What follows belongs to an exercise in optimizing a design on an open flow for small area; a production flow would make more cautious choices.
The RTL was checked by simulation tests, not by an equivalence proof against the original design.
Not every run is shown, and edits may drop behaviour that the tests do not exercise.

===== config.mk =====
export PLATFORM = sky130hd
export DESIGN_NAME = vga_renderer
export DESIGN_NICKNAME = vga_renderer
export VERILOG_FILES = /design/flow/design.v
export SDC_FILE = /design/flow/constraint.sdc
export NUM_CORES = 4
export LEC_CHECK = 0
export CAP_MARGIN = 20
export CORE_MARGIN = 2
export CORE_UTILIZATION = 40
export SLEW_MARGIN = 20

===== constraint.sdc =====
create_clock -name core_clock -period 20.0 [get_ports {clk}]
set_input_delay 4.0000 -clock core_clock [delete_from_list [all_inputs] [get_ports {clk}]]
set_output_delay 4.0000 -clock core_clock [all_outputs]
set_load 0.01 [all_outputs]

===== design.v =====
`timescale 1ns / 1ps
module counter
(
    input  wire clk,
    input  wire reset,
    output wire hSync,
    output wire vSync,
    output reg  [9:0] hCount,
    output reg  [9:0] vCount,
    output wire fast_blink,
    output wire cursor_blink
);
    reg [14:0] blink_hi;
    wire h_end = hCount[9] & hCount[8] & (&hCount[4:0]);    
    wire v_end = vCount[9] & vCount[3] & vCount[2];         
    always @(posedge clk)
    begin
        if (reset)
        begin
            hCount <= 10'd0;
            vCount <= 10'd0;
        end
        else if (h_end)
        begin
            hCount <= 10'd0;
            vCount <= v_end ? 10'd0 : vCount + 1'b1;
        end
        else
            hCount <= hCount + 1'b1;
    end
    always @(posedge clk)
    begin
        if (reset)
            blink_hi <= 15'd0;
        else if (&hCount[4:0])
            blink_hi <= blink_hi + 1'b1;
    end
    assign hSync = (hCount < 10'd96);
    assign vSync = (vCount < 10'd2);
    assign cursor_blink = blink_hi[14];
    assign fast_blink = blink_hi[13];
endmodule
`timescale 1ns / 1ps
module display_controller
(
    input  wire [9:0]  hCount,
    input  wire [9:0]  vCount,
    input  wire        fast_blink,
    input  wire        cursor_blink,
    input  wire [1:0]  edit_row,
    input  wire [1:0]  edit_col,
    input  wire        cell_locked,
    input  wire        sw0,
    input  wire        sw1,
    input  wire [63:0] matrix_a,
    input  wire [15:0] vector_v,
    input  wire        fsm_done,
    input  wire [7:0]  iteration_count,
    input  wire [15:0] v_old,
    input  wire [15:0] v_new,
    output wire [3:0]  code
);
    wire [9:0] h = hCount;
    wire [9:0] v = vCount;
    function automatic inr;
        input [9:0] x;
        input integer a;
        input integer b;
        begin
            inr = ({22'd0, x} >= a) && ({22'd0, x} < b);
        end
    endfunction
    function automatic [4:0] font_row;
        input       tens;
        input [3:0] val;
        input [2:0] y;
        reg   [3:0] d;
        begin
            if (tens)
                d = (val >= 4'd10) ? 4'd1 : 4'd0;
            else
                d = (val >= 4'd10) ? val - 4'd10 : val;
            font_row = 5'b00000;
            case (d)
                4'd0: case (y)
                    0: font_row = 5'b01110; 1: font_row = 5'b10001; 2: font_row = 5'b10011;
                    3: font_row = 5'b10101; 4: font_row = 5'b11001; 5: font_row = 5'b10001;
                    6: font_row = 5'b01110; default: font_row = 5'b00000;
                endcase
                4'd1: case (y)
                    0: font_row = 5'b00100; 1: font_row = 5'b01100; 2: font_row = 5'b00100;
                    3: font_row = 5'b00100; 4: font_row = 5'b00100; 5: font_row = 5'b00100;
                    6: font_row = 5'b01110; default: font_row = 5'b00000;
                endcase
                4'd2: case (y)
                    0: font_row = 5'b01110; 1: font_row = 5'b10001; 2: font_row = 5'b00001;
                    3: font_row = 5'b00110; 4: font_row = 5'b01000; 5: font_row = 5'b10000;
                    6: font_row = 5'b11111; default: font_row = 5'b00000;
                endcase
                4'd3: case (y)
                    0: font_row = 5'b11110; 1: font_row = 5'b00001; 2: font_row = 5'b00001;
                    3: font_row = 5'b01110; 4: font_row = 5'b00001; 5: font_row = 5'b00001;
                    6: font_row = 5'b11110; default: font_row = 5'b00000;
                endcase
                4'd4: case (y)
                    0: font_row = 5'b00010; 1: font_row = 5'b00110; 2: font_row = 5'b01010;
                    3: font_row = 5'b10010; 4: font_row = 5'b11111; 5: font_row = 5'b00010;
                    6: font_row = 5'b00010; default: font_row = 5'b00000;
                endcase
                4'd5: case (y)
                    0: font_row = 5'b11111; 1: font_row = 5'b10000; 2: font_row = 5'b11110;
                    3: font_row = 5'b00001; 4: font_row = 5'b00001; 5: font_row = 5'b10001;
                    6: font_row = 5'b01110; default: font_row = 5'b00000;
                endcase
                4'd6: case (y)
                    0: font_row = 5'b01110; 1: font_row = 5'b10000; 2: font_row = 5'b11110;
                    3: font_row = 5'b10001; 4: font_row = 5'b10001; 5: font_row = 5'b10001;
                    6: font_row = 5'b01110; default: font_row = 5'b00000;
                endcase
                4'd7: case (y)
                    0: font_row = 5'b11111; 1: font_row = 5'b00001; 2: font_row = 5'b00010;
                    3: font_row = 5'b00100; 4: font_row = 5'b01000; 5: font_row = 5'b10000;
                    6: font_row = 5'b10000; default: font_row = 5'b00000;
                endcase
                4'd8: case (y)
                    0: font_row = 5'b01110; 1: font_row = 5'b10001; 2: font_row = 5'b10001;
                    3: font_row = 5'b01110; 4: font_row = 5'b10001; 5: font_row = 5'b10001;
                    6: font_row = 5'b01110; default: font_row = 5'b00000;
                endcase
                4'd9: case (y)
                    0: font_row = 5'b01110; 1: font_row = 5'b10001; 2: font_row = 5'b10001;
                    3: font_row = 5'b01111; 4: font_row = 5'b00001; 5: font_row = 5'b00001;
                    6: font_row = 5'b01110; default: font_row = 5'b00000;
                endcase
                default: font_row = 5'b00000;
            endcase
        end
    endfunction
    wire state_edit = ~sw0;
    wire blink_ind = inr(h, (630) + 144, (638) + 144) & inr(v, (2) + 35, (10) + 35) & fast_blink;           
    wire test_pos  = inr(h, (15) + 144, (25) + 144) & inr(v, (255) + 35, (265) + 35);                        
    wire dbg_row_y = inr(v, (430) + 35, (440) + 35);
    wire dbg_col_y = inr(v, (450) + 35, (460) + 35);
    wire [1:0] dbg_sel = dbg_row_y ? edit_row : edit_col;
    reg dbg_x;
    always @(*)
        case (dbg_sel)
            2'd0: dbg_x = inr(h, (10) + 144, (18) + 144);
            2'd1: dbg_x = inr(h, (30) + 144, (38) + 144);
            2'd2: dbg_x = inr(h, (50) + 144, (58) + 144);
            default: dbg_x = inr(h, (70) + 144, (78) + 144);
        endcase
    wire dbg = (dbg_row_y | dbg_col_y) & dbg_x;                       
    wire sw_y = inr(v, (5) + 35, (20) + 35);
    wire sw0_ind = inr(h, (10) + 144, (60) + 144) & sw_y;                                  
    wire sw1_ind = inr(h, (70) + 144, (120) + 144) & sw_y;                                 
    reg row_y;
    always @(*)
        case (edit_row)
            2'd0: row_y = inr(v, (60) + 35, (80) + 35);
            2'd1: row_y = inr(v, (90) + 35, (110) + 35);
            2'd2: row_y = inr(v, (120) + 35, (140) + 35);
            default: row_y = inr(v, (150) + 35, (170) + 35);
        endcase
    reg col_x;
    always @(*)
        case (edit_col)
            2'd0: col_x = inr(h, (200) + 144, (220) + 144);
            2'd1: col_x = inr(h, (230) + 144, (250) + 144);
            2'd2: col_x = inr(h, (260) + 144, (280) + 144);
            default: col_x = inr(h, (290) + 144, (310) + 144);
        endcase
    wire rowcol_ind = (inr(h, (3) + 144, (8) + 144) & row_y) | (inr(v, (235) + 35, (240) + 35) & col_x);    
    reg ep_y;
    always @(*)
        case (edit_row)
            2'd0: ep_y = inr(v, (240) + 35, (248) + 35);
            2'd1: ep_y = inr(v, (250) + 35, (258) + 35);
            2'd2: ep_y = inr(v, (260) + 35, (268) + 35);
            default: ep_y = inr(v, (270) + 35, (278) + 35);
        endcase
    reg ep_x;
    always @(*)
        case (edit_col)
            2'd0: ep_x = inr(h, (200) + 144, (208) + 144);
            2'd1: ep_x = inr(h, (210) + 144, (218) + 144);
            2'd2: ep_x = inr(h, (220) + 144, (228) + 144);
            default: ep_x = inr(h, (230) + 144, (238) + 144);
        endcase
    wire edit_pos = state_edit & ((inr(h, (2) + 144, (6) + 144) & ep_y) | (~sw1 & inr(v, (240) + 35, (244) + 35) & ep_x));  
    reg vec_y;
    always @(*)
        case (edit_row)
            2'd0: vec_y = inr(v, (30) + 35, (75) + 35);
            2'd1: vec_y = inr(v, (75) + 35, (120) + 35);
            2'd2: vec_y = inr(v, (120) + 35, (165) + 35);
            default: vec_y = inr(v, (165) + 35, (210) + 35);
        endcase
    reg mat_y;
    always @(*)
        case (edit_row)
            2'd0: mat_y = inr(v, (270) + 35, (312) + 35);
            2'd1: mat_y = inr(v, (312) + 35, (354) + 35);
            2'd2: mat_y = inr(v, (354) + 35, (396) + 35);
            default: mat_y = inr(v, (396) + 35, (438) + 35);
        endcase
    reg mat_x;
    always @(*)
        case (edit_col)
            2'd0: mat_x = inr(h, (20) + 144, (62) + 144);
            2'd1: mat_x = inr(h, (62) + 144, (104) + 144);
            2'd2: mat_x = inr(h, (104) + 144, (146) + 144);
            default: mat_x = inr(h, (146) + 144, (188) + 144);
        endcase
    wire vec_edge_y = inr(v, (30) + 35, (35) + 35) | inr(v, (70) + 35, (80) + 35) | inr(v, (115) + 35, (125) + 35) | inr(v, (160) + 35, (170) + 35) | inr(v, (205) + 35, (210) + 35);
    wire mat_edge_y = inr(v, (270) + 35, (275) + 35) | inr(v, (307) + 35, (317) + 35) | inr(v, (349) + 35, (359) + 35) | inr(v, (391) + 35, (401) + 35) | inr(v, (433) + 35, (438) + 35);
    wire vec_edge_x = inr(h, (20) + 144, (33) + 144) | inr(h, (107) + 144, (120) + 144);
    wire mat_edge_x = inr(h, (20) + 144, (25) + 144) | inr(h, (57) + 144, (67) + 144) | inr(h, (99) + 144, (109) + 144) | inr(h, (141) + 144, (151) + 144) | inr(h, (183) + 144, (188) + 144);
    wire upper = ~v[9] & ~v[8];    
    wire cur_fill = state_edit & ~dbg &
                    (sw1 ? (vec_y & inr(h, (20) + 144, (120) + 144)) : (mat_y & mat_x));
    wire cur_edge = vec_edge_y | mat_edge_y | (upper ? vec_edge_x : mat_edge_x);
    wire cur_green  = cur_fill & cell_locked;
    wire cur_yellow = cur_fill & ~cell_locked & cursor_blink;
    wire cur_orange = cur_fill & ~cell_locked & ~cursor_blink & cur_edge;
    wire cur_any    = cur_green | cur_yellow | cur_orange;
    wire [3:0] bl0 = v_old[3:0],   bl1 = v_old[7:4],  bl2 = v_old[11:8],  bl3 = v_old[15:12];
    wire [3:0] br0 = v_new[3:0],   br1 = v_new[7:4],  br2 = v_new[11:8],  br3 = v_new[15:12];
    wire xl0 = inr(h, (185) + 144, (230) + 144), xl1 = inr(h, (240) + 144, (285) + 144), xl2 = inr(h, (295) + 144, (340) + 144), xl3 = inr(h, (350) + 144, (390) + 144);
    wire xr0 = inr(h, (415) + 144, (460) + 144), xr1 = inr(h, (470) + 144, (515) + 144), xr2 = inr(h, (525) + 144, (570) + 144), xr3 = inr(h, (580) + 144, (620) + 144);
    wire bar_left = xl0 | xl1 | xl2 | xl3;
    wire bar_right = xr0 | xr1 | xr2 | xr3;
    wire [3:0] bar_val = ({4{xl0}} & bl0) | ({4{xl1}} & bl1) | ({4{xl2}} & bl2) | ({4{xl3}} & bl3) |
                         ({4{xr0}} & br0) | ({4{xr1}} & br1) | ({4{xr2}} & br2) | ({4{xr3}} & br3);
    wire [15:0] bar_t;
    genvar gj;
    generate
        for (gj = 0; gj < 15; gj = gj + 1) begin : g_bar_t
            assign bar_t[gj] = (v >= 90 + 10 * gj);
        end
    endgenerate
    assign bar_t[15] = 1'b0;
    wire bar_on = bar_t[~bar_val] & inr(v, (55) + 35, (205) + 35);
    wire bar_cyan  = bar_on & bar_left;
    wire bar_green = bar_on & bar_right;
    wire chart = inr(h, (160) + 144, (620) + 144) & inr(v, (30) + 35, (220) + 35);
    wire chart_line = chart & (inr(h, (160) + 144, (162) + 144) | inr(h, (618) + 144, (620) + 144) | inr(v, (30) + 35, (32) + 35) | inr(v, (218) + 35, (220) + 35) |
                               inr(h, (389) + 144, (391) + 144) | inr(v, (205) + 35, (207) + 35)) & ~(bar_on & (bar_left | bar_right));
    wire vec_br = inr(v, (30) + 35, (210) + 35) & ((inr(h, (20) + 144, (28) + 144) & (inr(v, (30) + 35, (34) + 35) | inr(v, (206) + 35, (210) + 35) | inr(h, (20) + 144, (23) + 144))) |
                                 (inr(h, (112) + 144, (120) + 144) & (inr(v, (30) + 35, (34) + 35) | inr(v, (206) + 35, (210) + 35) | inr(h, (117) + 144, (120) + 144))));
    wire mat_br_y = inr(v, (270) + 35, (274) + 35) | inr(v, (434) + 35, (438) + 35);
    wire mat_br = (inr(h, (10) + 144, (20) + 144) & inr(v, (270) + 35, (438) + 35) & (mat_br_y | inr(h, (10) + 144, (13) + 144))) |
                  (inr(h, (188) + 144, (190) + 144) & mat_br_y);
    wire vn_area = inr(h, (220) + 144, (540) + 144) & inr(v, (320) + 35, (390) + 35);
    wire vn_br_y = inr(v, (320) + 35, (325) + 35) | inr(v, (385) + 35, (390) + 35);
    wire vn_br = vn_area & ((inr(h, (220) + 144, (232) + 144) & (vn_br_y | inr(h, (220) + 144, (223) + 144))) |
                            (inr(h, (528) + 144, (540) + 144) & (vn_br_y | inr(h, (537) + 144, (540) + 144))));
    wire vn_border = vn_area & (inr(h, (220) + 144, (222) + 144) | inr(h, (538) + 144, (540) + 144) | inr(v, (320) + 35, (322) + 35) | inr(v, (388) + 35, (390) + 35));
    wire mat_line = inr(h, (20) + 144, (188) + 144) & inr(v, (270) + 35, (438) + 35) &
                    (inr(h, (20) + 144, (21) + 144) | inr(h, (61) + 144, (63) + 144) | inr(h, (103) + 144, (105) + 144) | inr(h, (145) + 144, (147) + 144) | inr(h, (187) + 144, (188) + 144) |
                     inr(v, (270) + 35, (271) + 35) | inr(v, (311) + 35, (313) + 35) | inr(v, (353) + 35, (355) + 35) | inr(v, (395) + 35, (397) + 35) | inr(v, (437) + 35, (438) + 35));
    reg        row_vec, row_mat, row_vn;
    reg [1:0]  row_idx;
    reg [3:0]  offy;
    always @(*)
    begin
        row_vec = 1'b0; row_mat = 1'b0; row_vn = 1'b0; row_idx = 2'd0; offy = 4'd0;
        if (inr(v, (40) + 35, (54) + 35))        begin row_vec = 1'b1; row_idx = 2'd0; offy = 4'd11; end
        else if (inr(v, (85) + 35, (99) + 35))   begin row_vec = 1'b1; row_idx = 2'd1; offy = 4'd8;  end
        else if (inr(v, (130) + 35, (144) + 35)) begin row_vec = 1'b1; row_idx = 2'd2; offy = 4'd5;  end
        else if (inr(v, (175) + 35, (189) + 35)) begin row_vec = 1'b1; row_idx = 2'd3; offy = 4'd2;  end
        else if (inr(v, (280) + 35, (287) + 35)) begin row_mat = 1'b1; row_idx = 2'd0; offy = 4'd3;  end
        else if (inr(v, (322) + 35, (329) + 35)) begin row_mat = 1'b1; row_idx = 2'd1; offy = 4'd5;  end
        else if (inr(v, (364) + 35, (371) + 35)) begin row_mat = 1'b1; row_idx = 2'd2; offy = 4'd7;  end
        else if (inr(v, (406) + 35, (413) + 35)) begin row_mat = 1'b1; row_idx = 2'd3; offy = 4'd1;  end
        else if (inr(v, (338) + 35, (352) + 35)) begin row_vn  = 1'b1; row_idx = 2'd0; offy = 4'd5;  end
    end
    reg        col_on, col_tens;
    reg [1:0]  col_idx;
    reg [3:0]  offx;
    always @(*)
    begin
        col_on = 1'b0; col_tens = 1'b0; col_idx = 2'd0; offx = 4'd0;
        if (row_vec)
        begin
            if (inr(h, (38) + 144, (48) + 144))      begin col_on = 1'b1; col_tens = 1'b1; offx = 4'd6; end
            else if (inr(h, (51) + 144, (61) + 144)) begin col_on = 1'b1; col_tens = 1'b0; offx = 4'd3; end
        end
        else if (row_mat)
        begin
            if (inr(h, (24) + 144, (29) + 144))        begin col_on = 1'b1; col_tens = 1'b1; col_idx = 2'd0; offx = 4'd0; end
            else if (inr(h, (30) + 144, (35) + 144))   begin col_on = 1'b1; col_tens = 1'b0; col_idx = 2'd0; offx = 4'd6; end
            else if (inr(h, (66) + 144, (71) + 144))   begin col_on = 1'b1; col_tens = 1'b1; col_idx = 2'd1; offx = 4'd2; end
            else if (inr(h, (72) + 144, (77) + 144))   begin col_on = 1'b1; col_tens = 1'b0; col_idx = 2'd1; offx = 4'd0; end
            else if (inr(h, (108) + 144, (113) + 144)) begin col_on = 1'b1; col_tens = 1'b1; col_idx = 2'd2; offx = 4'd4; end
            else if (inr(h, (114) + 144, (119) + 144)) begin col_on = 1'b1; col_tens = 1'b0; col_idx = 2'd2; offx = 4'd2; end
            else if (inr(h, (150) + 144, (155) + 144)) begin col_on = 1'b1; col_tens = 1'b1; col_idx = 2'd3; offx = 4'd6; end
            else if (inr(h, (156) + 144, (161) + 144)) begin col_on = 1'b1; col_tens = 1'b0; col_idx = 2'd3; offx = 4'd4; end
        end
        else if (row_vn)
        begin
            if (inr(h, (253) + 144, (263) + 144))      begin col_on = 1'b1; col_tens = 1'b1; col_idx = 2'd0; offx = 4'd13; end
            else if (inr(h, (266) + 144, (276) + 144)) begin col_on = 1'b1; col_tens = 1'b0; col_idx = 2'd0; offx = 4'd10; end
            else if (inr(h, (328) + 144, (338) + 144)) begin col_on = 1'b1; col_tens = 1'b1; col_idx = 2'd1; offx = 4'd8;  end
            else if (inr(h, (341) + 144, (351) + 144)) begin col_on = 1'b1; col_tens = 1'b0; col_idx = 2'd1; offx = 4'd5;  end
            else if (inr(h, (403) + 144, (413) + 144)) begin col_on = 1'b1; col_tens = 1'b1; col_idx = 2'd2; offx = 4'd3;  end
            else if (inr(h, (416) + 144, (426) + 144)) begin col_on = 1'b1; col_tens = 1'b0; col_idx = 2'd2; offx = 4'd0;  end
            else if (inr(h, (478) + 144, (488) + 144)) begin col_on = 1'b1; col_tens = 1'b1; col_idx = 2'd3; offx = 4'd14; end
            else if (inr(h, (491) + 144, (501) + 144)) begin col_on = 1'b1; col_tens = 1'b0; col_idx = 2'd3; offx = 4'd11; end
        end
    end
    wire [3:0] dx = h[3:0] - offx;
    wire [3:0] dy = v[3:0] - offy;
    wire       scale2 = ~row_mat;
    wire [2:0] gx = scale2 ? dx[3:1] : dx[2:0];
    wire [2:0] gy = scale2 ? dy[3:1] : dy[2:0];
    reg  [3:0] dval;
    always @(*)
    begin
        if (row_vec)
            dval = vector_v[4*row_idx +: 4];
        else if (row_mat)
            dval = matrix_a[16*row_idx + 4*col_idx +: 4];
        else
            dval = v_new[4*col_idx +: 4];
    end
    wire [4:0] frow = font_row(col_tens, dval, gy);
    wire       fbit = frow[3'd4 - gx];
    wire       digit_on = col_on & fbit;
    wire vec_dig = digit_on & row_vec & ~cur_any;        
    wire mat_dig = digit_on & row_mat & ~cur_any;        
    wire vn_dig  = digit_on & row_vn;                    
    wire [3:0] it_tens = iteration_count / 8'd10;
    wire [3:0] it_ones = iteration_count % 8'd10;
    wire       it_t = inr(h, (565) + 144, (590) + 144);
    wire       it_o = inr(h, (595) + 144, (620) + 144);
    wire [3:0] it_digit = it_t ? it_tens : it_ones;
    reg  [6:0] seg;
    always @(*)
        case (it_digit)
            4'd0: seg = 7'b1111110;
            4'd1: seg = 7'b0110000;
            4'd2: seg = 7'b1101101;
            4'd3: seg = 7'b1111001;
            4'd4: seg = 7'b0110011;
            4'd5: seg = 7'b1011011;
            4'd6: seg = 7'b1011111;
            4'd7: seg = 7'b1110000;
            4'd8: seg = 7'b1111111;
            4'd9: seg = 7'b1111011;
            default: seg = 7'b0000000;
        endcase
    wire sL = inr(h, (565) + 144, (568) + 144) | inr(h, (595) + 144, (598) + 144);
    wire sM = inr(h, (568) + 144, (585) + 144) | inr(h, (598) + 144, (615) + 144);
    wire sR = inr(h, (585) + 144, (590) + 144) | inr(h, (615) + 144, (620) + 144);
    wire iter_dig =
        (seg[6] & sM & inr(v, (345) + 35, (348) + 35)) |
        (seg[5] & sR & inr(v, (346) + 35, (355) + 35)) |
        (seg[4] & sR & inr(v, (357) + 35, (366) + 35)) |
        (seg[3] & sM & inr(v, (364) + 35, (367) + 35)) |
        (seg[2] & sL & inr(v, (357) + 35, (366) + 35)) |
        (seg[1] & sL & inr(v, (346) + 35, (355) + 35)) |
        (seg[0] & sM & inr(v, (354) + 35, (358) + 35));                           
    wire lab_y = inr(v, (12) + 35, (25) + 35);
    wire labels = (lab_y & (inr(h, (55) + 144, (85) + 144) | inr(h, (230) + 144, (310) + 144) | inr(h, (460) + 144, (540) + 144))) |
                  (inr(h, (90) + 144, (120) + 144) & inr(v, (232) + 35, (245) + 35)) | (inr(h, (320) + 144, (420) + 144) & inr(v, (302) + 35, (315) + 35)) |
                  (inr(h, (560) + 144, (610) + 144) & inr(v, (322) + 35, (335) + 35));
    wire label_gray = labels & ~sw0_ind & ~sw1_ind;
    wire mode = inr(h, (550) + 144, (630) + 144) & inr(v, (5) + 35, (22) + 35);
    wire c_red     = blink_ind | (sw0_ind & ~sw0) | (mode & ~state_edit & ~fsm_done);
    wire c_blue    = test_pos;
    wire c_cyan    = (dbg & dbg_row_y) | (sw1_ind & sw1) | bar_cyan | vec_dig;
    wire c_magenta = (dbg & ~dbg_row_y) | (sw1_ind & ~sw1) | iter_dig;
    wire c_green   = (sw0_ind & sw0) | cur_green | bar_green | vn_dig | (mode & ~state_edit & fsm_done);
    wire c_yellow  = rowcol_ind | cur_yellow;
    wire c_orange  = cur_orange | edit_pos | (mode & state_edit);
    wire c_white   = (vec_br & ~cur_any) | (mat_br & ~dbg) | vn_br | mat_dig;
    wire c_gray    = chart_line | (mat_line & ~cur_any & ~dbg) | (vn_border & ~vn_br) | label_gray;
    assign code[3] = c_red | c_magenta | c_white | c_yellow | c_orange;    
    assign code[2] = c_green | c_cyan | c_white | c_yellow;                
    assign code[1] = c_cyan | c_magenta | c_white | c_blue;                
    assign code[0] = c_gray | c_blue | c_orange;                           
endmodule
`timescale 1ns / 1ps
module vga_renderer (
    input  wire        clk,
    input  wire        reset,
    input  wire [1:0]  edit_row,
    input  wire [1:0]  edit_col,
    input  wire        cell_locked,
    input  wire        sw0,
    input  wire        sw1,
    input  wire [63:0] matrix_a,
    input  wire [15:0] vector_v,
    input  wire        fsm_done,
    input  wire [7:0]  iteration_count,
    input  wire [15:0] v_old,
    input  wire [15:0] v_new,
    output wire        vga_hsync,
    output wire        vga_vsync,
    output wire [3:0]  vga_red,
    output wire [3:0]  vga_green,
    output wire [3:0]  vga_blue
);
    wire [9:0] hCount, vCount;
    wire fast_blink, cursor_blink;
    wire [3:0] code_next;
    reg  [3:0] code;
    counter vga_counter (
        .clk(clk),
        .reset(reset),
        .hSync(vga_hsync),
        .vSync(vga_vsync),
        .hCount(hCount),
        .vCount(vCount),
        .fast_blink(fast_blink),
        .cursor_blink(cursor_blink)
    );
    display_controller renderer (
        .hCount(hCount),
        .vCount(vCount),
        .fast_blink(fast_blink),
        .cursor_blink(cursor_blink),
        .edit_row(edit_row),
        .edit_col(edit_col),
        .cell_locked(cell_locked),
        .sw0(sw0),
        .sw1(sw1),
        .matrix_a(matrix_a),
        .vector_v(vector_v),
        .fsm_done(fsm_done),
        .iteration_count(iteration_count),
        .v_old(v_old),
        .v_new(v_new),
        .code(code_next)
    );
    always @(posedge clk)
        code <= code_next;
    wire rf = code[3], gf = code[2], bf = code[1], x = code[0];
    wire gray = x & ~rf & ~bf;
    wire r_low = rf | (x & bf);
    wire g_low = gf | (x & bf);
    assign vga_red   = {rf, rf | gray, r_low, r_low};
    assign vga_green = {gf | (x & rf), gf | gray, g_low, g_low};
    assign vga_blue  = {bf, bf | gray, bf, bf};
endmodule

===== run.sh =====
#!/bin/bash
# synth_recipe.tcl (not shown) runs the flow's synth.tcl, then flattens the netlist and writes it again
# the make line also repeats each setting of config.mk as NAME=value (left out here)
make -C /OpenROAD-flow-scripts/flow DESIGN_CONFIG=/design/flow/config.mk WORK_HOME=/design/flow/orfs CLKGATE_MAP_FILE= SYNTH_SCRIPT=/design/flow/synth_recipe.tcl finish

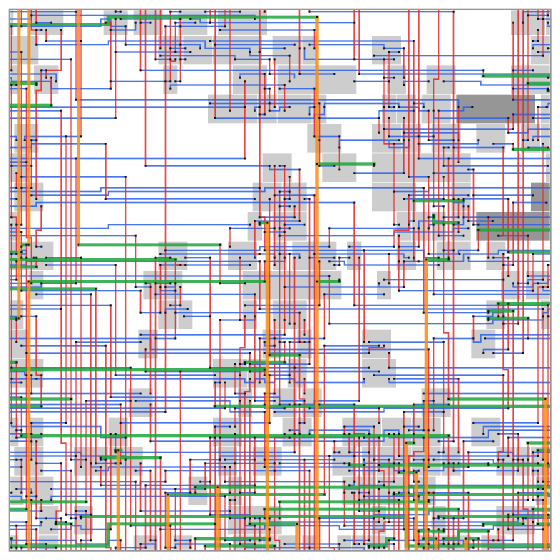
(run_1/zoom.png)
Window x 53 to 103, y 53 to 103 um. Cells in gray, sequential cells in the stronger gray; small squares are vias.
legend:
  met3:
    color: green
  met4:
    color: orange
  met2:
    color: red
  met1:
    color: blue
netlist names of flops here include: code (2)
cells with their middle in the window: 139
most frequent: nand2_1 (15), nor2_1 (14), o21ai_0 (12)
sequential cells in the window: 2

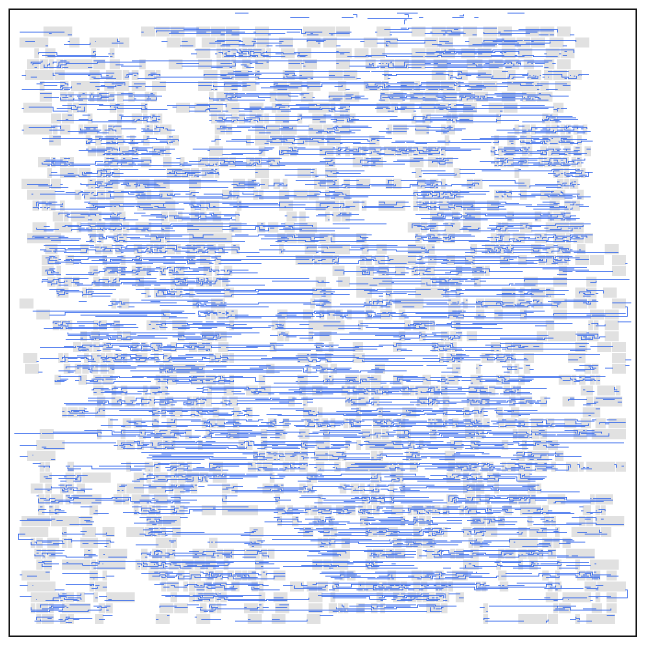
(run_1/met1.png)
Scale: 4 px per um. Cells faint in the background.
main direction: horizontal
share of all routed wire: 42%
wire length on this layer: 19300 um

==> out/results.txt, run 1 <==
Setup crit start: iteration_count[5]
Final net count: 1656
Port buffer count: 143
Post-route ant nets: 0
Largest cells by area after synthesis: dfxtp_1, nand2_1, nor2_1, o21ai_0, a21oi_1
CTS sink cnt: 39
Cts repair resizes: 0
Seq/Total Area, Yosys: 8.41%
Die Span X: 156 um
Cts hold-fix bufs: 0
GPL Wtd Cong: 1.05
Area after DPL: 10800 um2
Type of destination of the critical path: flip-flop
Setup TNS: 0 ns
GRT overflow: 0
Netlist cell types: 103
HP Class: flip-flop to flip-flop
Reg2Reg Depth: 21
Synth Flop Type: dfxtp_1
Clk latency of the worst-skew pair: 0.31 ns
DRT Pass-1 Iters: 8
Post-synthesis async set-or-reset flop share: 0%
# rows: 55
DIE AREA: 24400 um2
Yosys top cell area share: 8.41%
Fin crit share: 42.8%
Syn Area/Cell: 6.45 um2
Die Y: 156 um
Final setup skew: 0.00645 ns
Post-Syn Instances: 1439
GRT Resource Usage Total: 36.5%
Mapped Area: 9280 um2
Vias: 12500
Ports: 144
HP Start: vga_counter.blink_hi[5]
Crit path max fanout: 11
CTS tree: built
Core Region: 22700 um2
Post-DP HPWL: 35400 um
First-pass GRT wire length: 69200 um
DRC errors left: 0
Max Cap Viol: 0
Initial antenna violation count: 0
Drt via density: 6.96
Synth area leader: dfxtp_1
CTS clock-pin slew for the worst setup and hold paths: 0.08 ns
Setup crit end: code[3]
Worst Path Required: 20.18 ns
Initial drt markers: 1819
Layout cells sized above 1: 6.45%
Max Clk Rate: 117 MHz
RSZ-0062 raised after global routing: no
Largest net degree at the start of global routing: 49
Root buffer cell: clkbuf_16
Post-route cell area: 11000 um2
Final setup viols: 0
WS Path Type: primary input to flip-flop
Setup bufs post-CTS: 0
Total CTS buffers: 5
Slew Viols, Final: 0
Slew @ Worst Pin: 1.11 ns
Final wirelength: 46000 um
Mapped Nets: 1592
FF-to-FF setup slack: 12.60 ns
ANT cells: 0
Synthesis-to-finish area growth: 18.3%
Startpoint Class: primary input
Tmin final: 8.55 ns
Rel. slew slack: 25.3%
WL/cell: 25.7 um
Vias in the first global route: 11200
Reg-to-reg endpoint: code[2]
Final hold viol count: 0
H-tree Lvls: 2
Worst R2R Start: vga_counter.vCount[1]
Number of synthesized flops with an enable pin: 0
Outcome: finished clean
Starting Density: 40.9%
Clk buf depth: 2
Syn. warnings: 3
Flops & latches, synth: 39
Arrival @ worst endpoint: 8.73 ns
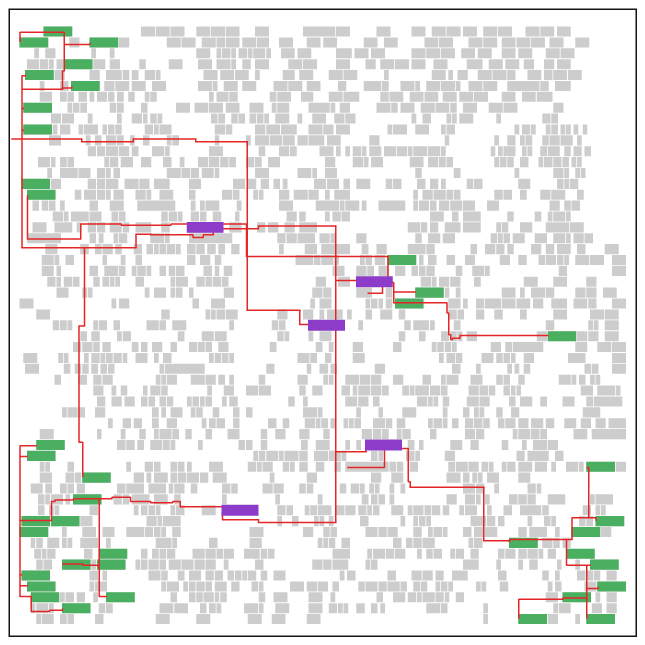
(run_1/clock_map.png)
Scale: 4 px per um.
legend:
  cells driving clock nets:
    color: purple
    count: 5
  flip-flops:
    color: green
    count: 39
  clock wires:
    color: red
    length: 996 um
routed clock nets: 6

## run 1: metal layers
layer | wire length (um) | part of all wire (%) | GRT usage, %
met1 | 19300 | 42 | 51.0
met2 | 19300 | 42 | 53.8
met3 | 4960 | 11 | 7.37
met4 | 2420 | 5.3 | 16.0
met5 | 0 | 0 | 0
## run 1: per-stage QoR
| step | setup WS [ns] | hold slack (ns) | std cells | util, % |
|---|---|---|---|---|
| 2_1_floorplan | 12.31 | 0.454 | 1439 | - |
| 3_3_place_gp | 11.47 | 0.462 | 1781 | 47.5 |
| 3_5_place_dp | 11.29 | 0.476 | 1781 | 47.5 |
| 4_1_cts | 11.55 | 0.486 | 1789 | 48.4 |
| 5_1_grt | 11.16 | 0.521 | 1789 | 48.4 |
| 6_report | 11.45 | 0.484 | 1789 | 48.4 |
## run 1: registers in the layout (all words and copies together), names as in the netlist
signal	count
code	4
vga_counter.blink_hi	15
vga_counter.vCount	10
vga_counter.hCount	10
## run 1: cells in the mapped netlist, drive strengths merged (22+ instances only)
cell type	instances
inv	38
nor2	147
buf	54
o22ai	22
nor2b	25
clkbuf	68
o21ai	123
mux2i	23
a21oi	101
nand4	25
o211ai	30
nor3	53
a31oi	27
nand2	160
nand3	57
nand2b	35
dfxtp	39
## run 1: worst max-delay path, stage by stage
cell	delay (ns)
clkdlybuf4s50_1	0.68
nand2b_1	0.17
nor3b_1	0.31
o21ai_0	0.13
o221ai_1	0.12
o21ai_0	0.17
xnor2_1	0.27
o21ai_0	0.18
and3_1	0.22
o31ai_1	0.43
ha_1	0.33
and2_1	0.14
o311ai_0	0.27
a31oi_1	0.13
a41o_1	0.21
a221o_1	0.39
nor4_1	0.45
o21ai_1	0.13
## run 1: worst min-delay path by stage
stage	endpoint	slack [ns]	cells past startpoint
after CTS	vga_counter.blink_hi[5]	0.49	2
final	vga_counter.blink_hi[5]	0.48	2
after floorplan	vga_counter.blink_hi[7]	0.45	2
after global routing	vga_counter.blink_hi[5]	0.52	2
after global placement	vga_counter.blink_hi[5]	0.46	2
after detailed placement	vga_counter.blink_hi[5]	0.48	2
## run 1: final cells by class
| cell class | instances | area, um2 |
|---|---|---|
| clock buffers | 5 | 125 |
| clock inverters | 3 | 71.3 |
| fillers | 2433 | 11700 |
| inverters | 38 | 143 |
| multi-input cells | 1240 | 7800 |
| flip-flops and latches | 39 | 781 |
| well taps | 285 | 357 |
| repair buffers | 179 | 1700 |
## run 1: kinds of logic (layout without fill, tap and decap cells)
kind of cell	Yosys count	after routing	share of synthesized area, %
multiplexers	35	35	4.18
flip-flops	39	39	8.41
XOR/XNOR	33	33	3.11
adder cells (fa/ha/maj)	23	23	3.26
buffers and inverters	160	225	7.55
AND/OR/NAND/NOR	634	634	35.1
AO/OA/AOI/OAI	515	515	38.4
## run 1: placed cells by master (no fill, tap or decap), types with 35 or more instances in the layout
cell type        Yosys  routed
buf_4               13      36
nand3_1             57      57
clkdlybuf4s50_1      0     143
dfxtp_1             39      39
nor3_1              49      49
inv_1               38      38
nor2_1             146     146
nand2_1            160     160
o21ai_0            109     109
a21oi_1             99      99
nand2b_1            35      35
==> run_1/cts_layout.png <==
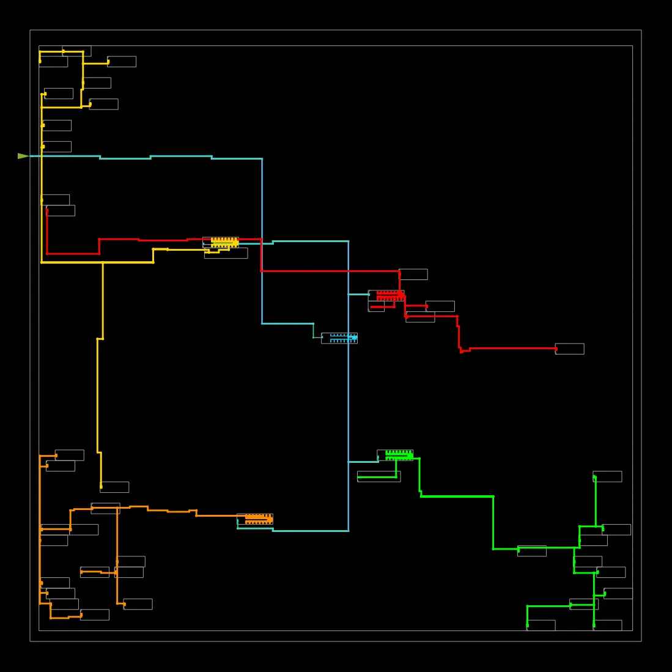

==> run 2, diff against run 1 <==
==> flow/run.sh (new file) <==
#!/bin/bash
# Standard ORFS layout, except that synthesis maps the logic with an
# area-oriented ABC script (flow/abc_area.script) instead of ORFS's speed
# script. Everything before ABC (and so every register, its name and cell)
# is the standard synthesis's. Each tool's output goes to a log file here.
set -euo pipefail
W=$(pwd)
S=$FLOW_HOME/scripts
# synth.tcl with only its ABC call changed to use our script
sed 's|log_cmd abc {\*}$abc_args|log_cmd abc -script '"$W"'/flow/abc_area.script {*}[lrange $abc_args 2 end]|' \
    $S/synth.tcl > $W/own_synth_core.tcl
grep -q "flow/abc_area.script" $W/own_synth_core.tcl
# The standard flow's synthesis script, sourcing that copy
sed 's|source $::env(SCRIPTS_DIR)/synth.tcl|source '"$W"'/own_synth_core.tcl|' \
    $W/synth_recipe.tcl > $W/own_synth.tcl
grep -q "own_synth_core.tcl" $W/own_synth.tcl
bash $W/standard.sh SYNTH_SCRIPT=$W/own_synth.tcl finish > $W/orfs_flow.log 2>&1
==> flow/abc_area.script (new file) <==
strash
dc2
dch -f
amap
topo
==> standard.sh (new file) <==
#!/bin/bash
# synth_recipe.tcl (not shown) runs the flow's synth.tcl, then flattens the netlist and writes it again
# the make line also repeats each setting of config.mk as NAME=value (left out here)
make -C /OpenROAD-flow-scripts/flow DESIGN_CONFIG=/design/flow/config.mk WORK_HOME=/design/flow/orfs CLKGATE_MAP_FILE= SYNTH_SCRIPT=/design/flow/synth_recipe.tcl "${@:-finish}"
removed: run.sh
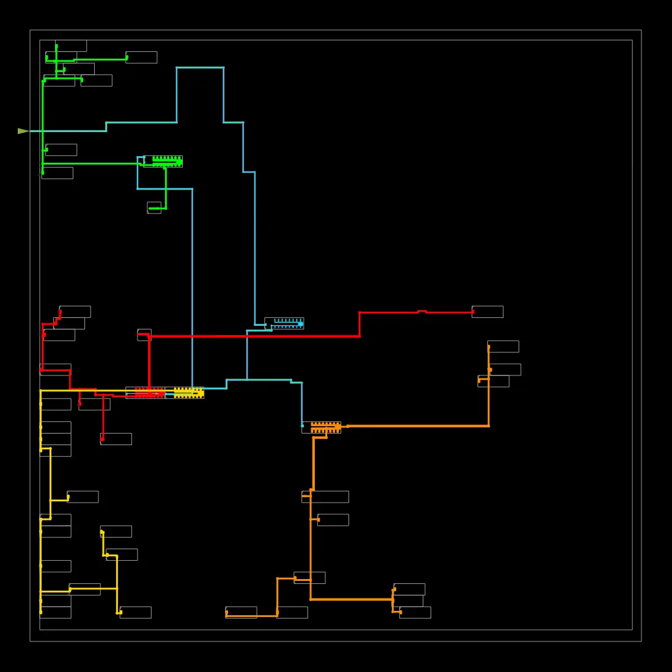
(run_2/cts_layout.png)
root buffer cell: clkbuf_16
CTS sink cnt: 39
H-tree Lvls: 2
Seq cells: 39

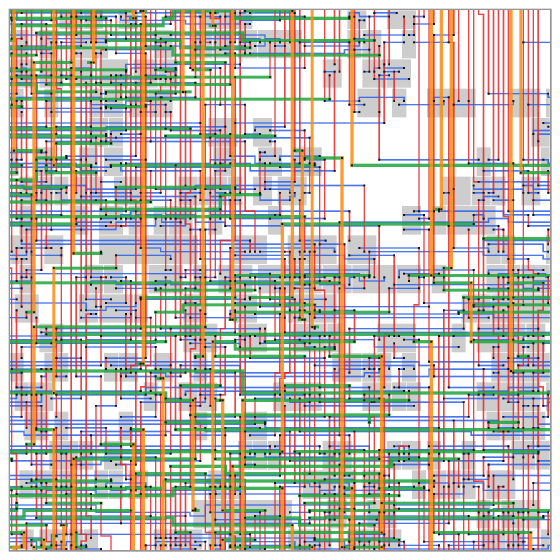
(run_2/zoom.png)
Window x 47 to 97, y 47 to 97 um. Cells in gray, sequential cells in the stronger gray; small squares are vias.
legend:
  met3:
    color: green
  met1:
    color: blue
  met4:
    color: orange
  met2:
    color: red
cells with their middle in the window: 201
sequential cells in the window: 0
most frequent: nor2_1 (52), nor3_1 (19), clkinv_1 (16)

==> run 2 against run 1 <==
Still clean. Hold slack lost 0.0073 ns. Die area decreased by 15%. Synthesized cell count shrank 5.0%. Critical path type unchanged. Critical endpoint unchanged. Highest routed layer unchanged.
==> out/results.txt, run 2 <==
Outcome: finished clean (unchanged)
Startpoint Class: primary input (unchanged)
Mapped Nets: 1520 (was 1592)
Final setup skew: 0.0131 ns (was 0.00645 ns)
WS Path Type: primary input to flip-flop (unchanged)
Rel. slew slack: 15.1% (was 25.3%)
Cts repair resizes: 0 (unchanged)
Vias in the first global route: 11300 (was 11200)
Final setup viols: 0 (unchanged)
Worst Path Required: 20.19 ns (was 20.18 ns)
Type of destination of the critical path: flip-flop (unchanged)
Post-Syn Instances: 1367 (was 1439)
Synth top cells by count: nor2_1, clkinv_1, nor3_1, o21ai_0, nand2_1 (was nand2_1, nor2_1, o21ai_0, a21oi_1, clkbuf_1)
Max Used Layer: met4 (unchanged)
DP Worst Slack: 9.93 ns (was 11.29 ns)
HP Start: vga_counter.blink_hi[2] (was vga_counter.blink_hi[5])
GRT Resource Usage Total: 42.0% (was 36.5%)
Area after DPL: 9680 um2 (was 10800 um2)
Synth area leader: nor2_1 (was dfxtp_1)
Top reg by flops: vga_counter.blink_hi (unchanged)
Met1 WL: 16400 um (was 19300 um)
Die Y: 144 um (was 156 um)
Max reg flops: 15 (unchanged)
DRT Pass-1 Iters: 8 (unchanged)
Metal3 WL: 6500 um (was 4960 um)
Seq/Total Area, Yosys: 9.99% (was 8.41%)
Commonest non-fill, non-tap cell in the layout: nor2_1 (was nand2_1)
RSZ-0062 raised after global routing: no (unchanged)
Arrival @ worst endpoint: 10.19 ns (was 8.73 ns)
Final Core Density: 51.0% (was 48.4%)
Netlist cell types: 50 (was 103)
Drt via density: 6.88 (was 6.96)
CTS tree: built (unchanged)
Core Region: 19300 um2 (was 22700 um2)
Layout cells sized above 1: 1.96% (was 6.45%)
Largest net degree at the start of global routing: 42 (was 49)
Most frequent cells in the layout: nor2_1, clkinv_1, clkdlybuf4s50_1 (was nand2_1, nor2_1, clkdlybuf4s50_1)
Met2 wire length: 18300 um (was 19300 um)
Fin crit share: 50.0% (was 42.8%)
Worst path slowest cell: or4b_1 (was clkdlybuf4s50_1)
Crit-path max cell delay: 0.50 ns (was 0.68 ns)
Post-route ant nets: 0 (unchanged)
Final net count: 1681 (was 1656)
CTS clock-pin slew for the worst setup and hold paths: 0.08 ns (about the same)
DRC errors left: 0 (unchanged)
Syn Area/Cell: 5.72 um2 (was 6.45 um2)
Post-DP HPWL: 35400 um (about the same)
Flops & latches, synth: 39 (unchanged)
Setup TNS: 0 ns (unchanged)
Synth Flop Type: dfxtp_1 (unchanged)
Setup bufs post-CTS: 0 (unchanged)
Initial antenna violation count: 1 (was 0)
Starting Density: 40.4% (was 40.9%)
Final hold viol count: 0 (unchanged)
Tmin final: 10.00 ns (was 8.55 ns)
Ports: 144 (unchanged)
Post-route cell area: 9860 um2 (was 11000 um2)
DIE AREA: 20700 um2 (was 24400 um2)
Cts hold-fix bufs: 0 (unchanged)
Synthesis-to-finish area growth: 26.1% (was 18.3%)
Total CTS buffers: 5 (unchanged)
WL/cell: 24.9 um (was 25.7 um)
Post-synthesis async set-or-reset flop share: 0% (unchanged)
ANT cells: 0 (unchanged)
Slew Viols, Final: 0 (unchanged)
GPL Wtd Cong: 1.20 (was 1.05)
Fin worst setup slack: 10.0 ns (was 11.45 ns)
Port buffer count: 143 (unchanged)
Syn. warnings: 3 (unchanged)
Largest cells by area after synthesis: nor2_1, dfxtp_1, clkinv_1, nor3_1, o21ai_0 (was dfxtp_1, nand2_1, nor2_1, o21ai_0, a21oi_1)
Max Clk Rate: 100 MHz (was 117 MHz)
Mapped Area: 7820 um2 (was 9280 um2)
Final wirelength: 44700 um (was 46000 um)
Initial drt markers: 2043 (was 1819)
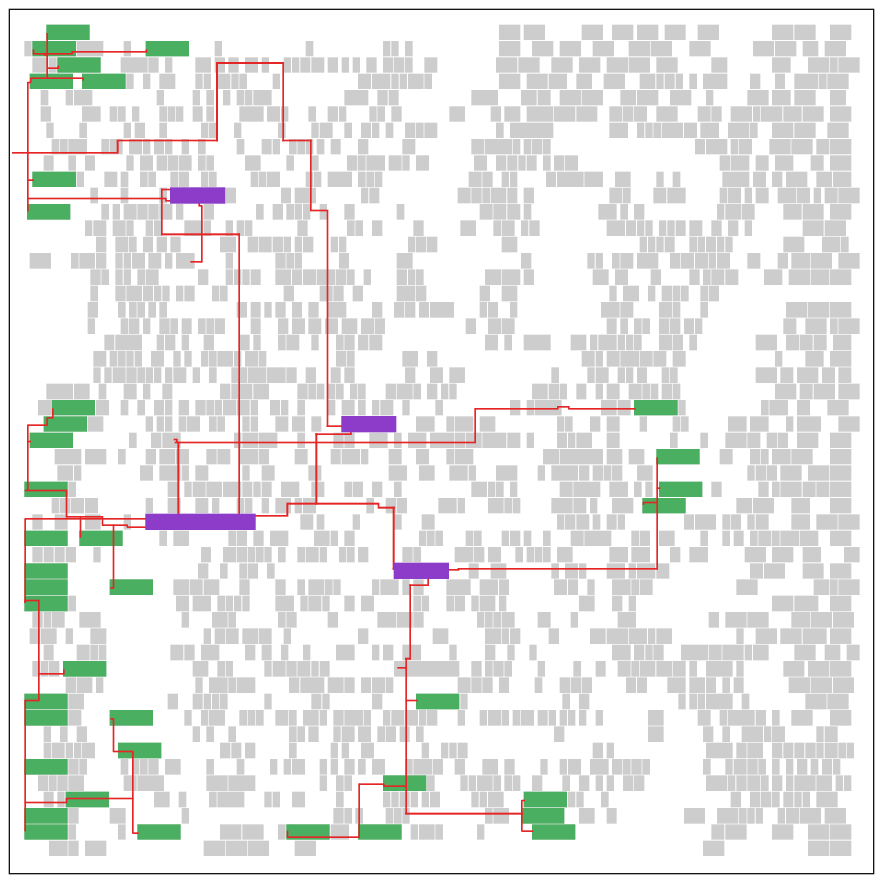
(run_2/clock_map.png)
Scale: 6 px per um.
legend:
  flip-flops:
    color: green
    count: 39
  cells driving clock nets:
    color: purple
    count: 5
  clock wires:
    color: red
    length: 856 um
routed clock nets: 6
flops lie: all over the die

run 2: cell count changes after synthesis, sizes merged, moves of 27 or more:
cell | before | now
nor2 | 147 | 334
clkinv | 0 | 172
nand2 | 160 | 91
clkbuf | 68 | 0
nor3 | 53 | 105
buf | 54 | 8
inv | 38 | 0
nand2b | 35 | 2
nand3 | 57 | 24
o21ai | 123 | 96
run 2: metrics by stage:
stage / instances / hold WS, ns
global route: 1794 / 0.511
global placement: 1786 / 0.448
detailed placement: 1786 / 0.463
floorplan: 1367 / 0.432
CTS: 1794 / 0.480
finish: 1794 / 0.477
run 2: cells by family after synthesis:
group	after synthesis	share of synthesized area (%)
simple gates	682	39.1
compound gates	442	37.9
buf+inv	180	9.03
flops	39	9.99
fa+ha+maj	23	3.87
xor+xnor	1	0.112
run 2: worst paths after layout:
check                                                to  slack, ns  cells past startpoint
worst min register to register  vga_counter.blink_hi[2]       0.48                      1
worst max register to register                  code[2]      10.87                     35
worst max-delay path                            code[3]       10.0                     33
worst min-delay path            vga_counter.blink_hi[2]       0.48                      1
run 2: final cells by class:
| type | instances | area, um2 |
|---|---|---|
| fillers | 2076 | 9480 |
| multi-input cells | 1148 | 6350 |
| repair buffers | 162 | 1570 |
| flip-flops and latches | 39 | 781 |
| inverters | 172 | 646 |
| well taps | 265 | 332 |
| clock buffers | 5 | 125 |
| clock inverters | 3 | 47.5 |
run 2: worst max-delay path, delay by kind of cell:
| family | cells | cell delay (ns) |
|---|---|---|
| AOI/OAI and AO/OA | 14 | 2.81 |
| adders and majority gates | 1 | 0.24 |
| buffers and inverters | 6 | 1.20 |
| and+or+nand+nor | 12 | 1.93 |
run 2: routing by layer:
| layer | GRT usage [%] | up-vias |
|---|---|---|
| li1 | - | 5408 |
| met1 | 50.9 | 5577 |
| met2 | 65.0 | 1071 |
| met3 | 13.5 | 283 |
| met4 | 24.4 | 0 |
| met5 | 0 | - |
==> run_2/pins.png <==
Scale: 2 px per um. Pins as bars across the die edge, other pins in gray.
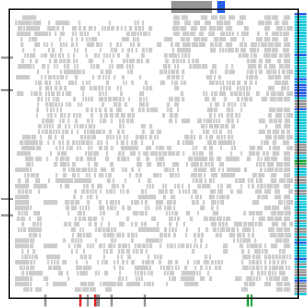

==> run 3, diff against run 2 <==
--- a/design.v
+++ b/design.v
@@ -224,14 +224,11 @@
     wire cur_yellow = cur_fill & ~cell_locked & cursor_blink;
     wire cur_orange = cur_fill & ~cell_locked & ~cursor_blink & cur_edge;
     wire cur_any    = cur_green | cur_yellow | cur_orange;
-    wire [3:0] bl0 = v_old[3:0],   bl1 = v_old[7:4],  bl2 = v_old[11:8],  bl3 = v_old[15:12];
-    wire [3:0] br0 = v_new[3:0],   br1 = v_new[7:4],  br2 = v_new[11:8],  br3 = v_new[15:12];
     wire xl0 = inr(h, (185) + 144, (230) + 144), xl1 = inr(h, (240) + 144, (285) + 144), xl2 = inr(h, (295) + 144, (340) + 144), xl3 = inr(h, (350) + 144, (390) + 144);
     wire xr0 = inr(h, (415) + 144, (460) + 144), xr1 = inr(h, (470) + 144, (515) + 144), xr2 = inr(h, (525) + 144, (570) + 144), xr3 = inr(h, (580) + 144, (620) + 144);
     wire bar_left = xl0 | xl1 | xl2 | xl3;
     wire bar_right = xr0 | xr1 | xr2 | xr3;
-    wire [3:0] bar_val = ({4{xl0}} & bl0) | ({4{xl1}} & bl1) | ({4{xl2}} & bl2) | ({4{xl3}} & bl3) |
-                         ({4{xr0}} & br0) | ({4{xr1}} & br1) | ({4{xr2}} & br2) | ({4{xr3}} & br3);
+    wire bar_y = inr(v, (55) + 35, (205) + 35);
     wire [15:0] bar_t;
     genvar gj;
     generate
@@ -240,12 +237,12 @@
         end
     endgenerate
     assign bar_t[15] = 1'b0;
-    wire bar_on = bar_t[~bar_val] & inr(v, (55) + 35, (205) + 35);
+    wire bar_on;       
     wire bar_cyan  = bar_on & bar_left;
     wire bar_green = bar_on & bar_right;
     wire chart = inr(h, (160) + 144, (620) + 144) & inr(v, (30) + 35, (220) + 35);
     wire chart_line = chart & (inr(h, (160) + 144, (162) + 144) | inr(h, (618) + 144, (620) + 144) | inr(v, (30) + 35, (32) + 35) | inr(v, (218) + 35, (220) + 35) |
-                               inr(h, (389) + 144, (391) + 144) | inr(v, (205) + 35, (207) + 35)) & ~(bar_on & (bar_left | bar_right));
+                               inr(h, (389) + 144, (391) + 144) | inr(v, (205) + 35, (207) + 35)) & ~bar_on;
     wire vec_br = inr(v, (30) + 35, (210) + 35) & ((inr(h, (20) + 144, (28) + 144) & (inr(v, (30) + 35, (34) + 35) | inr(v, (206) + 35, (210) + 35) | inr(h, (20) + 144, (23) + 144))) |
                                  (inr(h, (112) + 144, (120) + 144) & (inr(v, (30) + 35, (34) + 35) | inr(v, (206) + 35, (210) + 35) | inr(h, (117) + 144, (120) + 144))));
     wire mat_br_y = inr(v, (270) + 35, (274) + 35) | inr(v, (434) + 35, (438) + 35);
@@ -314,16 +311,27 @@
     wire       scale2 = ~row_mat;
     wire [2:0] gx = scale2 ? dx[3:1] : dx[2:0];
     wire [2:0] gy = scale2 ? dy[3:1] : dy[2:0];
-    reg  [3:0] dval;
+    wire hleft  = (h < 150 + 144);      
+    wire hright = (h >= 400 + 144);     
+    wire sel_v  = row_vec & hleft;
+    wire sel_o  = bar_y & ~hleft & ~hright;
+    wire sel_n  = row_vn | (bar_y & ~hleft & hright);
+    wire [3:0] sel_a = {4{row_mat}} & (4'b0001 << row_idx);
+    wire [15:0] cand = ({16{sel_a[0]}} & matrix_a[15:0])  | ({16{sel_a[1]}} & matrix_a[31:16]) |
+                       ({16{sel_a[2]}} & matrix_a[47:32]) | ({16{sel_a[3]}} & matrix_a[63:48]) |
+                       ({16{sel_v}} & vector_v) | ({16{sel_o}} & v_old) | ({16{sel_n}} & v_new);
+    reg [1:0] vsel;
     always @(*)
     begin
-        if (row_vec)
-            dval = vector_v[4*row_idx +: 4];
-        else if (row_mat)
-            dval = matrix_a[16*row_idx + 4*col_idx +: 4];
+        if (row_mat | row_vn)
+            vsel = col_idx;
+        else if (hleft)
+            vsel = row_idx;
         else
-            dval = v_new[4*col_idx +: 4];
+            vsel = {xl2 | xl3 | xr2 | xr3, xl1 | xl3 | xr1 | xr3};
     end
+    wire [3:0] dval = cand[4*vsel +: 4];
+    assign bar_on = bar_t[~dval] & bar_y & (bar_left | bar_right);
     wire [4:0] frow = font_row(col_tens, dval, gy);
     wire       fbit = frow[3'd4 - gx];
     wire       digit_on = col_on & fbit;
--- a/flow/run.sh
+++ b/flow/run.sh
@@ -14,4 +14,4 @@
 sed 's|source $::env(SCRIPTS_DIR)/synth.tcl|source '"$W"'/own_synth_core.tcl|' \
     $W/synth_recipe.tcl > $W/own_synth.tcl
 grep -q "own_synth_core.tcl" $W/own_synth.tcl
-bash $W/standard.sh SYNTH_SCRIPT=$W/own_synth.tcl finish > $W/orfs_flow.log 2>&1
+bash $W/standard.sh SYNTH_SCRIPT=$W/own_synth.tcl "BUFFER_PORTS_ARGS=-buffer_cell sky130_fd_sc_hd__buf_1" finish > $W/orfs_flow.log 2>&1
==> flow/abc_area.script (replaced) <==
strash
&get -n
&st
&deepsyn -T 120
&put
dch -f
amap -F 200 -A 50 -m
topo
--- a/config.mk
+++ b/config.mk
@@ -5,7 +5,8 @@
 export SDC_FILE = /design/flow/constraint.sdc
 export NUM_CORES = 4
 export LEC_CHECK = 0
-export CAP_MARGIN = 20
+export CAP_MARGIN = 10
 export CORE_MARGIN = 2
-export CORE_UTILIZATION = 40
-export SLEW_MARGIN = 20
+export CORE_UTILIZATION = 50
+export CTS_BUF_LIST = sky130_fd_sc_hd__clkbuf_8
+export SLEW_MARGIN = 10
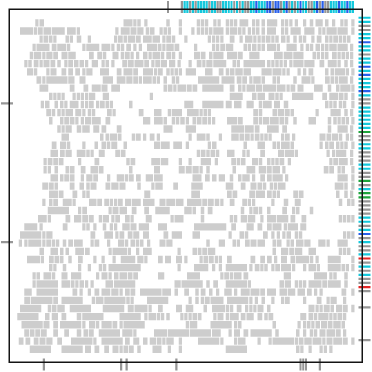
(run_3/pins.png)
Scale: 3 px per um. Pins as bars across the die edge, other pins in gray.
legend:
  vga_red:
    color: green
    pins: 4
    direction: output
    edge: right
  edit_row:
    color: red
    pins: 2
    direction: input
    edge: right
  vector_v:
    color: blue
    pins: 16
    direction: input
    edge: 11 top, 5 right
  matrix_a:
    color: cyan
    pins: 64
    direction: input
    edge: 33 top, 31 right
all pins by edge: 70 right, 64 top, 8 bottom, 2 left

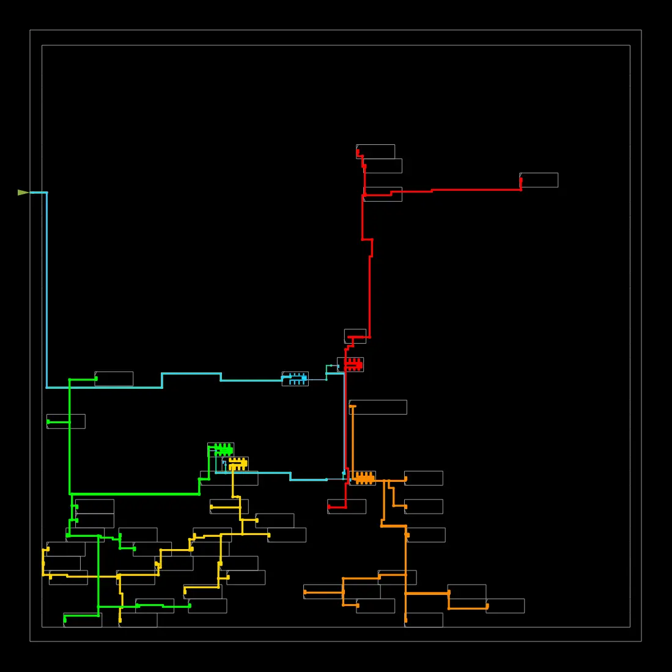
(run_3/cts_layout.png)
root buffer cell: clkbuf_8
total CTS buffers: 5

==> run 3 against run 2 <==
Global-route usage up 5.3 points. Count of clock-buffer cells in the layout did not move. Synthesized area down 18%. Clock skew down 0.0051 ns. Critical path depth fell by 4. Sequential share of layout area is 2.7 points higher. Hold slack got worse by 0.0064 ns. Final area decreased by 25%. Core utilization is 7.5 points higher. Final cell count fell by 22%. Worst setup slack improved by 1.1 ns. Largest cell class unchanged. Highest routed layer unchanged.
==> out/results.txt, run 3 <==
Outcome: finished clean (unchanged)
CTS sink cnt: 39 (unchanged)
Final net count: 1382 (was 1681)
Synthesis-to-finish area growth: 14.8% (was 26.1%)
Non-Filler Instances: 1402 (was 1794)
Synth Flop Type: dfxtp_1 (unchanged)
Yosys top cell area share: 12.2% (was 16.0%)
ANT cells: 0 (unchanged)
Netlist cell types: 55 (was 50)
Type of destination of the critical path: flip-flop (unchanged)
GRT overflow: 0 (unchanged)
Post-synthesis async set-or-reset flop share: 0% (unchanged)
Mapped Nets: 1227 (was 1520)
Die Span X: 117 um (was 144 um)
Largest registers: vga_counter.blink_hi (15), vga_counter.hCount (10), vga_counter.vCount (10) (unchanged)
Starting Density: 51.0% (was 40.4%)
Post-Syn Instances: 1074 (was 1367)
Setup bufs post-CTS: 0 (unchanged)
CTS tree: built (unchanged)
Clk latency of the worst-skew pair: 0.31 ns (about the same)
DRT Pass-1 Iters: 13 (was 8)
Mapped Area: 6400 um2 (was 7820 um2)
Final Core Density: 58.5% (was 51.0%)
WL/cell: 24.2 um (was 24.9 um)
Reg2Reg Depth: 31 (was 35)
Syn. warnings: 3 (unchanged)
Slew Viols, Final: 0 (unchanged)
DIE AREA: 13700 um2 (was 20700 um2)
Setup TNS: 0 ns (unchanged)
Worst R2R Start: vga_counter.hCount[5] (unchanged)
Worst Path Required: 20.20 ns (was 20.19 ns)
Cts hold-fix bufs: 0 (unchanged)
Top reg by flops: vga_counter.blink_hi (unchanged)
Synth area leader: dfxtp_1 (was nor2_1)
Final hold viol count: 0 (unchanged)
Crit path max fanout: 5 (unchanged)
Buf/Inv on CP: 5 (was 6)
Cts repair resizes: 0 (unchanged)
Commonest non-fill, non-tap cell in the layout: nor2_1 (unchanged)
H-tree Lvls: 2 (unchanged)
Final setup viols: 0 (unchanged)
Core Region: 12600 um2 (was 19300 um2)
Crit-path max cell delay: 0.44 ns (was 0.50 ns)
CP delay by family, top: compound AO/OA/AOI/OAI gates (unchanged)
First-pass GRT wire length: 48900 um (was 65900 um)
FF-to-FF setup slack: 11.17 ns (was 10.87 ns)
WS Path Type: primary input to flip-flop (unchanged)
Arrival @ worst endpoint: 9.14 ns (was 10.19 ns)
Placed Cells: 1394 (was 1786)
Count leader, synth: nor2_1 (unchanged)
Number of fill cells: 1286 (was 2076)
GRT Resource Usage Total: 47.3% (was 42.0%)
Most frequent cells in the layout: nor2_1, clkinv_1, buf_1 (was nor2_1, clkinv_1, clkdlybuf4s50_1)
Clk buf depth: 2 (unchanged)
Largest net degree at the start of global routing: 24 (was 42)
Max reg flops: 15 (unchanged)
Fin crit share: 44.7% (was 50.0%)
HP Class: flip-flop to flip-flop (unchanged)
Max Cap Viol: 0 (unchanged)
Startpoint Class: primary input (unchanged)
Rel. slew slack: 5.72% (was 15.1%)
Slew @ Worst Pin: 1.40 ns (was 1.27 ns)
Flops & latches, synth: 39 (unchanged)
Tmin final: 8.94 ns (was 10.00 ns)
Syn Area/Cell: 5.96 um2 (was 5.72 um2)
Drt via density: 7.27 (was 6.88)
Layout cells sized above 1: 2.03% (was 1.96%)
CTS clock-pin slew for the worst setup and hold paths: 0.09 ns (was 0.08 ns)
GPL Wtd Cong: 1.20 (about the same)
Seq/Total Area, Yosys: 12.2% (was 9.99%)
Post-DP HPWL: 26500 um (was 35400 um)
Vias in the first global route: 8801 (was 11300)
Largest cells by area after synthesis: dfxtp_1, nor2_1, clkinv_1, o21ai_0, nand2_1 (was nor2_1, dfxtp_1, clkinv_1, nor3_1, o21ai_0)
Number of synthesized flops with an enable pin: 0 (unchanged)
Vias: 10200 (was 12300)
RSZ-0062 raised after global routing: no (unchanged)
Final wirelength: 34000 um (was 44700 um)
Area used by multi-input combinational logic: 4960 um2 (was 6350 um2)
Post-route ant nets: 0 (unchanged)
Ports: 144 (unchanged)
# rows: 41 (was 51)
Port buffer count: 143 (unchanged)
Initial drt markers: 1914 (was 2043)
Synth top cells by count: nor2_1, clkinv_1, o21ai_0, nand2_1, a21oi_1 (was nor2_1, clkinv_1, nor3_1, o21ai_0, nand2_1)
Setup crit start: iteration_count[6] (was iteration_count[5])
Initial antenna violation count: 0 (was 1)
Seq. cell area: 781 um2 (unchanged)
Crit path top cell by count: nor2_1 (unchanged)
DRC errors left: 0 (unchanged)
Critical Path Stages: 29 (was 33)
Die Y: 117 um (was 144 um)
Max Clk Rate: 112 MHz (was 100 MHz)
Worst path slowest cell: a221oi_1 (was or4b_1)
Setup crit end: code[1] (was code[3])
Reg-to-reg endpoint: code[2] (unchanged)
Final setup skew: 0.00805 ns (was 0.0131 ns)
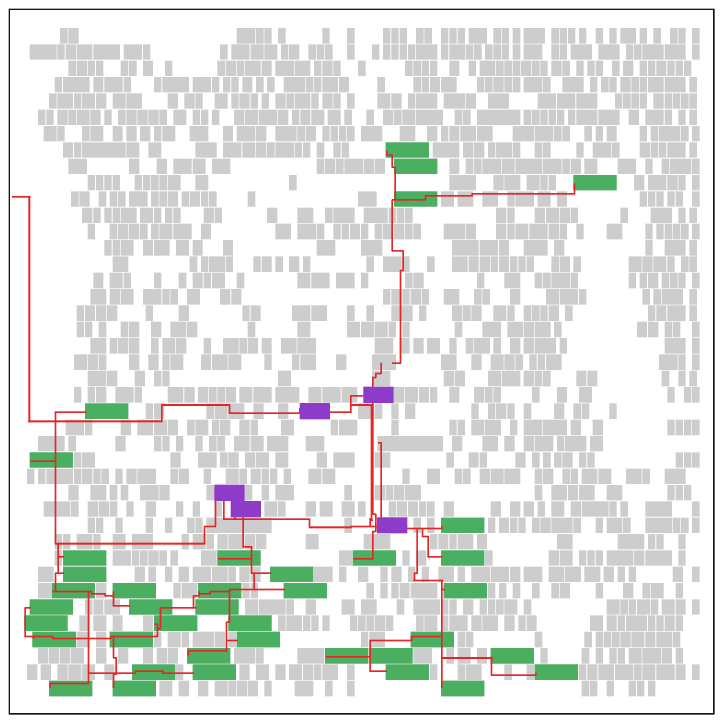
(run_3/clock_map.png)
Scale: 6 px per um.
legend:
  cells driving clock nets:
    color: purple
    count: 5
  clock wires:
    color: red
    length: 639 um
  flip-flops:
    color: green
    count: 39
routed clock nets: 6

==> run 3: changes by cell type after synthesis, moves of 13 or more <==
cell      delta
a21oi_1     -22
or3_1       -23
o22ai_1     -19
o221ai_1    -13
o21ai_0     +22
or2_0       -14
nor2_1     -132
nor3_1      -54
a222oi_1    +17
==> run 3: worst min path at each step <==
stage | startpoint | endpoint | slack, ns | cells after the start
floorplan | vga_counter.blink_hi[4] | vga_counter.blink_hi[4] | 0.43 | 1
global placement | vga_counter.blink_hi[3] | vga_counter.blink_hi[3] | 0.44 | 1
detailed placement | vga_counter.blink_hi[6] | vga_counter.blink_hi[6] | 0.45 | 1
CTS | vga_counter.blink_hi[6] | vga_counter.blink_hi[6] | 0.47 | 1
global route | vga_counter.blink_hi[8] | vga_counter.blink_hi[8] | 0.49 | 1
finish | vga_counter.blink_hi[8] | vga_counter.blink_hi[8] | 0.47 | 1
==> run 3: layout make-up <==
class | count | area share [%]
multi-input combinational | 860 | 67.4
sequential | 39 | 10.6
timing repair buffer | 156 | 8.63
inverter | 167 | 8.52
tap | 172 | 2.93
clock inverter | 3 | 0.970
clock buffer | 5 | 0.936
==> run 3: stage by stage <==
step	hold WS (ns)	instance area, um2	worst slack [ns]
finish	0.470	7350	11.06
global route	0.494	7350	10.64
CTS	0.469	7350	11.28
detailed placement	0.454	7210	10.97
global placement	0.445	7210	11.27
floorplan	0.431	6400	11.90
==> run 3: routing by layer <==
metal | up-vias | wire length, um | GRT usage [%]
li1 | 4353 | - | -
met1 | 4481 | 11600 | 56.8
met3 | 311 | 5290 | 16.8
met5 | - | 0 | 0
met4 | 0 | 3090 | 31.7
met2 | 1049 | 13900 | 70.9
==> run 3: logic make-up (layout without fill, tap and decap cells) <==
group | count (synthesis) | count (layout) | share of synthesized area (%)
AO/OA/AOI/OAI | 404 | 404 | 42.4
XOR/XNOR | 1 | 1 | 0.137
adder cells (fa/ha/maj) | 23 | 23 | 4.73
buffers and inverters | 175 | 331 | 10.7
flip-flops | 39 | 39 | 12.2
AND/OR/NAND/NOR | 432 | 432 | 29.8
==> run_3/zoom.png <==
Window x 34 to 84, y 34 to 84 um. Cells in gray, sequential cells in the stronger gray; small squares are vias.
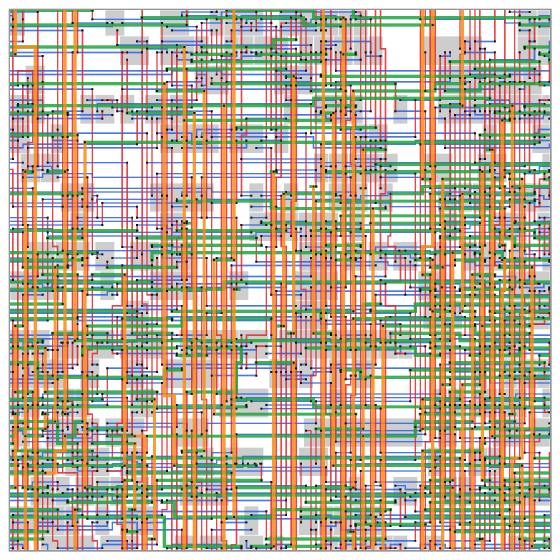

==> run 4, diff against run 3 <==
==> config.mk (replaced) <==
export PLATFORM = sky130hd
export DESIGN_NAME = vga_renderer
export DESIGN_NICKNAME = vga_renderer
export VERILOG_FILES = /design/flow/design.v
export SDC_FILE = /design/flow/constraint.sdc
export NUM_CORES = 4
export LEC_CHECK = 0
export CAP_MARGIN = 20
export CORE_MARGIN = 2
export CORE_UTILIZATION = 45
export SLEW_MARGIN = 20
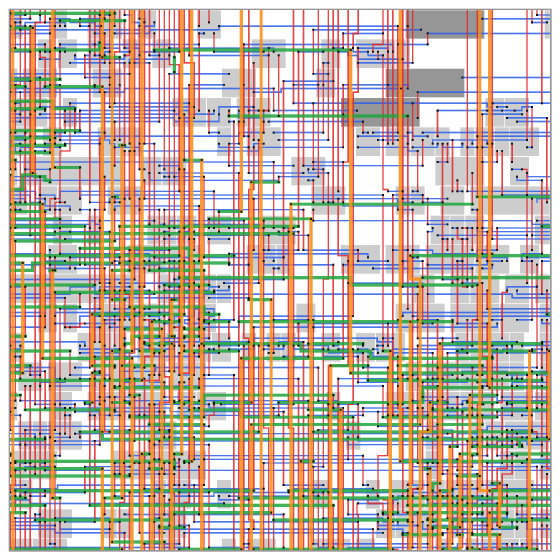
(run_4/zoom.png)
Window x 37 to 87, y 37 to 87 um. Cells in gray, sequential cells in the stronger gray; small squares are vias.
legend:
  met3:
    color: green
  met1:
    color: blue
  met4:
    color: orange
  met2:
    color: red
sequential cells in the window: 3
most frequent: nor2_1 (39), o21ai_0 (27), clkinv_1 (21)
netlist names of flops here include: code (3)
cells with their middle in the window: 197

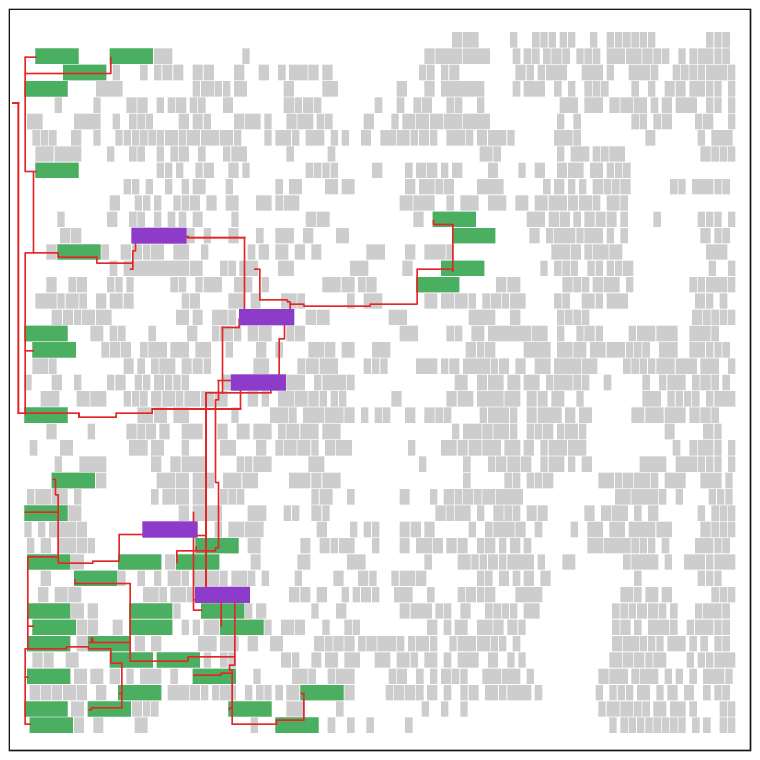
(run_4/clock_map.png)
Scale: 6 px per um.
legend:
  cells driving clock nets:
    color: purple
    count: 5
  flip-flops:
    color: green
    count: 39
  clock wires:
    color: red
    length: 683 um
routed clock nets: 6

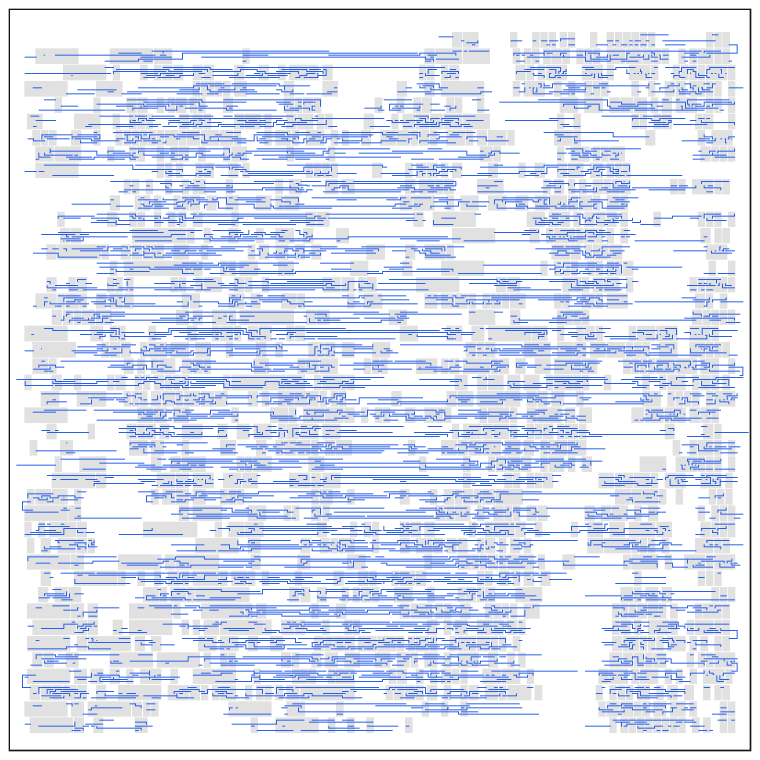
(run_4/met1.png)
Scale: 6 px per um. Cells faint in the background.
nets with wire on the layer: 1251
longest straight run: 49.2 um
share of all routed wire: 35%
main direction: horizontal
wire length on this layer: 12000 um

==> run 4 against run 3 <==
Still clean on timing, DRC and antenna. Final area rose by 0.68%. Register-to-register slack worse by 0.04 ns. Critical endpoint unchanged. Worst setup slack lost 0.20 ns. Flip-flop and latch count unchanged. Routed wire length grew 0.57%. Final cell count is 0.57% higher. Synthesized cell count unchanged. Global-route usage fell by 3.5 points. Core utilization shrank 5.2 points.
==> out/results.txt, run 4 <==
CTS clock-pin slew for the worst setup and hold paths: 0.07 ns (was 0.09 ns)
Flops & latches, synth: 39 (unchanged)
Clk latency of the worst-skew pair: 0.29 ns (was 0.31 ns)
CTS sink cnt: 39 (unchanged)
Largest registers: vga_counter.blink_hi (15), vga_counter.hCount (10), vga_counter.vCount (10) (unchanged)
Initial drt markers: 1702 (was 1914)
Total CTS buffers: 5 (unchanged)
Crit path max fanout: 5 (unchanged)
Post-route cell area: 7400 um2 (was 7350 um2)
Syn Area/Cell: 5.96 um2 (unchanged)
CTS tree: built (unchanged)
Crit-path max cell delay: 0.47 ns (was 0.44 ns)
Mapped Area: 6400 um2 (unchanged)
DIE AREA: 15200 um2 (was 13700 um2)
Max Cap Viol: 0 (unchanged)
Ports: 144 (unchanged)
H-tree Lvls: 2 (unchanged)
WL/cell: 24.2 um (about the same)
Slew Viols, Final: 0 (unchanged)
Most frequent cells in the layout: nor2_1, clkinv_1, buf_1 (unchanged)
WS Path Type: primary input to flip-flop (unchanged)
Root buffer cell: clkbuf_16 (was clkbuf_8)
Commonest non-fill, non-tap cell in the layout: nor2_1 (unchanged)
Top reg by flops: vga_counter.blink_hi (unchanged)
Seq/Total Area, Yosys: 12.2% (unchanged)
Drt via density: 6.98 (was 7.27)
Fin crit share: 45.7% (was 44.7%)
Vias: 9845 (was 10200)
Number of synthesized flops with an enable pin: 0 (unchanged)
Layout cells sized above 1: 2.11% (was 2.03%)
Synth Flop Type: dfxtp_1 (unchanged)
# rows: 43 (was 41)
Mapped Nets: 1227 (unchanged)
Vias in the first global route: 8832 (was 8801)
Setup TNS: 0 ns (unchanged)
Clk buf depth: 2 (unchanged)
Arrival @ worst endpoint: 9.32 ns (was 9.14 ns)
Number of fill cells: 1452 (was 1286)
Synthesis-to-finish area growth: 15.6% (was 14.8%)
Setup bufs post-CTS: 0 (unchanged)
Final setup viols: 0 (unchanged)
Hold depth: 1 (unchanged)
Slew @ Worst Pin: 1.16 ns (was 1.40 ns)
ANT cells: 0 (unchanged)
DRC errors left: 0 (unchanged)
Die Y: 123 um (was 117 um)
RSZ-0062 raised after global routing: no (unchanged)
Post-synthesis async set-or-reset flop share: 0% (unchanged)
HP Class: flip-flop to flip-flop (unchanged)
Fin worst setup slack: 10.86 ns (was 11.06 ns)
Worst R2R Start: vga_counter.vCount[6] (was vga_counter.hCount[5])
Synth area leader: dfxtp_1 (unchanged)
Rel. slew slack: 22.3% (was 5.72%)
GPL Wtd Cong: 1.13 (was 1.20)
Type of destination of the critical path: flip-flop (unchanged)
Netlist cell types: 55 (unchanged)
Post-route ant nets: 0 (unchanged)
FF-to-FF setup slack: 11.13 ns (was 11.17 ns)
Synth top cells by count: nor2_1, clkinv_1, o21ai_0, nand2_1, a21oi_1 (unchanged)
Area after DPL: 7220 um2 (was 7210 um2)
First-pass GRT wire length: 50000 um (was 48900 um)
Initial antenna violation count: 0 (unchanged)
GRT Resource Usage Total: 43.8% (was 47.3%)
DRT Pass-1 Iters: 15 (was 13)
Yosys top cell area share: 12.2% (unchanged)
Cts hold-fix bufs: 0 (unchanged)
Core Region: 13900 um2 (was 12600 um2)
Port buffer count: 143 (unchanged)
Hold Slack: 0.460 ns (was 0.470 ns)
Cts repair resizes: 0 (unchanged)
Worst path slowest cell: a221oi_1 (unchanged)
Outcome: finished clean (unchanged)
Final setup skew: 0.00512 ns (was 0.00805 ns)
Startpoint Class: primary input (unchanged)
Max Clk Rate: 109 MHz (was 112 MHz)
HP Start: vga_counter.blink_hi[8] (unchanged)
DP Worst Slack: 10.84 ns (was 10.97 ns)
Largest net degree at the start of global routing: 24 (unchanged)
Crit path top cell by count: nor2_1 (unchanged)
Hold Path End: vga_counter.blink_hi[8] (unchanged)
Final hold viol count: 0 (unchanged)
Tmin final: 9.14 ns (was 8.94 ns)
Post-DP HPWL: 26900 um (was 26500 um)
Post-Syn Instances: 1074 (unchanged)
Worst Path Required: 20.17 ns (was 20.20 ns)
Final wirelength: 34200 um (was 34000 um)
Max reg flops: 15 (unchanged)
Starting Density: 46.1% (was 51.0%)
Die Span X: 123 um (was 117 um)
Count leader, synth: nor2_1 (unchanged)
Reg2Reg Depth: 36 (was 31)
GRT overflow: 0 (unchanged)
Final net count: 1382 (unchanged)
Largest cells by area after synthesis: dfxtp_1, nor2_1, clkinv_1, o21ai_0, nand2_1 (unchanged)
Reg-to-reg endpoint: code[1] (was code[2])
Syn. warnings: 3 (unchanged)
==> run 4: worst max path at each step <==
stage                            start  endpoint  slack, ns
floorplan           iteration_count[6]   code[1]      11.90
global placement    iteration_count[6]   code[1]      11.01
detailed placement  iteration_count[6]   code[1]      10.84
CTS                 iteration_count[6]   code[1]      11.14
global route        iteration_count[6]   code[1]      10.45
finish              iteration_count[6]   code[1]      10.86
==> run 4: layout make-up <==
cell class / count / area [um2] / area share [%]
Inverter: 167 / 627 / 8.47
Clock inverter: 2 / 38.8 / 0.524
Clock buffer: 6 / 139 / 1.88
Sequential cell: 39 / 781 / 10.5
Tap cell: 180 / 225 / 3.04
Multi-Input combinational cell: 860 / 4960 / 67.0
Timing Repair Buffer: 156 / 634 / 8.57
==> run 4: stage by stage <==
step	instances	util, %
floorplan	1074	-
global placement	1402	52.0
detailed placement	1402	52.0
CTS	1410	53.3
global route	1410	53.3
finish	1410	53.3
==> run 4: cell families after synthesis <==
logic type,count (synthesis),synth area share [%]
adders and majority gates,23,4.73
AOI/OAI and AO/OA,404,42.4
buffers and inverters,175,10.7
and+or+nand+nor,432,29.8
DFF,39,12.2
xor gates and xnor gates,1,0.137
==> run 4: worst max-delay path, delay by kind of cell <==
kind	cells	cell delay [ns]
AOI/OAI and AO/OA	11	2.53
and+or+nand+nor	9	1.78
buffers and inverters	4	0.66
adders and majority gates	1	0.34
==> run 4: metal layers <==
| layer | vias to the layer above | routed length [um] | track usage, % |
|---|---|---|---|
| met2 | 930 | 13900 | 66.5 |
| met5 | - | 0 | 0 |
| met4 | 0 | 3300 | 33.5 |
| met1 | 4277 | 12000 | 51.4 |
| li1 | 4354 | - | - |
| met3 | 284 | 4940 | 13.4 |
==> run_4/pins.png <==
Scale: 3 px per um. Pins as bars across the die edge, other pins in gray.
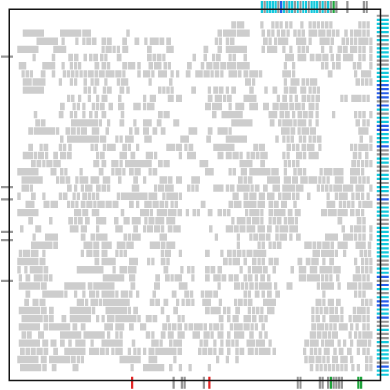

==> run 5, diff against run 4 <==
--- a/flow/run.sh
+++ b/flow/run.sh
@@ -14,4 +14,4 @@
 sed 's|source $::env(SCRIPTS_DIR)/synth.tcl|source '"$W"'/own_synth_core.tcl|' \
     $W/synth_recipe.tcl > $W/own_synth.tcl
 grep -q "own_synth_core.tcl" $W/own_synth.tcl
-bash $W/standard.sh SYNTH_SCRIPT=$W/own_synth.tcl "BUFFER_PORTS_ARGS=-buffer_cell sky130_fd_sc_hd__buf_1" finish > $W/orfs_flow.log 2>&1
+bash $W/standard.sh SYNTH_SCRIPT=$W/own_synth.tcl "BUFFER_PORTS_ARGS=-buffer_cell sky130_fd_sc_hd__buf_1" SYNTH_INSBUF=0 finish > $W/orfs_flow.log 2>&1
--- a/config.mk
+++ b/config.mk
@@ -5,7 +5,8 @@
 export SDC_FILE = /design/flow/constraint.sdc
 export NUM_CORES = 4
 export LEC_CHECK = 0
-export CAP_MARGIN = 20
+export CAP_MARGIN = 10
 export CORE_MARGIN = 2
-export CORE_UTILIZATION = 45
-export SLEW_MARGIN = 20
+export CORE_UTILIZATION = 50
+export CTS_BUF_LIST = sky130_fd_sc_hd__clkbuf_8
+export SLEW_MARGIN = 10
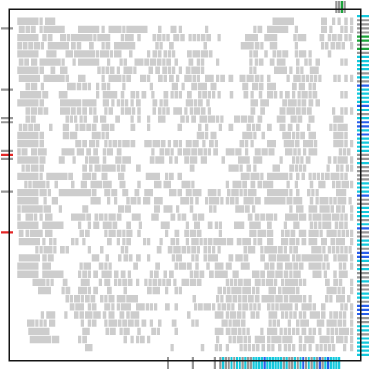
(run_5/pins.png)
Scale: 3 px per um. Pins as bars across the die edge, other pins in gray.
legend:
  vector_v:
    color: blue
    pins: 16
    direction: input
    edge: 12 right, 4 bottom
  vga_red:
    color: green
    pins: 4
    direction: output
    edge: 3 right, 1 top
  edit_row:
    color: red
    pins: 2
    direction: input
    edge: left
  matrix_a:
    color: cyan
    pins: 64
    direction: input
    edge: 39 right, 25 bottom
all pins by edge: 84 right, 47 bottom, 9 left, 4 top

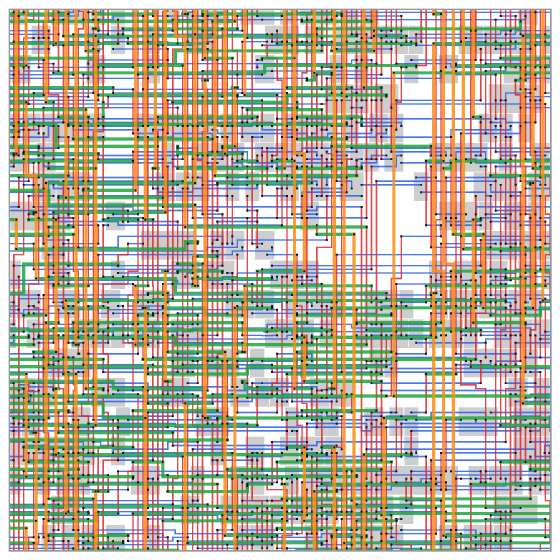
(run_5/zoom.png)
Window x 33 to 83, y 33 to 83 um. Cells in gray, sequential cells in the stronger gray; small squares are vias.
legend:
  met4:
    color: orange
  met1:
    color: blue
  met2:
    color: red
  met3:
    color: green
cells with their middle in the window: 245
most frequent: nor2_1 (52), o21ai_0 (38), clkinv_1 (33)
sequential cells in the window: 0

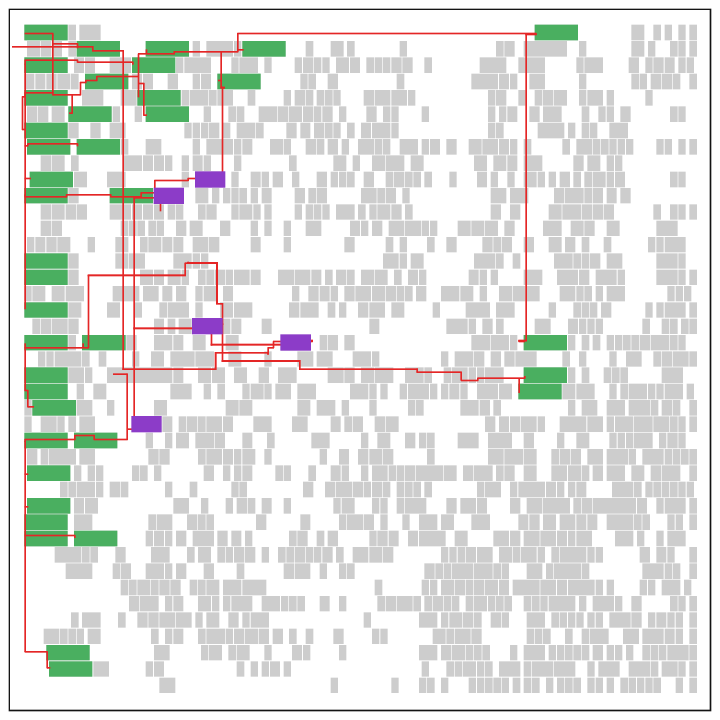
(run_5/clock_map.png)
Scale: 6 px per um.
legend:
  flip-flops:
    color: green
    count: 39
  clock wires:
    color: red
    length: 726 um
  cells driving clock nets:
    color: purple
    count: 5
routed clock nets: 6

==> run 5 against run 4 <==
Fmax rose by 3.2%. Non-clock buffer count fell by 1. Die area fell by 11%. Via count rose by 2.4%. Critical endpoint unchanged. Highest routed layer unchanged.
==> out/results.txt, run 5 <==
Netlist cell types: 54 (was 55)
Worst path slowest cell: a31oi_1 (was a221oi_1)
CTS clock-pin slew for the worst setup and hold paths: 0.10 ns (was 0.07 ns)
Root buffer cell: clkbuf_8 (was clkbuf_16)
CTS sink cnt: 39 (unchanged)
Number of synthesized flops with an enable pin: 0 (unchanged)
Starting Density: 50.7% (was 46.1%)
Clk latency of the worst-skew pair: 0.32 ns (was 0.29 ns)
Setup crit end: code[1] (unchanged)
Met3 usage: 19.8% (was 13.4%)
Fin crit share: 44.3% (was 45.7%)
First-pass GRT wire length: 48700 um (was 50000 um)
FF-to-FF setup slack: 11.33 ns (was 11.13 ns)
Seq/Total Area, Yosys: 12.3% (was 12.2%)
Final net count: 1381 (was 1382)
DP Worst Slack: 11.05 ns (was 10.84 ns)
WS Path Type: primary input to flip-flop (unchanged)
Port buffer count: 143 (unchanged)
Crit path top cell by count: nor2_1 (unchanged)
Max Cap Viol: 0 (unchanged)
Final wirelength: 32800 um (was 34200 um)
Post-DP HPWL: 25900 um (was 26900 um)
GRT overflow: 0 (unchanged)
Synthesis-to-finish area growth: 15.4% (was 15.6%)
Crit path max fanout: 5 (unchanged)
Synth Flop Type: dfxtp_1 (unchanged)
Final hold viol count: 0 (unchanged)
Layout cells sized above 1: 1.95% (was 2.11%)
Post-route ant nets: 0 (unchanged)
Flops & latches, synth: 39 (unchanged)
Syn. warnings: 3 (unchanged)
Top reg by flops: vga_counter.blink_hi (unchanged)
Largest net degree at the start of global routing: 24 (unchanged)
Initial drt markers: 1923 (was 1702)
Most frequent cells in the layout: nor2_1, clkinv_1, buf_1 (unchanged)
Worst R2R Start: vga_counter.vCount[6] (unchanged)
Critical Path Stages: 29 (was 25)
Buf/Inv on CP: 5 (was 4)
Core Region: 12500 um2 (was 13900 um2)
Grt met2 use: 70.9% (was 66.5%)
Mapped Area: 6340 um2 (was 6400 um2)
Ports: 144 (unchanged)
Setup bufs post-CTS: 0 (unchanged)
Worst Path Required: 20.20 ns (was 20.17 ns)
Outcome: finished clean (unchanged)
Largest cells by area after synthesis: dfxtp_1, nor2_1, clkinv_1, o21ai_0, nand2_1 (unchanged)
Commonest non-fill, non-tap cell in the layout: nor2_1 (unchanged)
HP Class: flip-flop to flip-flop (unchanged)
Cts repair resizes: 0 (unchanged)
Startpoint Class: primary input (unchanged)
CTS tree: built (unchanged)
Fin worst setup slack: 11.14 ns (was 10.86 ns)
Reg2Reg Depth: 35 (was 36)
Final setup viols: 0 (unchanged)
RSZ-0062 raised after global routing: no (unchanged)
Max Clk Rate: 113 MHz (was 109 MHz)
DIE AREA: 13600 um2 (was 15200 um2)
Count leader, synth: nor2_1 (unchanged)
Slew Viols, Final: 0 (unchanged)
Yosys top cell area share: 12.3% (was 12.2%)
Reg-to-reg endpoint: code[1] (unchanged)
DRT Pass-1 Iters: 12 (was 15)
CP delay by family, top: compound AO/OA/AOI/OAI gates (unchanged)
Initial antenna violation count: 0 (unchanged)
Type of destination of the critical path: flip-flop (unchanged)
Cts hold-fix bufs: 0 (unchanged)
Arrival @ worst endpoint: 9.06 ns (was 9.32 ns)
Synth top cells by count: nor2_1, clkinv_1, o21ai_0, nand2_1, a21oi_1 (unchanged)
WL/cell: 23.4 um (was 24.2 um)
# rows: 41 (was 43)
Slew @ Worst Pin: 1.06 ns (was 1.16 ns)
Setup crit start: iteration_count[6] (unchanged)
Total CTS buffers: 5 (unchanged)
H-tree Lvls: 2 (unchanged)
Vias: 10100 (was 9845)
Post-Syn Instances: 1066 (was 1074)
Setup TNS: 0 ns (unchanged)
Die Span X: 117 um (was 123 um)
Busiest grt layer: met2 (unchanged)
Tmin final: 8.86 ns (was 9.14 ns)
Final Core Density: 58.5% (was 53.3%)
Mapped Nets: 1219 (was 1227)
Post-synthesis async set-or-reset flop share: 0% (unchanged)
Vias in the first global route: 9029 (was 8832)
Final setup skew: 0.0290 ns (was 0.00512 ns)
Drt via density: 7.19 (was 6.98)
Clk buf depth: 2 (unchanged)
GRT Resource Usage Total: 47.1% (was 43.8%)
Synth area leader: dfxtp_1 (unchanged)
Rel. slew slack: 29.2% (was 22.3%)
Number of fill cells: 1232 (was 1452)
DRC errors left: 0 (unchanged)
Syn Area/Cell: 5.95 um2 (was 5.96 um2)
Die Y: 117 um (was 123 um)
Max reg flops: 15 (unchanged)
ANT cells: 0 (unchanged)
Crit-path max cell delay: 0.46 ns (was 0.47 ns)
Met1 global-route usage: 54.9% (was 51.4%)
Largest registers: vga_counter.blink_hi (15), vga_counter.hCount (10), vga_counter.vCount (10) (unchanged)
GPL Wtd Cong: 1.15 (was 1.13)
==> run 5: kinds of logic (layout without fill, tap and decap cells) <==
group	Yosys count	after routing	share of synthesized area (%)
AOI/OAI and AO/OA	404	404	42.8
DFF	39	39	12.3
adders and majority gates	23	23	4.77
xor gates and xnor gates	1	1	0.138
buffers and inverters	167	330	9.88
and+or+nand+nor	432	432	30.1
==> run 5: worst min path at each step <==
stage | to | start | depth (start not counted) | slack [ns]
5_1_grt | vga_counter.blink_hi[12] | vga_counter.blink_hi[12] | 2 | 0.49
4_1_cts | vga_counter.blink_hi[5] | vga_counter.blink_hi[5] | 1 | 0.47
3_5_place_dp | vga_counter.blink_hi[12] | vga_counter.blink_hi[12] | 2 | 0.46
6_report | vga_counter.blink_hi[4] | vga_counter.blink_hi[4] | 1 | 0.47
3_3_place_gp | vga_counter.blink_hi[3] | vga_counter.blink_hi[3] | 1 | 0.44
2_1_floorplan | vga_counter.blink_hi[4] | vga_counter.blink_hi[4] | 1 | 0.43
==> run 5: metal layers <==
| layer | share of wire (%) | wire [um] | vias to the layer above |
|---|---|---|---|
| li1 | - | - | 4355 |
| met1 | 35 | 11500 | 4427 |
| met2 | 40 | 13100 | 1010 |
| met3 | 16 | 5310 | 285 |
| met4 | 8.9 | 2910 | 0 |
| met5 | 0 | 0 | - |
==> run 5: final cells by class <==
type / count / area, um2 / share of cell area, %
Timing Repair Buffer: 155 / 627 / 8.57
Clock inverter: 3 / 43.8 / 0.598
Inverter: 167 / 627 / 8.57
Multi-Input combinational cell: 860 / 4960 / 67.7
Tap cell: 172 / 215 / 2.94
Sequential cell: 39 / 781 / 10.7
Clock buffer: 5 / 68.8 / 0.940
==> run 5: stage by stage <==
stage	hold slack (ns)	instance area [um2]	std cells
final	0.471	7320	1401
after global routing	0.486	7320	1401
after CTS	0.474	7320	1401
after detailed placement	0.462	7210	1393
after global placement	0.445	7210	1393
after floorplan	0.431	6340	1066
==> run_5/met1.png <==
Scale: 6 px per um. Cells faint in the background.
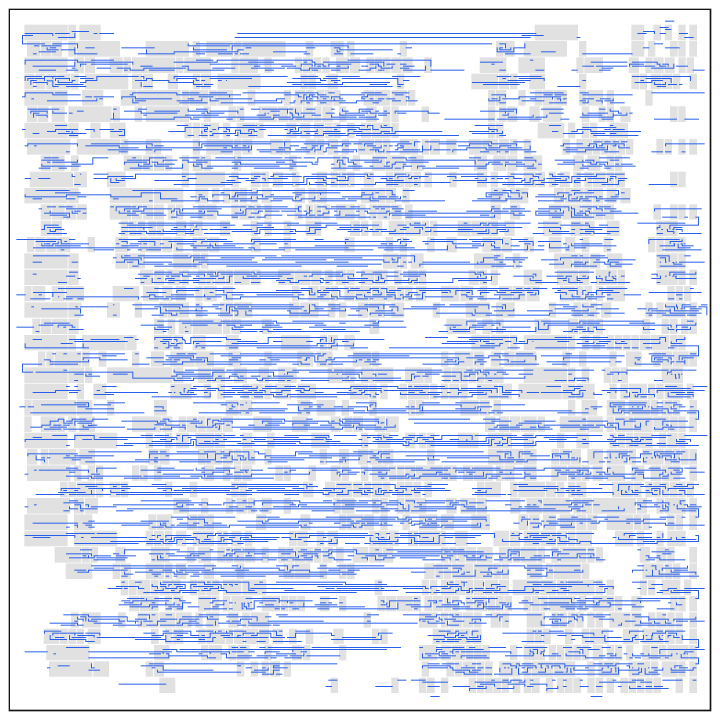

==> run 6, diff against run 5 <==
--- a/flow/run.sh
+++ b/flow/run.sh
@@ -14,4 +14,4 @@
 sed 's|source $::env(SCRIPTS_DIR)/synth.tcl|source '"$W"'/own_synth_core.tcl|' \
     $W/synth_recipe.tcl > $W/own_synth.tcl
 grep -q "own_synth_core.tcl" $W/own_synth.tcl
-bash $W/standard.sh SYNTH_SCRIPT=$W/own_synth.tcl "BUFFER_PORTS_ARGS=-buffer_cell sky130_fd_sc_hd__buf_1" SYNTH_INSBUF=0 finish > $W/orfs_flow.log 2>&1
+bash $W/standard.sh SYNTH_SCRIPT=$W/own_synth.tcl "BUFFER_PORTS_ARGS=-buffer_cell sky130_fd_sc_hd__buf_1" SYNTH_INSBUF=0 "CTS_ARGS=-sink_clustering_enable -repair_clock_nets -buf_list sky130_fd_sc_hd__clkbuf_8 -dont_use_dummy_load" finish > $W/orfs_flow.log 2>&1
--- a/config.mk
+++ b/config.mk
@@ -9,4 +9,5 @@
 export CORE_MARGIN = 2
 export CORE_UTILIZATION = 50
 export CTS_BUF_LIST = sky130_fd_sc_hd__clkbuf_8
+export GPL_TIMING_DRIVEN = 0
 export SLEW_MARGIN = 10
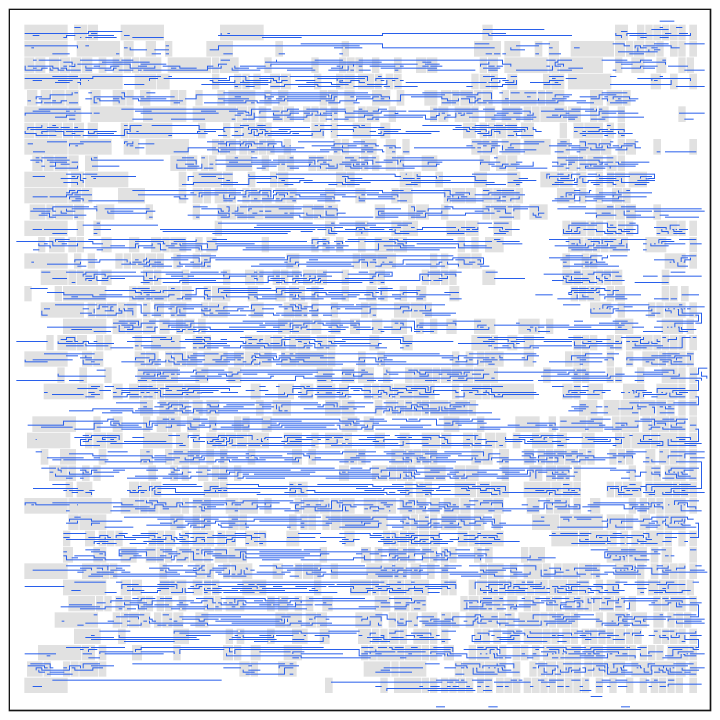
(run_6/met1.png)
Scale: 6 px per um. Cells faint in the background.
main direction: horizontal
nets with wire on the layer: 1281
share of all routed wire: 35%
wire length on this layer: 11700 um

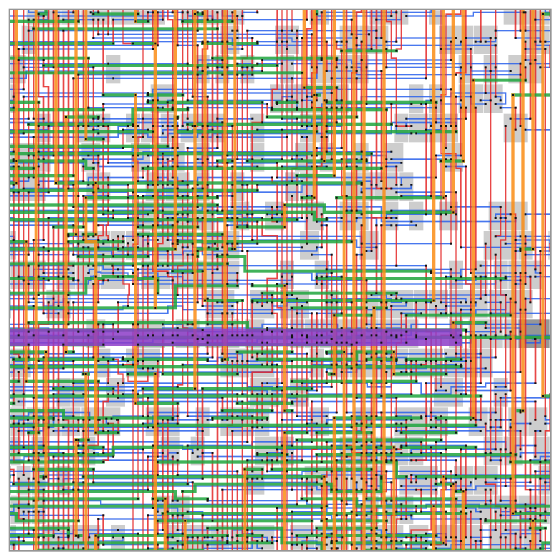
(run_6/zoom.png)
Window x 33 to 83, y 33 to 83 um. Cells in gray, sequential cells in the stronger gray; small squares are vias.
legend:
  met2:
    color: red
  met1:
    color: blue
  met3:
    color: green
  met4:
    color: orange
  met5:
    color: purple
sequential cells in the window: 0
most frequent: nor2_1 (46), o21ai_0 (32), clkinv_1 (31)
cells with their middle in the window: 231

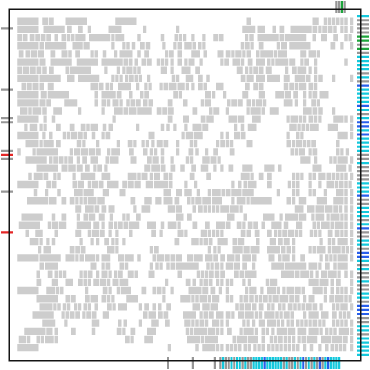
(run_6/pins.png)
Scale: 3 px per um. Pins as bars across the die edge, other pins in gray.
legend:
  vector_v:
    color: blue
    pins: 16
    direction: input
    edge: 12 right, 4 bottom
  edit_row:
    color: red
    pins: 2
    direction: input
    edge: left
  vga_red:
    color: green
    pins: 4
    direction: output
    edge: 3 right, 1 top
  matrix_a:
    color: cyan
    pins: 64
    direction: input
    edge: 39 right, 25 bottom
all pins by edge: 84 right, 47 bottom, 9 left, 4 top

==> run 6 against run 5 <==
Still clean on timing, DRC and antenna. Register-to-register slack got worse by 1.5 ns. Via count fell by 1.2%. Die area did not move. Routed wire length rose by 1.7%. Clock skew fell by 0.011 ns. Non-clock buffer count fell by 6.
==> out/results.txt, run 6 <==
Outcome: finished clean (unchanged)
Seq/Total Area, Yosys: 12.3% (unchanged)
WS Path Type: flip-flop to flip-flop (was primary input to flip-flop)
Syn. warnings: 3 (unchanged)
Port buffer count: 143 (unchanged)
Ports: 144 (unchanged)
Worst path slowest cell: dfxtp_1 (was a31oi_1)
Die Y: 117 um (unchanged)
Fin worst setup slack: 9.78 ns (was 11.14 ns)
Max Cap Viol: 0 (unchanged)
Post-synthesis async set-or-reset flop share: 0% (unchanged)
Slew @ Worst Pin: 1.34 ns (was 1.06 ns)
Total CTS buffers: 5 (unchanged)
Type of destination of the critical path: flip-flop (unchanged)
WL/cell: 23.9 um (was 23.4 um)
CTS sink cnt: 39 (unchanged)
Tmin final: 10.22 ns (was 8.86 ns)
Final setup skew: 0.0181 ns (was 0.0290 ns)
Root buffer cell: clkbuf_8 (unchanged)
Post-route ant nets: 0 (unchanged)
Clk buf depth: 2 (unchanged)
Post-DP HPWL: 26100 um (was 25900 um)
Mapped Area: 6340 um2 (unchanged)
Cts repair resizes: 0 (unchanged)
Largest cells by area after synthesis: dfxtp_1, nor2_1, clkinv_1, o21ai_0, nand2_1 (unchanged)
Max Clk Rate: 97.9 MHz (was 113 MHz)
Setup TNS: 0 ns (unchanged)
Largest registers: vga_counter.blink_hi (15), vga_counter.hCount (10), vga_counter.vCount (10) (unchanged)
Final hold viol count: 0 (unchanged)
Mapped Nets: 1219 (unchanged)
Busiest grt layer: met2 (unchanged)
First-pass GRT wire length: 48700 um (about the same)
GPL Wtd Cong: 1.14 (was 1.15)
Largest net degree at the start of global routing: 24 (unchanged)
Die Span X: 117 um (unchanged)
GRT overflow: 0 (unchanged)
Syn Area/Cell: 5.95 um2 (unchanged)
Most frequent cells in the layout: nor2_1, clkinv_1, buf_1 (unchanged)
Synthesis-to-finish area growth: 14.4% (was 15.4%)
Commonest non-fill, non-tap cell in the layout: nor2_1 (unchanged)
DIE AREA: 13600 um2 (unchanged)
Rel. slew slack: 9.70% (was 29.2%)
Top reg by flops: vga_counter.blink_hi (unchanged)
Met1 global-route usage: 55.4% (was 54.9%)
Core Region: 12500 um2 (unchanged)
Setup bufs post-CTS: 0 (unchanged)
Layout cells sized above 1: 1.31% (was 1.95%)
Drt via density: 7.13 (was 7.19)
Startpoint Class: flip-flop (was primary input)
Arrival @ worst endpoint: 10.45 ns (was 9.06 ns)
CTS clock-pin slew for the worst setup and hold paths: 0.09 ns (was 0.10 ns)
Synth top cells by count: nor2_1, clkinv_1, o21ai_0, nand2_1, a21oi_1 (unchanged)
Number of synthesized flops with an enable pin: 0 (unchanged)
Hold Slack: 0.479 ns (was 0.471 ns)
Crit path top cell by count: clkinv_1 (was nor2_1)
Initial drt markers: 1973 (was 1923)
Netlist cell types: 54 (unchanged)
GRT Resource Usage Total: 47.1% (about the same)
Post-Syn Instances: 1066 (unchanged)
Grt met2 use: 71.4% (was 70.9%)
Synth Flop Type: dfxtp_1 (unchanged)
Flops & latches, synth: 39 (unchanged)
Crit path max fanout: 16 (was 5)
CTS tree: built (unchanged)
H-tree Lvls: 2 (unchanged)
Slew Viols, Final: 0 (unchanged)
# rows: 41 (unchanged)
DP Worst Slack: 9.93 ns (was 11.05 ns)
Yosys top cell area share: 12.3% (unchanged)
Starting Density: 50.7% (unchanged)
DRT Pass-1 Iters: 12 (unchanged)
Met3 usage: 19.1% (was 19.8%)
Final setup viols: 0 (unchanged)
Final wirelength: 33400 um (was 32800 um)
HP Class: flip-flop to flip-flop (unchanged)
Fin crit share: 51.1% (was 44.3%)
DRC errors left: 0 (unchanged)
Initial antenna violation count: 2 (was 0)
Synth area leader: dfxtp_1 (unchanged)
Vias in the first global route: 8881 (was 9029)
Vias: 9960 (was 10100)
Count leader, synth: nor2_1 (unchanged)
Final net count: 1375 (was 1381)
Max reg flops: 15 (unchanged)
Cts hold-fix bufs: 0 (unchanged)
RSZ-0062 raised after global routing: no (unchanged)
Clk latency of the worst-skew pair: 0.32 ns (about the same)
Buf/Inv on CP: 8 (was 5)
Crit-path max cell delay: 0.85 ns (was 0.46 ns)
CP delay by family, top: simple AND/OR/NAND/NOR gates (was compound AO/OA/AOI/OAI gates)
Worst Path Required: 20.24 ns (was 20.20 ns)
-- run 6: cell counts after synthesis --
No cell type changed its count.
-- run 6: cell type report --
type | count | area, um2
sequential | 39 | 781
tap | 172 | 215
inverter | 167 | 627
antenna | 5 | 12.5
clock buffer | 5 | 68.8
multi-input combinational | 860 | 4970
fill | 1259 | 5260
timing repair buffer | 149 | 583
-- run 6: worst register-to-register path, delay by kind of cell (launching register included) --
kind | cells | cell delay, ns
AO/OA/AOI/OAI | 15 | 3.42
flip-flops | 1 | 0.85
buffers and inverters | 8 | 2.42
AND/OR/NAND/NOR | 12 | 3.45
-- run 6: metrics by stage --
stage,cell area (um2),std cells,util (%)
after floorplan,6340,1066,-
after global placement,7100,1381,56.7
after detailed placement,7160,1386,57.2
after CTS,7230,1391,57.8
after global routing,7250,1394,57.9
final,7260,1397,58.0
-- run 6: worst paths after layout --
| kind | start | to | slack (ns) | depth (start not counted) |
|---|---|---|---|---|
| worst max-delay path | vga_counter.vCount[6] | code[2] | 9.78 | 35 |
| worst max register to register | vga_counter.vCount[6] | code[2] | 9.78 | 35 |
| worst min-delay path | vga_counter.blink_hi[3] | vga_counter.blink_hi[3] | 0.48 | 1 |
| worst min register to register | vga_counter.blink_hi[3] | vga_counter.blink_hi[3] | 0.48 | 1 |
-- run 6: routing by layer --
metal,vias up,share of wire [%]
li1,4349,-
met4,2,8.1
met1,4404,35
met3,236,16
met2,969,41
met5,-,0.14
-- run 6: cells by family (layout without fill, tap and decap cells) --
family                   Yosys count  count (layout)  share of synthesized area (%)
adder cells (fa/ha/maj)           23              23                           4.77
other                              0               5                              0
flip-flops                        39              39                           12.3
AO/OA/AOI/OAI                    404             404                           42.8
XOR/XNOR                           1               1                          0.138
buffers and inverters            167             321                           9.88
AND/OR/NAND/NOR                  432             432                           30.1
==> run 7, diff against run 6 <==
--- a/flow/run.sh
+++ b/flow/run.sh
@@ -1,8 +1,13 @@
 #!/bin/bash
-# Standard ORFS layout, except that synthesis maps the logic with an
-# area-oriented ABC script (flow/abc_area.script) instead of ORFS's speed
-# script. Everything before ABC (and so every register, its name and cell)
-# is the standard synthesis's. Each tool's output goes to a log file here.
+# Standard ORFS layout with these changes, all aimed at cell area:
+#  - synthesis maps the logic with an area-oriented ABC script
+#    (flow/abc_area.script) instead of ORFS's speed script; everything before
+#    ABC (so every register, its name and cell) is the standard synthesis's;
+#  - no pass-through buffers in synthesis (SYNTH_INSBUF=0): the ports get
+#    their buffers from buffer_ports, as in the standard flow, here buf_1;
+#  - clock tree of clkbuf_8 without dummy loads.
+# make's output (every tool's) goes to orfs_flow.log here; ORFS also keeps
+# each step's log under orfs/logs.
 set -euo pipefail
 W=$(pwd)
 S=$FLOW_HOME/scripts
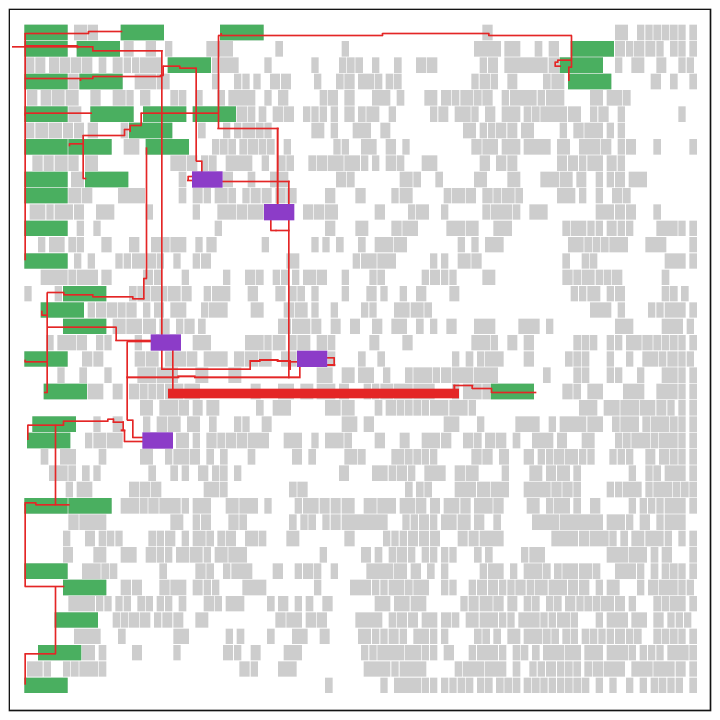
(run_7/clock_map.png)
Scale: 6 px per um.
legend:
  clock wires:
    color: red
    length: 761 um
  cells driving clock nets:
    color: purple
    count: 5
  flip-flops:
    color: green
    count: 39
routed clock nets: 6

==> run 7 against run 6 <==
Core utilization stayed put. Fmax is the same. Largest cell class unchanged. Highest routed layer unchanged.
==> out/results.txt, run 7 <==
Outcome: finished clean (unchanged)
Vias in the first global route: 8881 (unchanged)
Top reg by flops: vga_counter.blink_hi (unchanged)
Final setup viols: 0 (unchanged)
Die Span X: 117 um (unchanged)
Buf/Inv on CP: 8 (unchanged)
Area after DPL: 7160 um2 (unchanged)
Worst Path Required: 20.24 ns (about the same)
Clk latency of the worst-skew pair: 0.32 ns (about the same)
Layout cells sized above 1: 1.31% (unchanged)
Cts hold-fix bufs: 0 (unchanged)
H-tree Lvls: 2 (unchanged)
CP delay by family, top: simple AND/OR/NAND/NOR gates (unchanged)
GPL Wtd Cong: 1.14 (unchanged)
CTS sink cnt: 39 (unchanged)
Syn Area/Cell: 5.95 um2 (unchanged)
Critical Path Stages: 35 (unchanged)
Type of destination of the critical path: flip-flop (unchanged)
Count leader, synth: nor2_1 (unchanged)
Post-route cell area: 7260 um2 (unchanged)
Total CTS buffers: 5 (unchanged)
Mapped Nets: 1219 (unchanged)
Slew @ Worst Pin: 1.34 ns (unchanged)
Final setup skew: 0.0181 ns (unchanged)
Number of fill cells: 1259 (unchanged)
Reg-to-reg endpoint: code[2] (unchanged)
First-pass GRT wire length: 48700 um (unchanged)
WS Path Type: flip-flop to flip-flop (unchanged)
Most frequent cells in the layout: nor2_1, clkinv_1, buf_1 (unchanged)
Die Y: 117 um (unchanged)
Post-Syn Instances: 1066 (unchanged)
Yosys top cell area share: 12.3% (unchanged)
Seq. cell area: 781 um2 (unchanged)
CTS tree: built (unchanged)
DRT Pass-1 Iters: 12 (unchanged)
Tmin final: 10.22 ns (unchanged)
Setup TNS: 0 ns (unchanged)
Crit path top cell by count: clkinv_1 (unchanged)
Area used by multi-input combinational logic: 4970 um2 (unchanged)
Post-synthesis async set-or-reset flop share: 0% (unchanged)
Commonest non-fill, non-tap cell in the layout: nor2_1 (unchanged)
Max Clk Rate: 97.9 MHz (unchanged)
GRT overflow: 0 (unchanged)
GRT Resource Usage Total: 47.1% (unchanged)
Number of synthesized flops with an enable pin: 0 (unchanged)
Largest registers: vga_counter.blink_hi (15), vga_counter.hCount (10), vga_counter.vCount (10) (unchanged)
Post-DP HPWL: 26100 um (unchanged)
RSZ-0062 raised after global routing: no (unchanged)
Vias: 9960 (unchanged)
Clk buf depth: 2 (unchanged)
Final net count: 1375 (unchanged)
Reg2Reg Depth: 35 (unchanged)
Worst path slowest cell: dfxtp_1 (unchanged)
Arrival @ worst endpoint: 10.45 ns (about the same)
Final hold viol count: 0 (unchanged)
Port buffer count: 143 (unchanged)
Core Region: 12500 um2 (unchanged)
Fin crit share: 51.1% (unchanged)
HP Class: flip-flop to flip-flop (unchanged)
Synth Flop Type: dfxtp_1 (unchanged)
Cts repair resizes: 0 (unchanged)
Synth area leader: dfxtp_1 (unchanged)
Largest net degree at the start of global routing: 24 (unchanged)
Syn. warnings: 3 (unchanged)
Initial antenna violation count: 2 (unchanged)
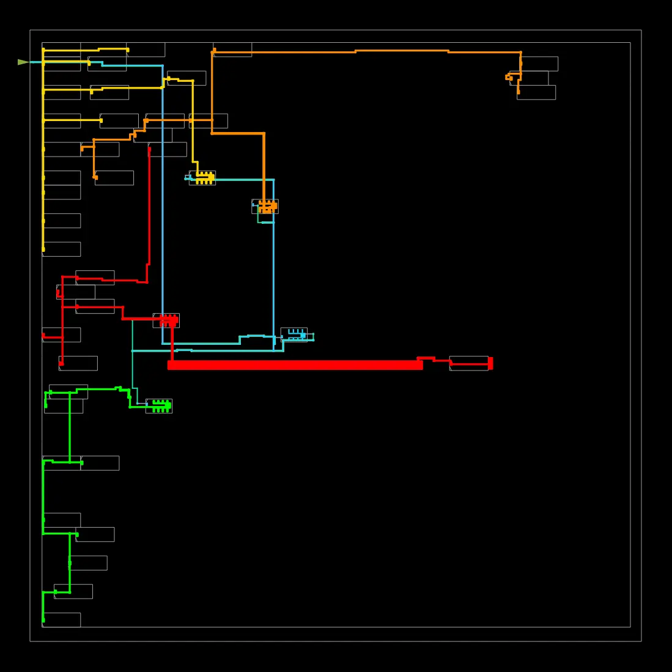
(run_7/cts_layout.png)

==> run 7: cell counts after synthesis <==
No cell type changed its count.
==> run 7: how the worst min path moves through the flow <==
stage,start,endpoint,depth (start not counted)
after floorplan,vga_counter.blink_hi[4],vga_counter.blink_hi[4],1
after detailed placement,vga_counter.blink_hi[5],vga_counter.blink_hi[5],1
after global placement,vga_counter.blink_hi[3],vga_counter.blink_hi[3],1
after global routing,vga_counter.blink_hi[6],vga_counter.blink_hi[6],1
after CTS,vga_counter.blink_hi[5],vga_counter.blink_hi[5],1
final,vga_counter.blink_hi[3],vga_counter.blink_hi[3],1
==> run 7: layout make-up <==
type | instances | area share, %
Antenna cell | 5 | 0.172
Clock buffer | 5 | 0.948
Inverter | 167 | 8.64
Multi-Input combinational cell | 860 | 68.5
Sequential cell | 39 | 10.8
Tap cell | 172 | 2.97
Timing Repair Buffer | 149 | 8.03
==> run 7: per-stage QoR <==
stage	util [%]	worst slack, ns	hold slack, ns	cells
after CTS	57.8	9.90	0.475	1391
after global placement	56.7	9.55	0.445	1381
final	58.0	9.78	0.479	1397
after detailed placement	57.2	9.93	0.460	1386
after floorplan	-	11.90	0.431	1066
after global routing	57.9	9.30	0.494	1394
==> run 7: worst reg2reg max path, delay by kind of cell (launching register included) <==
kind,cells,cell delay (ns)
and+or+nand+nor,12,3.45
AOI/OAI and AO/OA,15,3.42
buffers and inverters,8,2.42
DFF,1,0.85
==> run 7: metal layers <==
layer	share of wire (%)	global-route usage (%)	vias to the layer above
met1	35	55.4	4404
met2	41	71.4	969
met4	8.1	29.4	2
met5	0.14	0.741	-
li1	-	-	4349
met3	16	19.1	236
==> run 7: kinds of logic after synthesis <==
logic type | after synthesis | share of synthesized area, %
compound gates | 404 | 42.8
xor+xnor | 1 | 0.138
fa+ha+maj | 23 | 4.77
buf+inv | 167 | 9.88
flops | 39 | 12.3
simple gates | 432 | 30.1
==> run 8, diff against run 7 <==
==> flow/abc_area.script (replaced) <==
strash
&get -n
&st
&deepsyn -T 200
&put
dch -f
amap -F 200 -A 50 -m
strash
dch -f
amap -F 200 -A 50 -m
topo
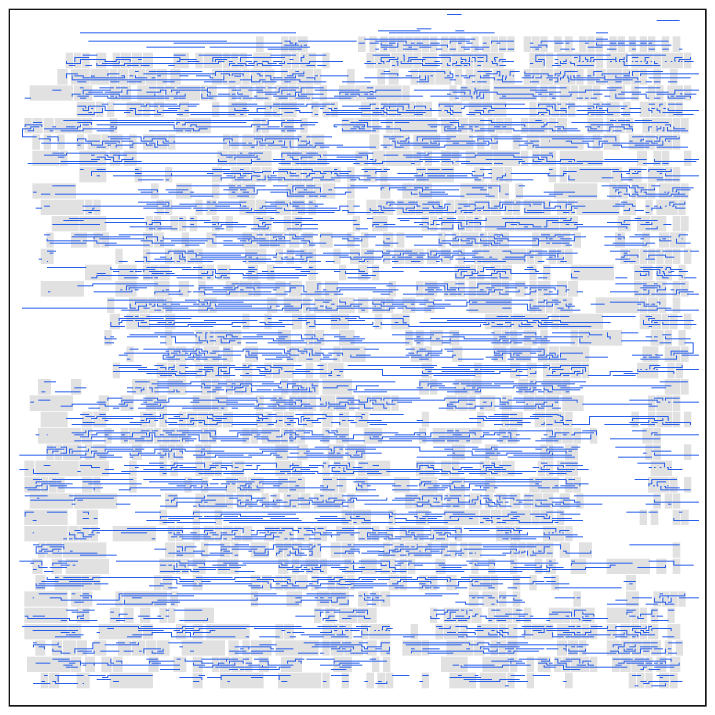
(run_8/met1.png)
Scale: 6 px per um. Cells faint in the background.
main direction: horizontal
share of all routed wire: 34%
wire length on this layer: 11100 um

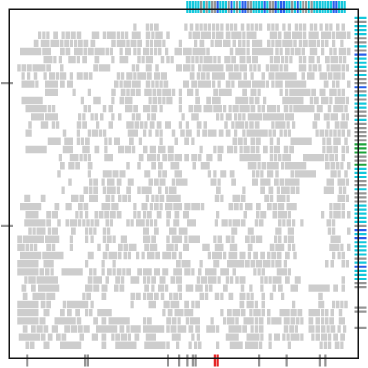
(run_8/pins.png)
Scale: 3 px per um. Pins as bars across the die edge, other pins in gray.
legend:
  edit_row:
    color: red
    pins: 2
    direction: input
    edge: bottom
  vector_v:
    color: blue
    pins: 16
    direction: input
    edge: 11 top, 5 right
  vga_red:
    color: green
    pins: 4
    direction: output
    edge: right
  matrix_a:
    color: cyan
    pins: 64
    direction: input
    edge: 33 top, 31 right
all pins by edge: 70 right, 58 top, 14 bottom, 2 left

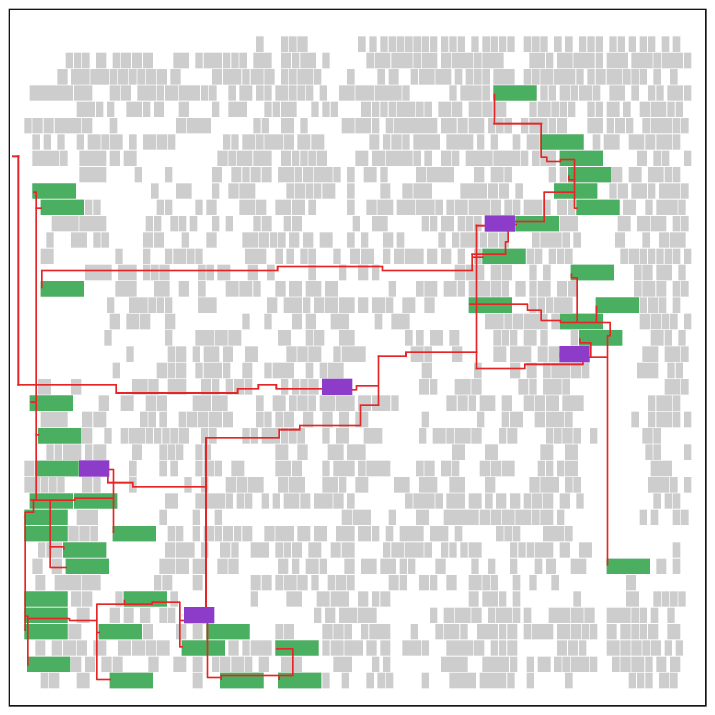
(run_8/clock_map.png)
Scale: 6 px per um.
legend:
  clock wires:
    color: red
    length: 725 um
  cells driving clock nets:
    color: purple
    count: 5
  flip-flops:
    color: green
    count: 39
flops lie: all over the die
routed clock nets: 6

==> run 8 against run 7 <==
Die area is 1.3% lower. Synthesized area is 1.4% lower. Global-route usage is 1.2 points higher. Worst setup slack worse by 0.17 ns. Synthesized cell count is 1.9% lower. Routed wire length is 3.2% lower. Largest cell class unchanged. Highest routed layer unchanged.
==> out/results.txt, run 8 <==
CTS clock-pin slew for the worst setup and hold paths: 0.09 ns (about the same)
Synth top cells by count: nor2_1, clkinv_1, o21ai_0, a21oi_1, nand2_1 (was nor2_1, clkinv_1, o21ai_0, nand2_1, a21oi_1)
Max reg flops: 15 (unchanged)
Core Region: 12100 um2 (was 12500 um2)
Layout cells sized above 1: 1.09% (was 1.31%)
Post-synthesis async set-or-reset flop share: 0% (unchanged)
Clk buf depth: 2 (unchanged)
GPL Wtd Cong: 1.13 (was 1.14)
Vias in the first global route: 8806 (was 8881)
Startpoint Class: flip-flop (unchanged)
Post-Syn Instances: 1046 (was 1066)
WL/cell: 23.6 um (was 23.9 um)
Commonest non-fill, non-tap cell in the layout: nor2_1 (unchanged)
Post-synthesis adder-cell area fraction: 4.84% (was 4.77%)
Hold depth: 1 (unchanged)
Die Span X: 116 um (was 117 um)
Max Clk Rate: 96.3 MHz (was 97.9 MHz)
Count leader, synth: nor2_1 (unchanged)
Yosys top cell area share: 12.5% (was 12.3%)
Tmin final: 10.38 ns (was 10.22 ns)
Syn Area/Cell: 5.98 um2 (was 5.95 um2)
Final Core Density: 58.9% (was 58.0%)
HP Start: vga_counter.blink_hi[7] (was vga_counter.blink_hi[3])
Cts repair resizes: 0 (unchanged)
Outcome: finished clean (unchanged)
Max Cap Viol: 0 (unchanged)
Area after DPL: 7050 um2 (was 7160 um2)
Setup TNS: 0 ns (unchanged)
Largest net degree at the start of global routing: 21 (was 24)
Mapped Nets: 1199 (was 1219)
Final net count: 1353 (was 1375)
RSZ-0062 raised after global routing: no (unchanged)
Post-synthesis simple-gate area fraction: 29.1% (was 30.1%)
Non-Filler Instances: 1367 (was 1397)
## run 8: cell type report
cell class / count / area, um2
Multi-Input combinational cell: 837 / 4860
Tap cell: 168 / 210
Fill cell: 1267 / 4980
Timing Repair Buffer: 147 / 568
Sequential cell: 39 / 781
Inverter: 170 / 638
Antenna cell: 1 / 2.50
Clock buffer: 5 / 68.8
## run 8: per-layer routing
metal	up-vias	wire length [um]	global-route usage [%]
met5	-	34	2.22
met4	4	2870	31.8
met3	287	5150	23.1
met2	958	13100	70.6
met1	4240	11100	55.9
li1	4284	-	-
## run 8: kinds of logic after synthesis
group                    count (synthesis)
AO/OA/AOI/OAI                          409
adder cells (fa/ha/maj)                 23
AND/OR/NAND/NOR                        405
buffers and inverters                  170
flip-flops                              39
## run 8: through the flow
stage	hold slack [ns]	setup slack [ns]
finish	0.465	9.62
CTS	0.465	10.42
floorplan	0.431	12.26
global placement	0.445	8.80
global route	0.495	9.41
detailed placement	0.457	10.46
## run 8: worst max-delay path by stage
stage                               start  endpoint  slack (ns)  depth (start not counted)
finish              vga_counter.vCount[4]   code[1]        9.62                         32
global route        vga_counter.vCount[4]   code[1]        9.41                         32
detailed placement  vga_counter.vCount[4]   code[1]       10.46                         32
global placement    vga_counter.vCount[3]   code[1]        8.80                         30
CTS                 vga_counter.vCount[4]   code[1]       10.42                         32
floorplan              iteration_count[6]   code[1]       12.26                         25

## Gallery

The clock tree on the layout.
picture 1
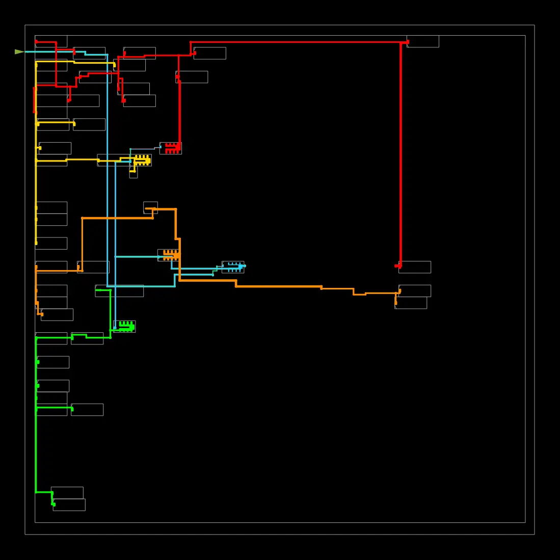
picture 2
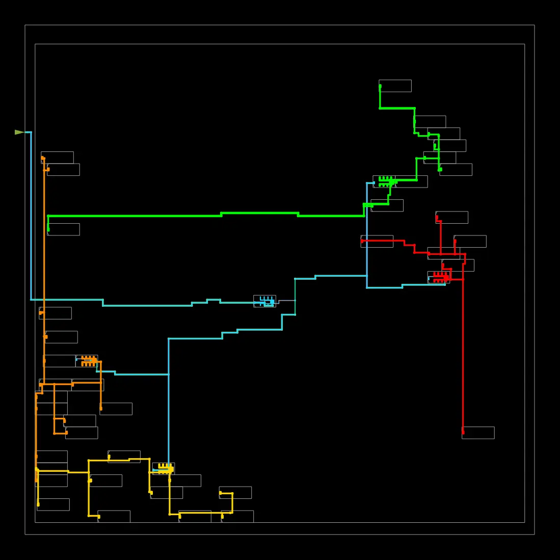
picture 3
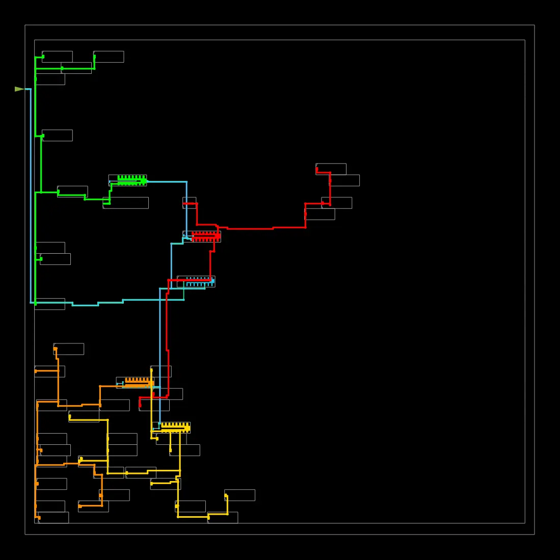
For run 5, see picture 1.
For run 4, see picture 3.
For run 8, see picture 2.

## port drivers added, routing unchanged
No port has a modelled driver above. Below, the same layouts with a new extraction and two added sets of constraints. Step 1 assumes that a clkbuf_16 drives the clock port and a buf_2 every other input. Step 2 also shifts input and output timing later by t, the mid clock arrival at the registers, as if the neighbouring blocks saw the same clock. Slacks: ideal / step 1 / step 2; pairs: ideal / step 1.
run	t, ns	setup WS [ns]	worst slew at a driven data input, ns
run 1	0.352	11.448 / 11.463 / 11.110	0.07
run 2	0.353	9.999 / 10.021 / 9.668	0.07
run 3	0.340	11.055 / 11.073 / 10.733	0.06
run 4	0.330	10.858 / 10.875 / 10.546	0.05
run 5	0.346	11.144 / 11.158 / 10.812	0.16
run 6	0.345	9.784 / 9.784 / 9.784	0.13
run 7	0.345	9.784 / 9.784 / 9.784	0.13
run 8	0.363	9.618 / 9.618 / 9.618	0.05
After both steps setup and hold are still met in every run listed. For run 1, which loses most, drivers alone change the setup slack by +0.015 ns; drivers and shift together by -0.338 ns.
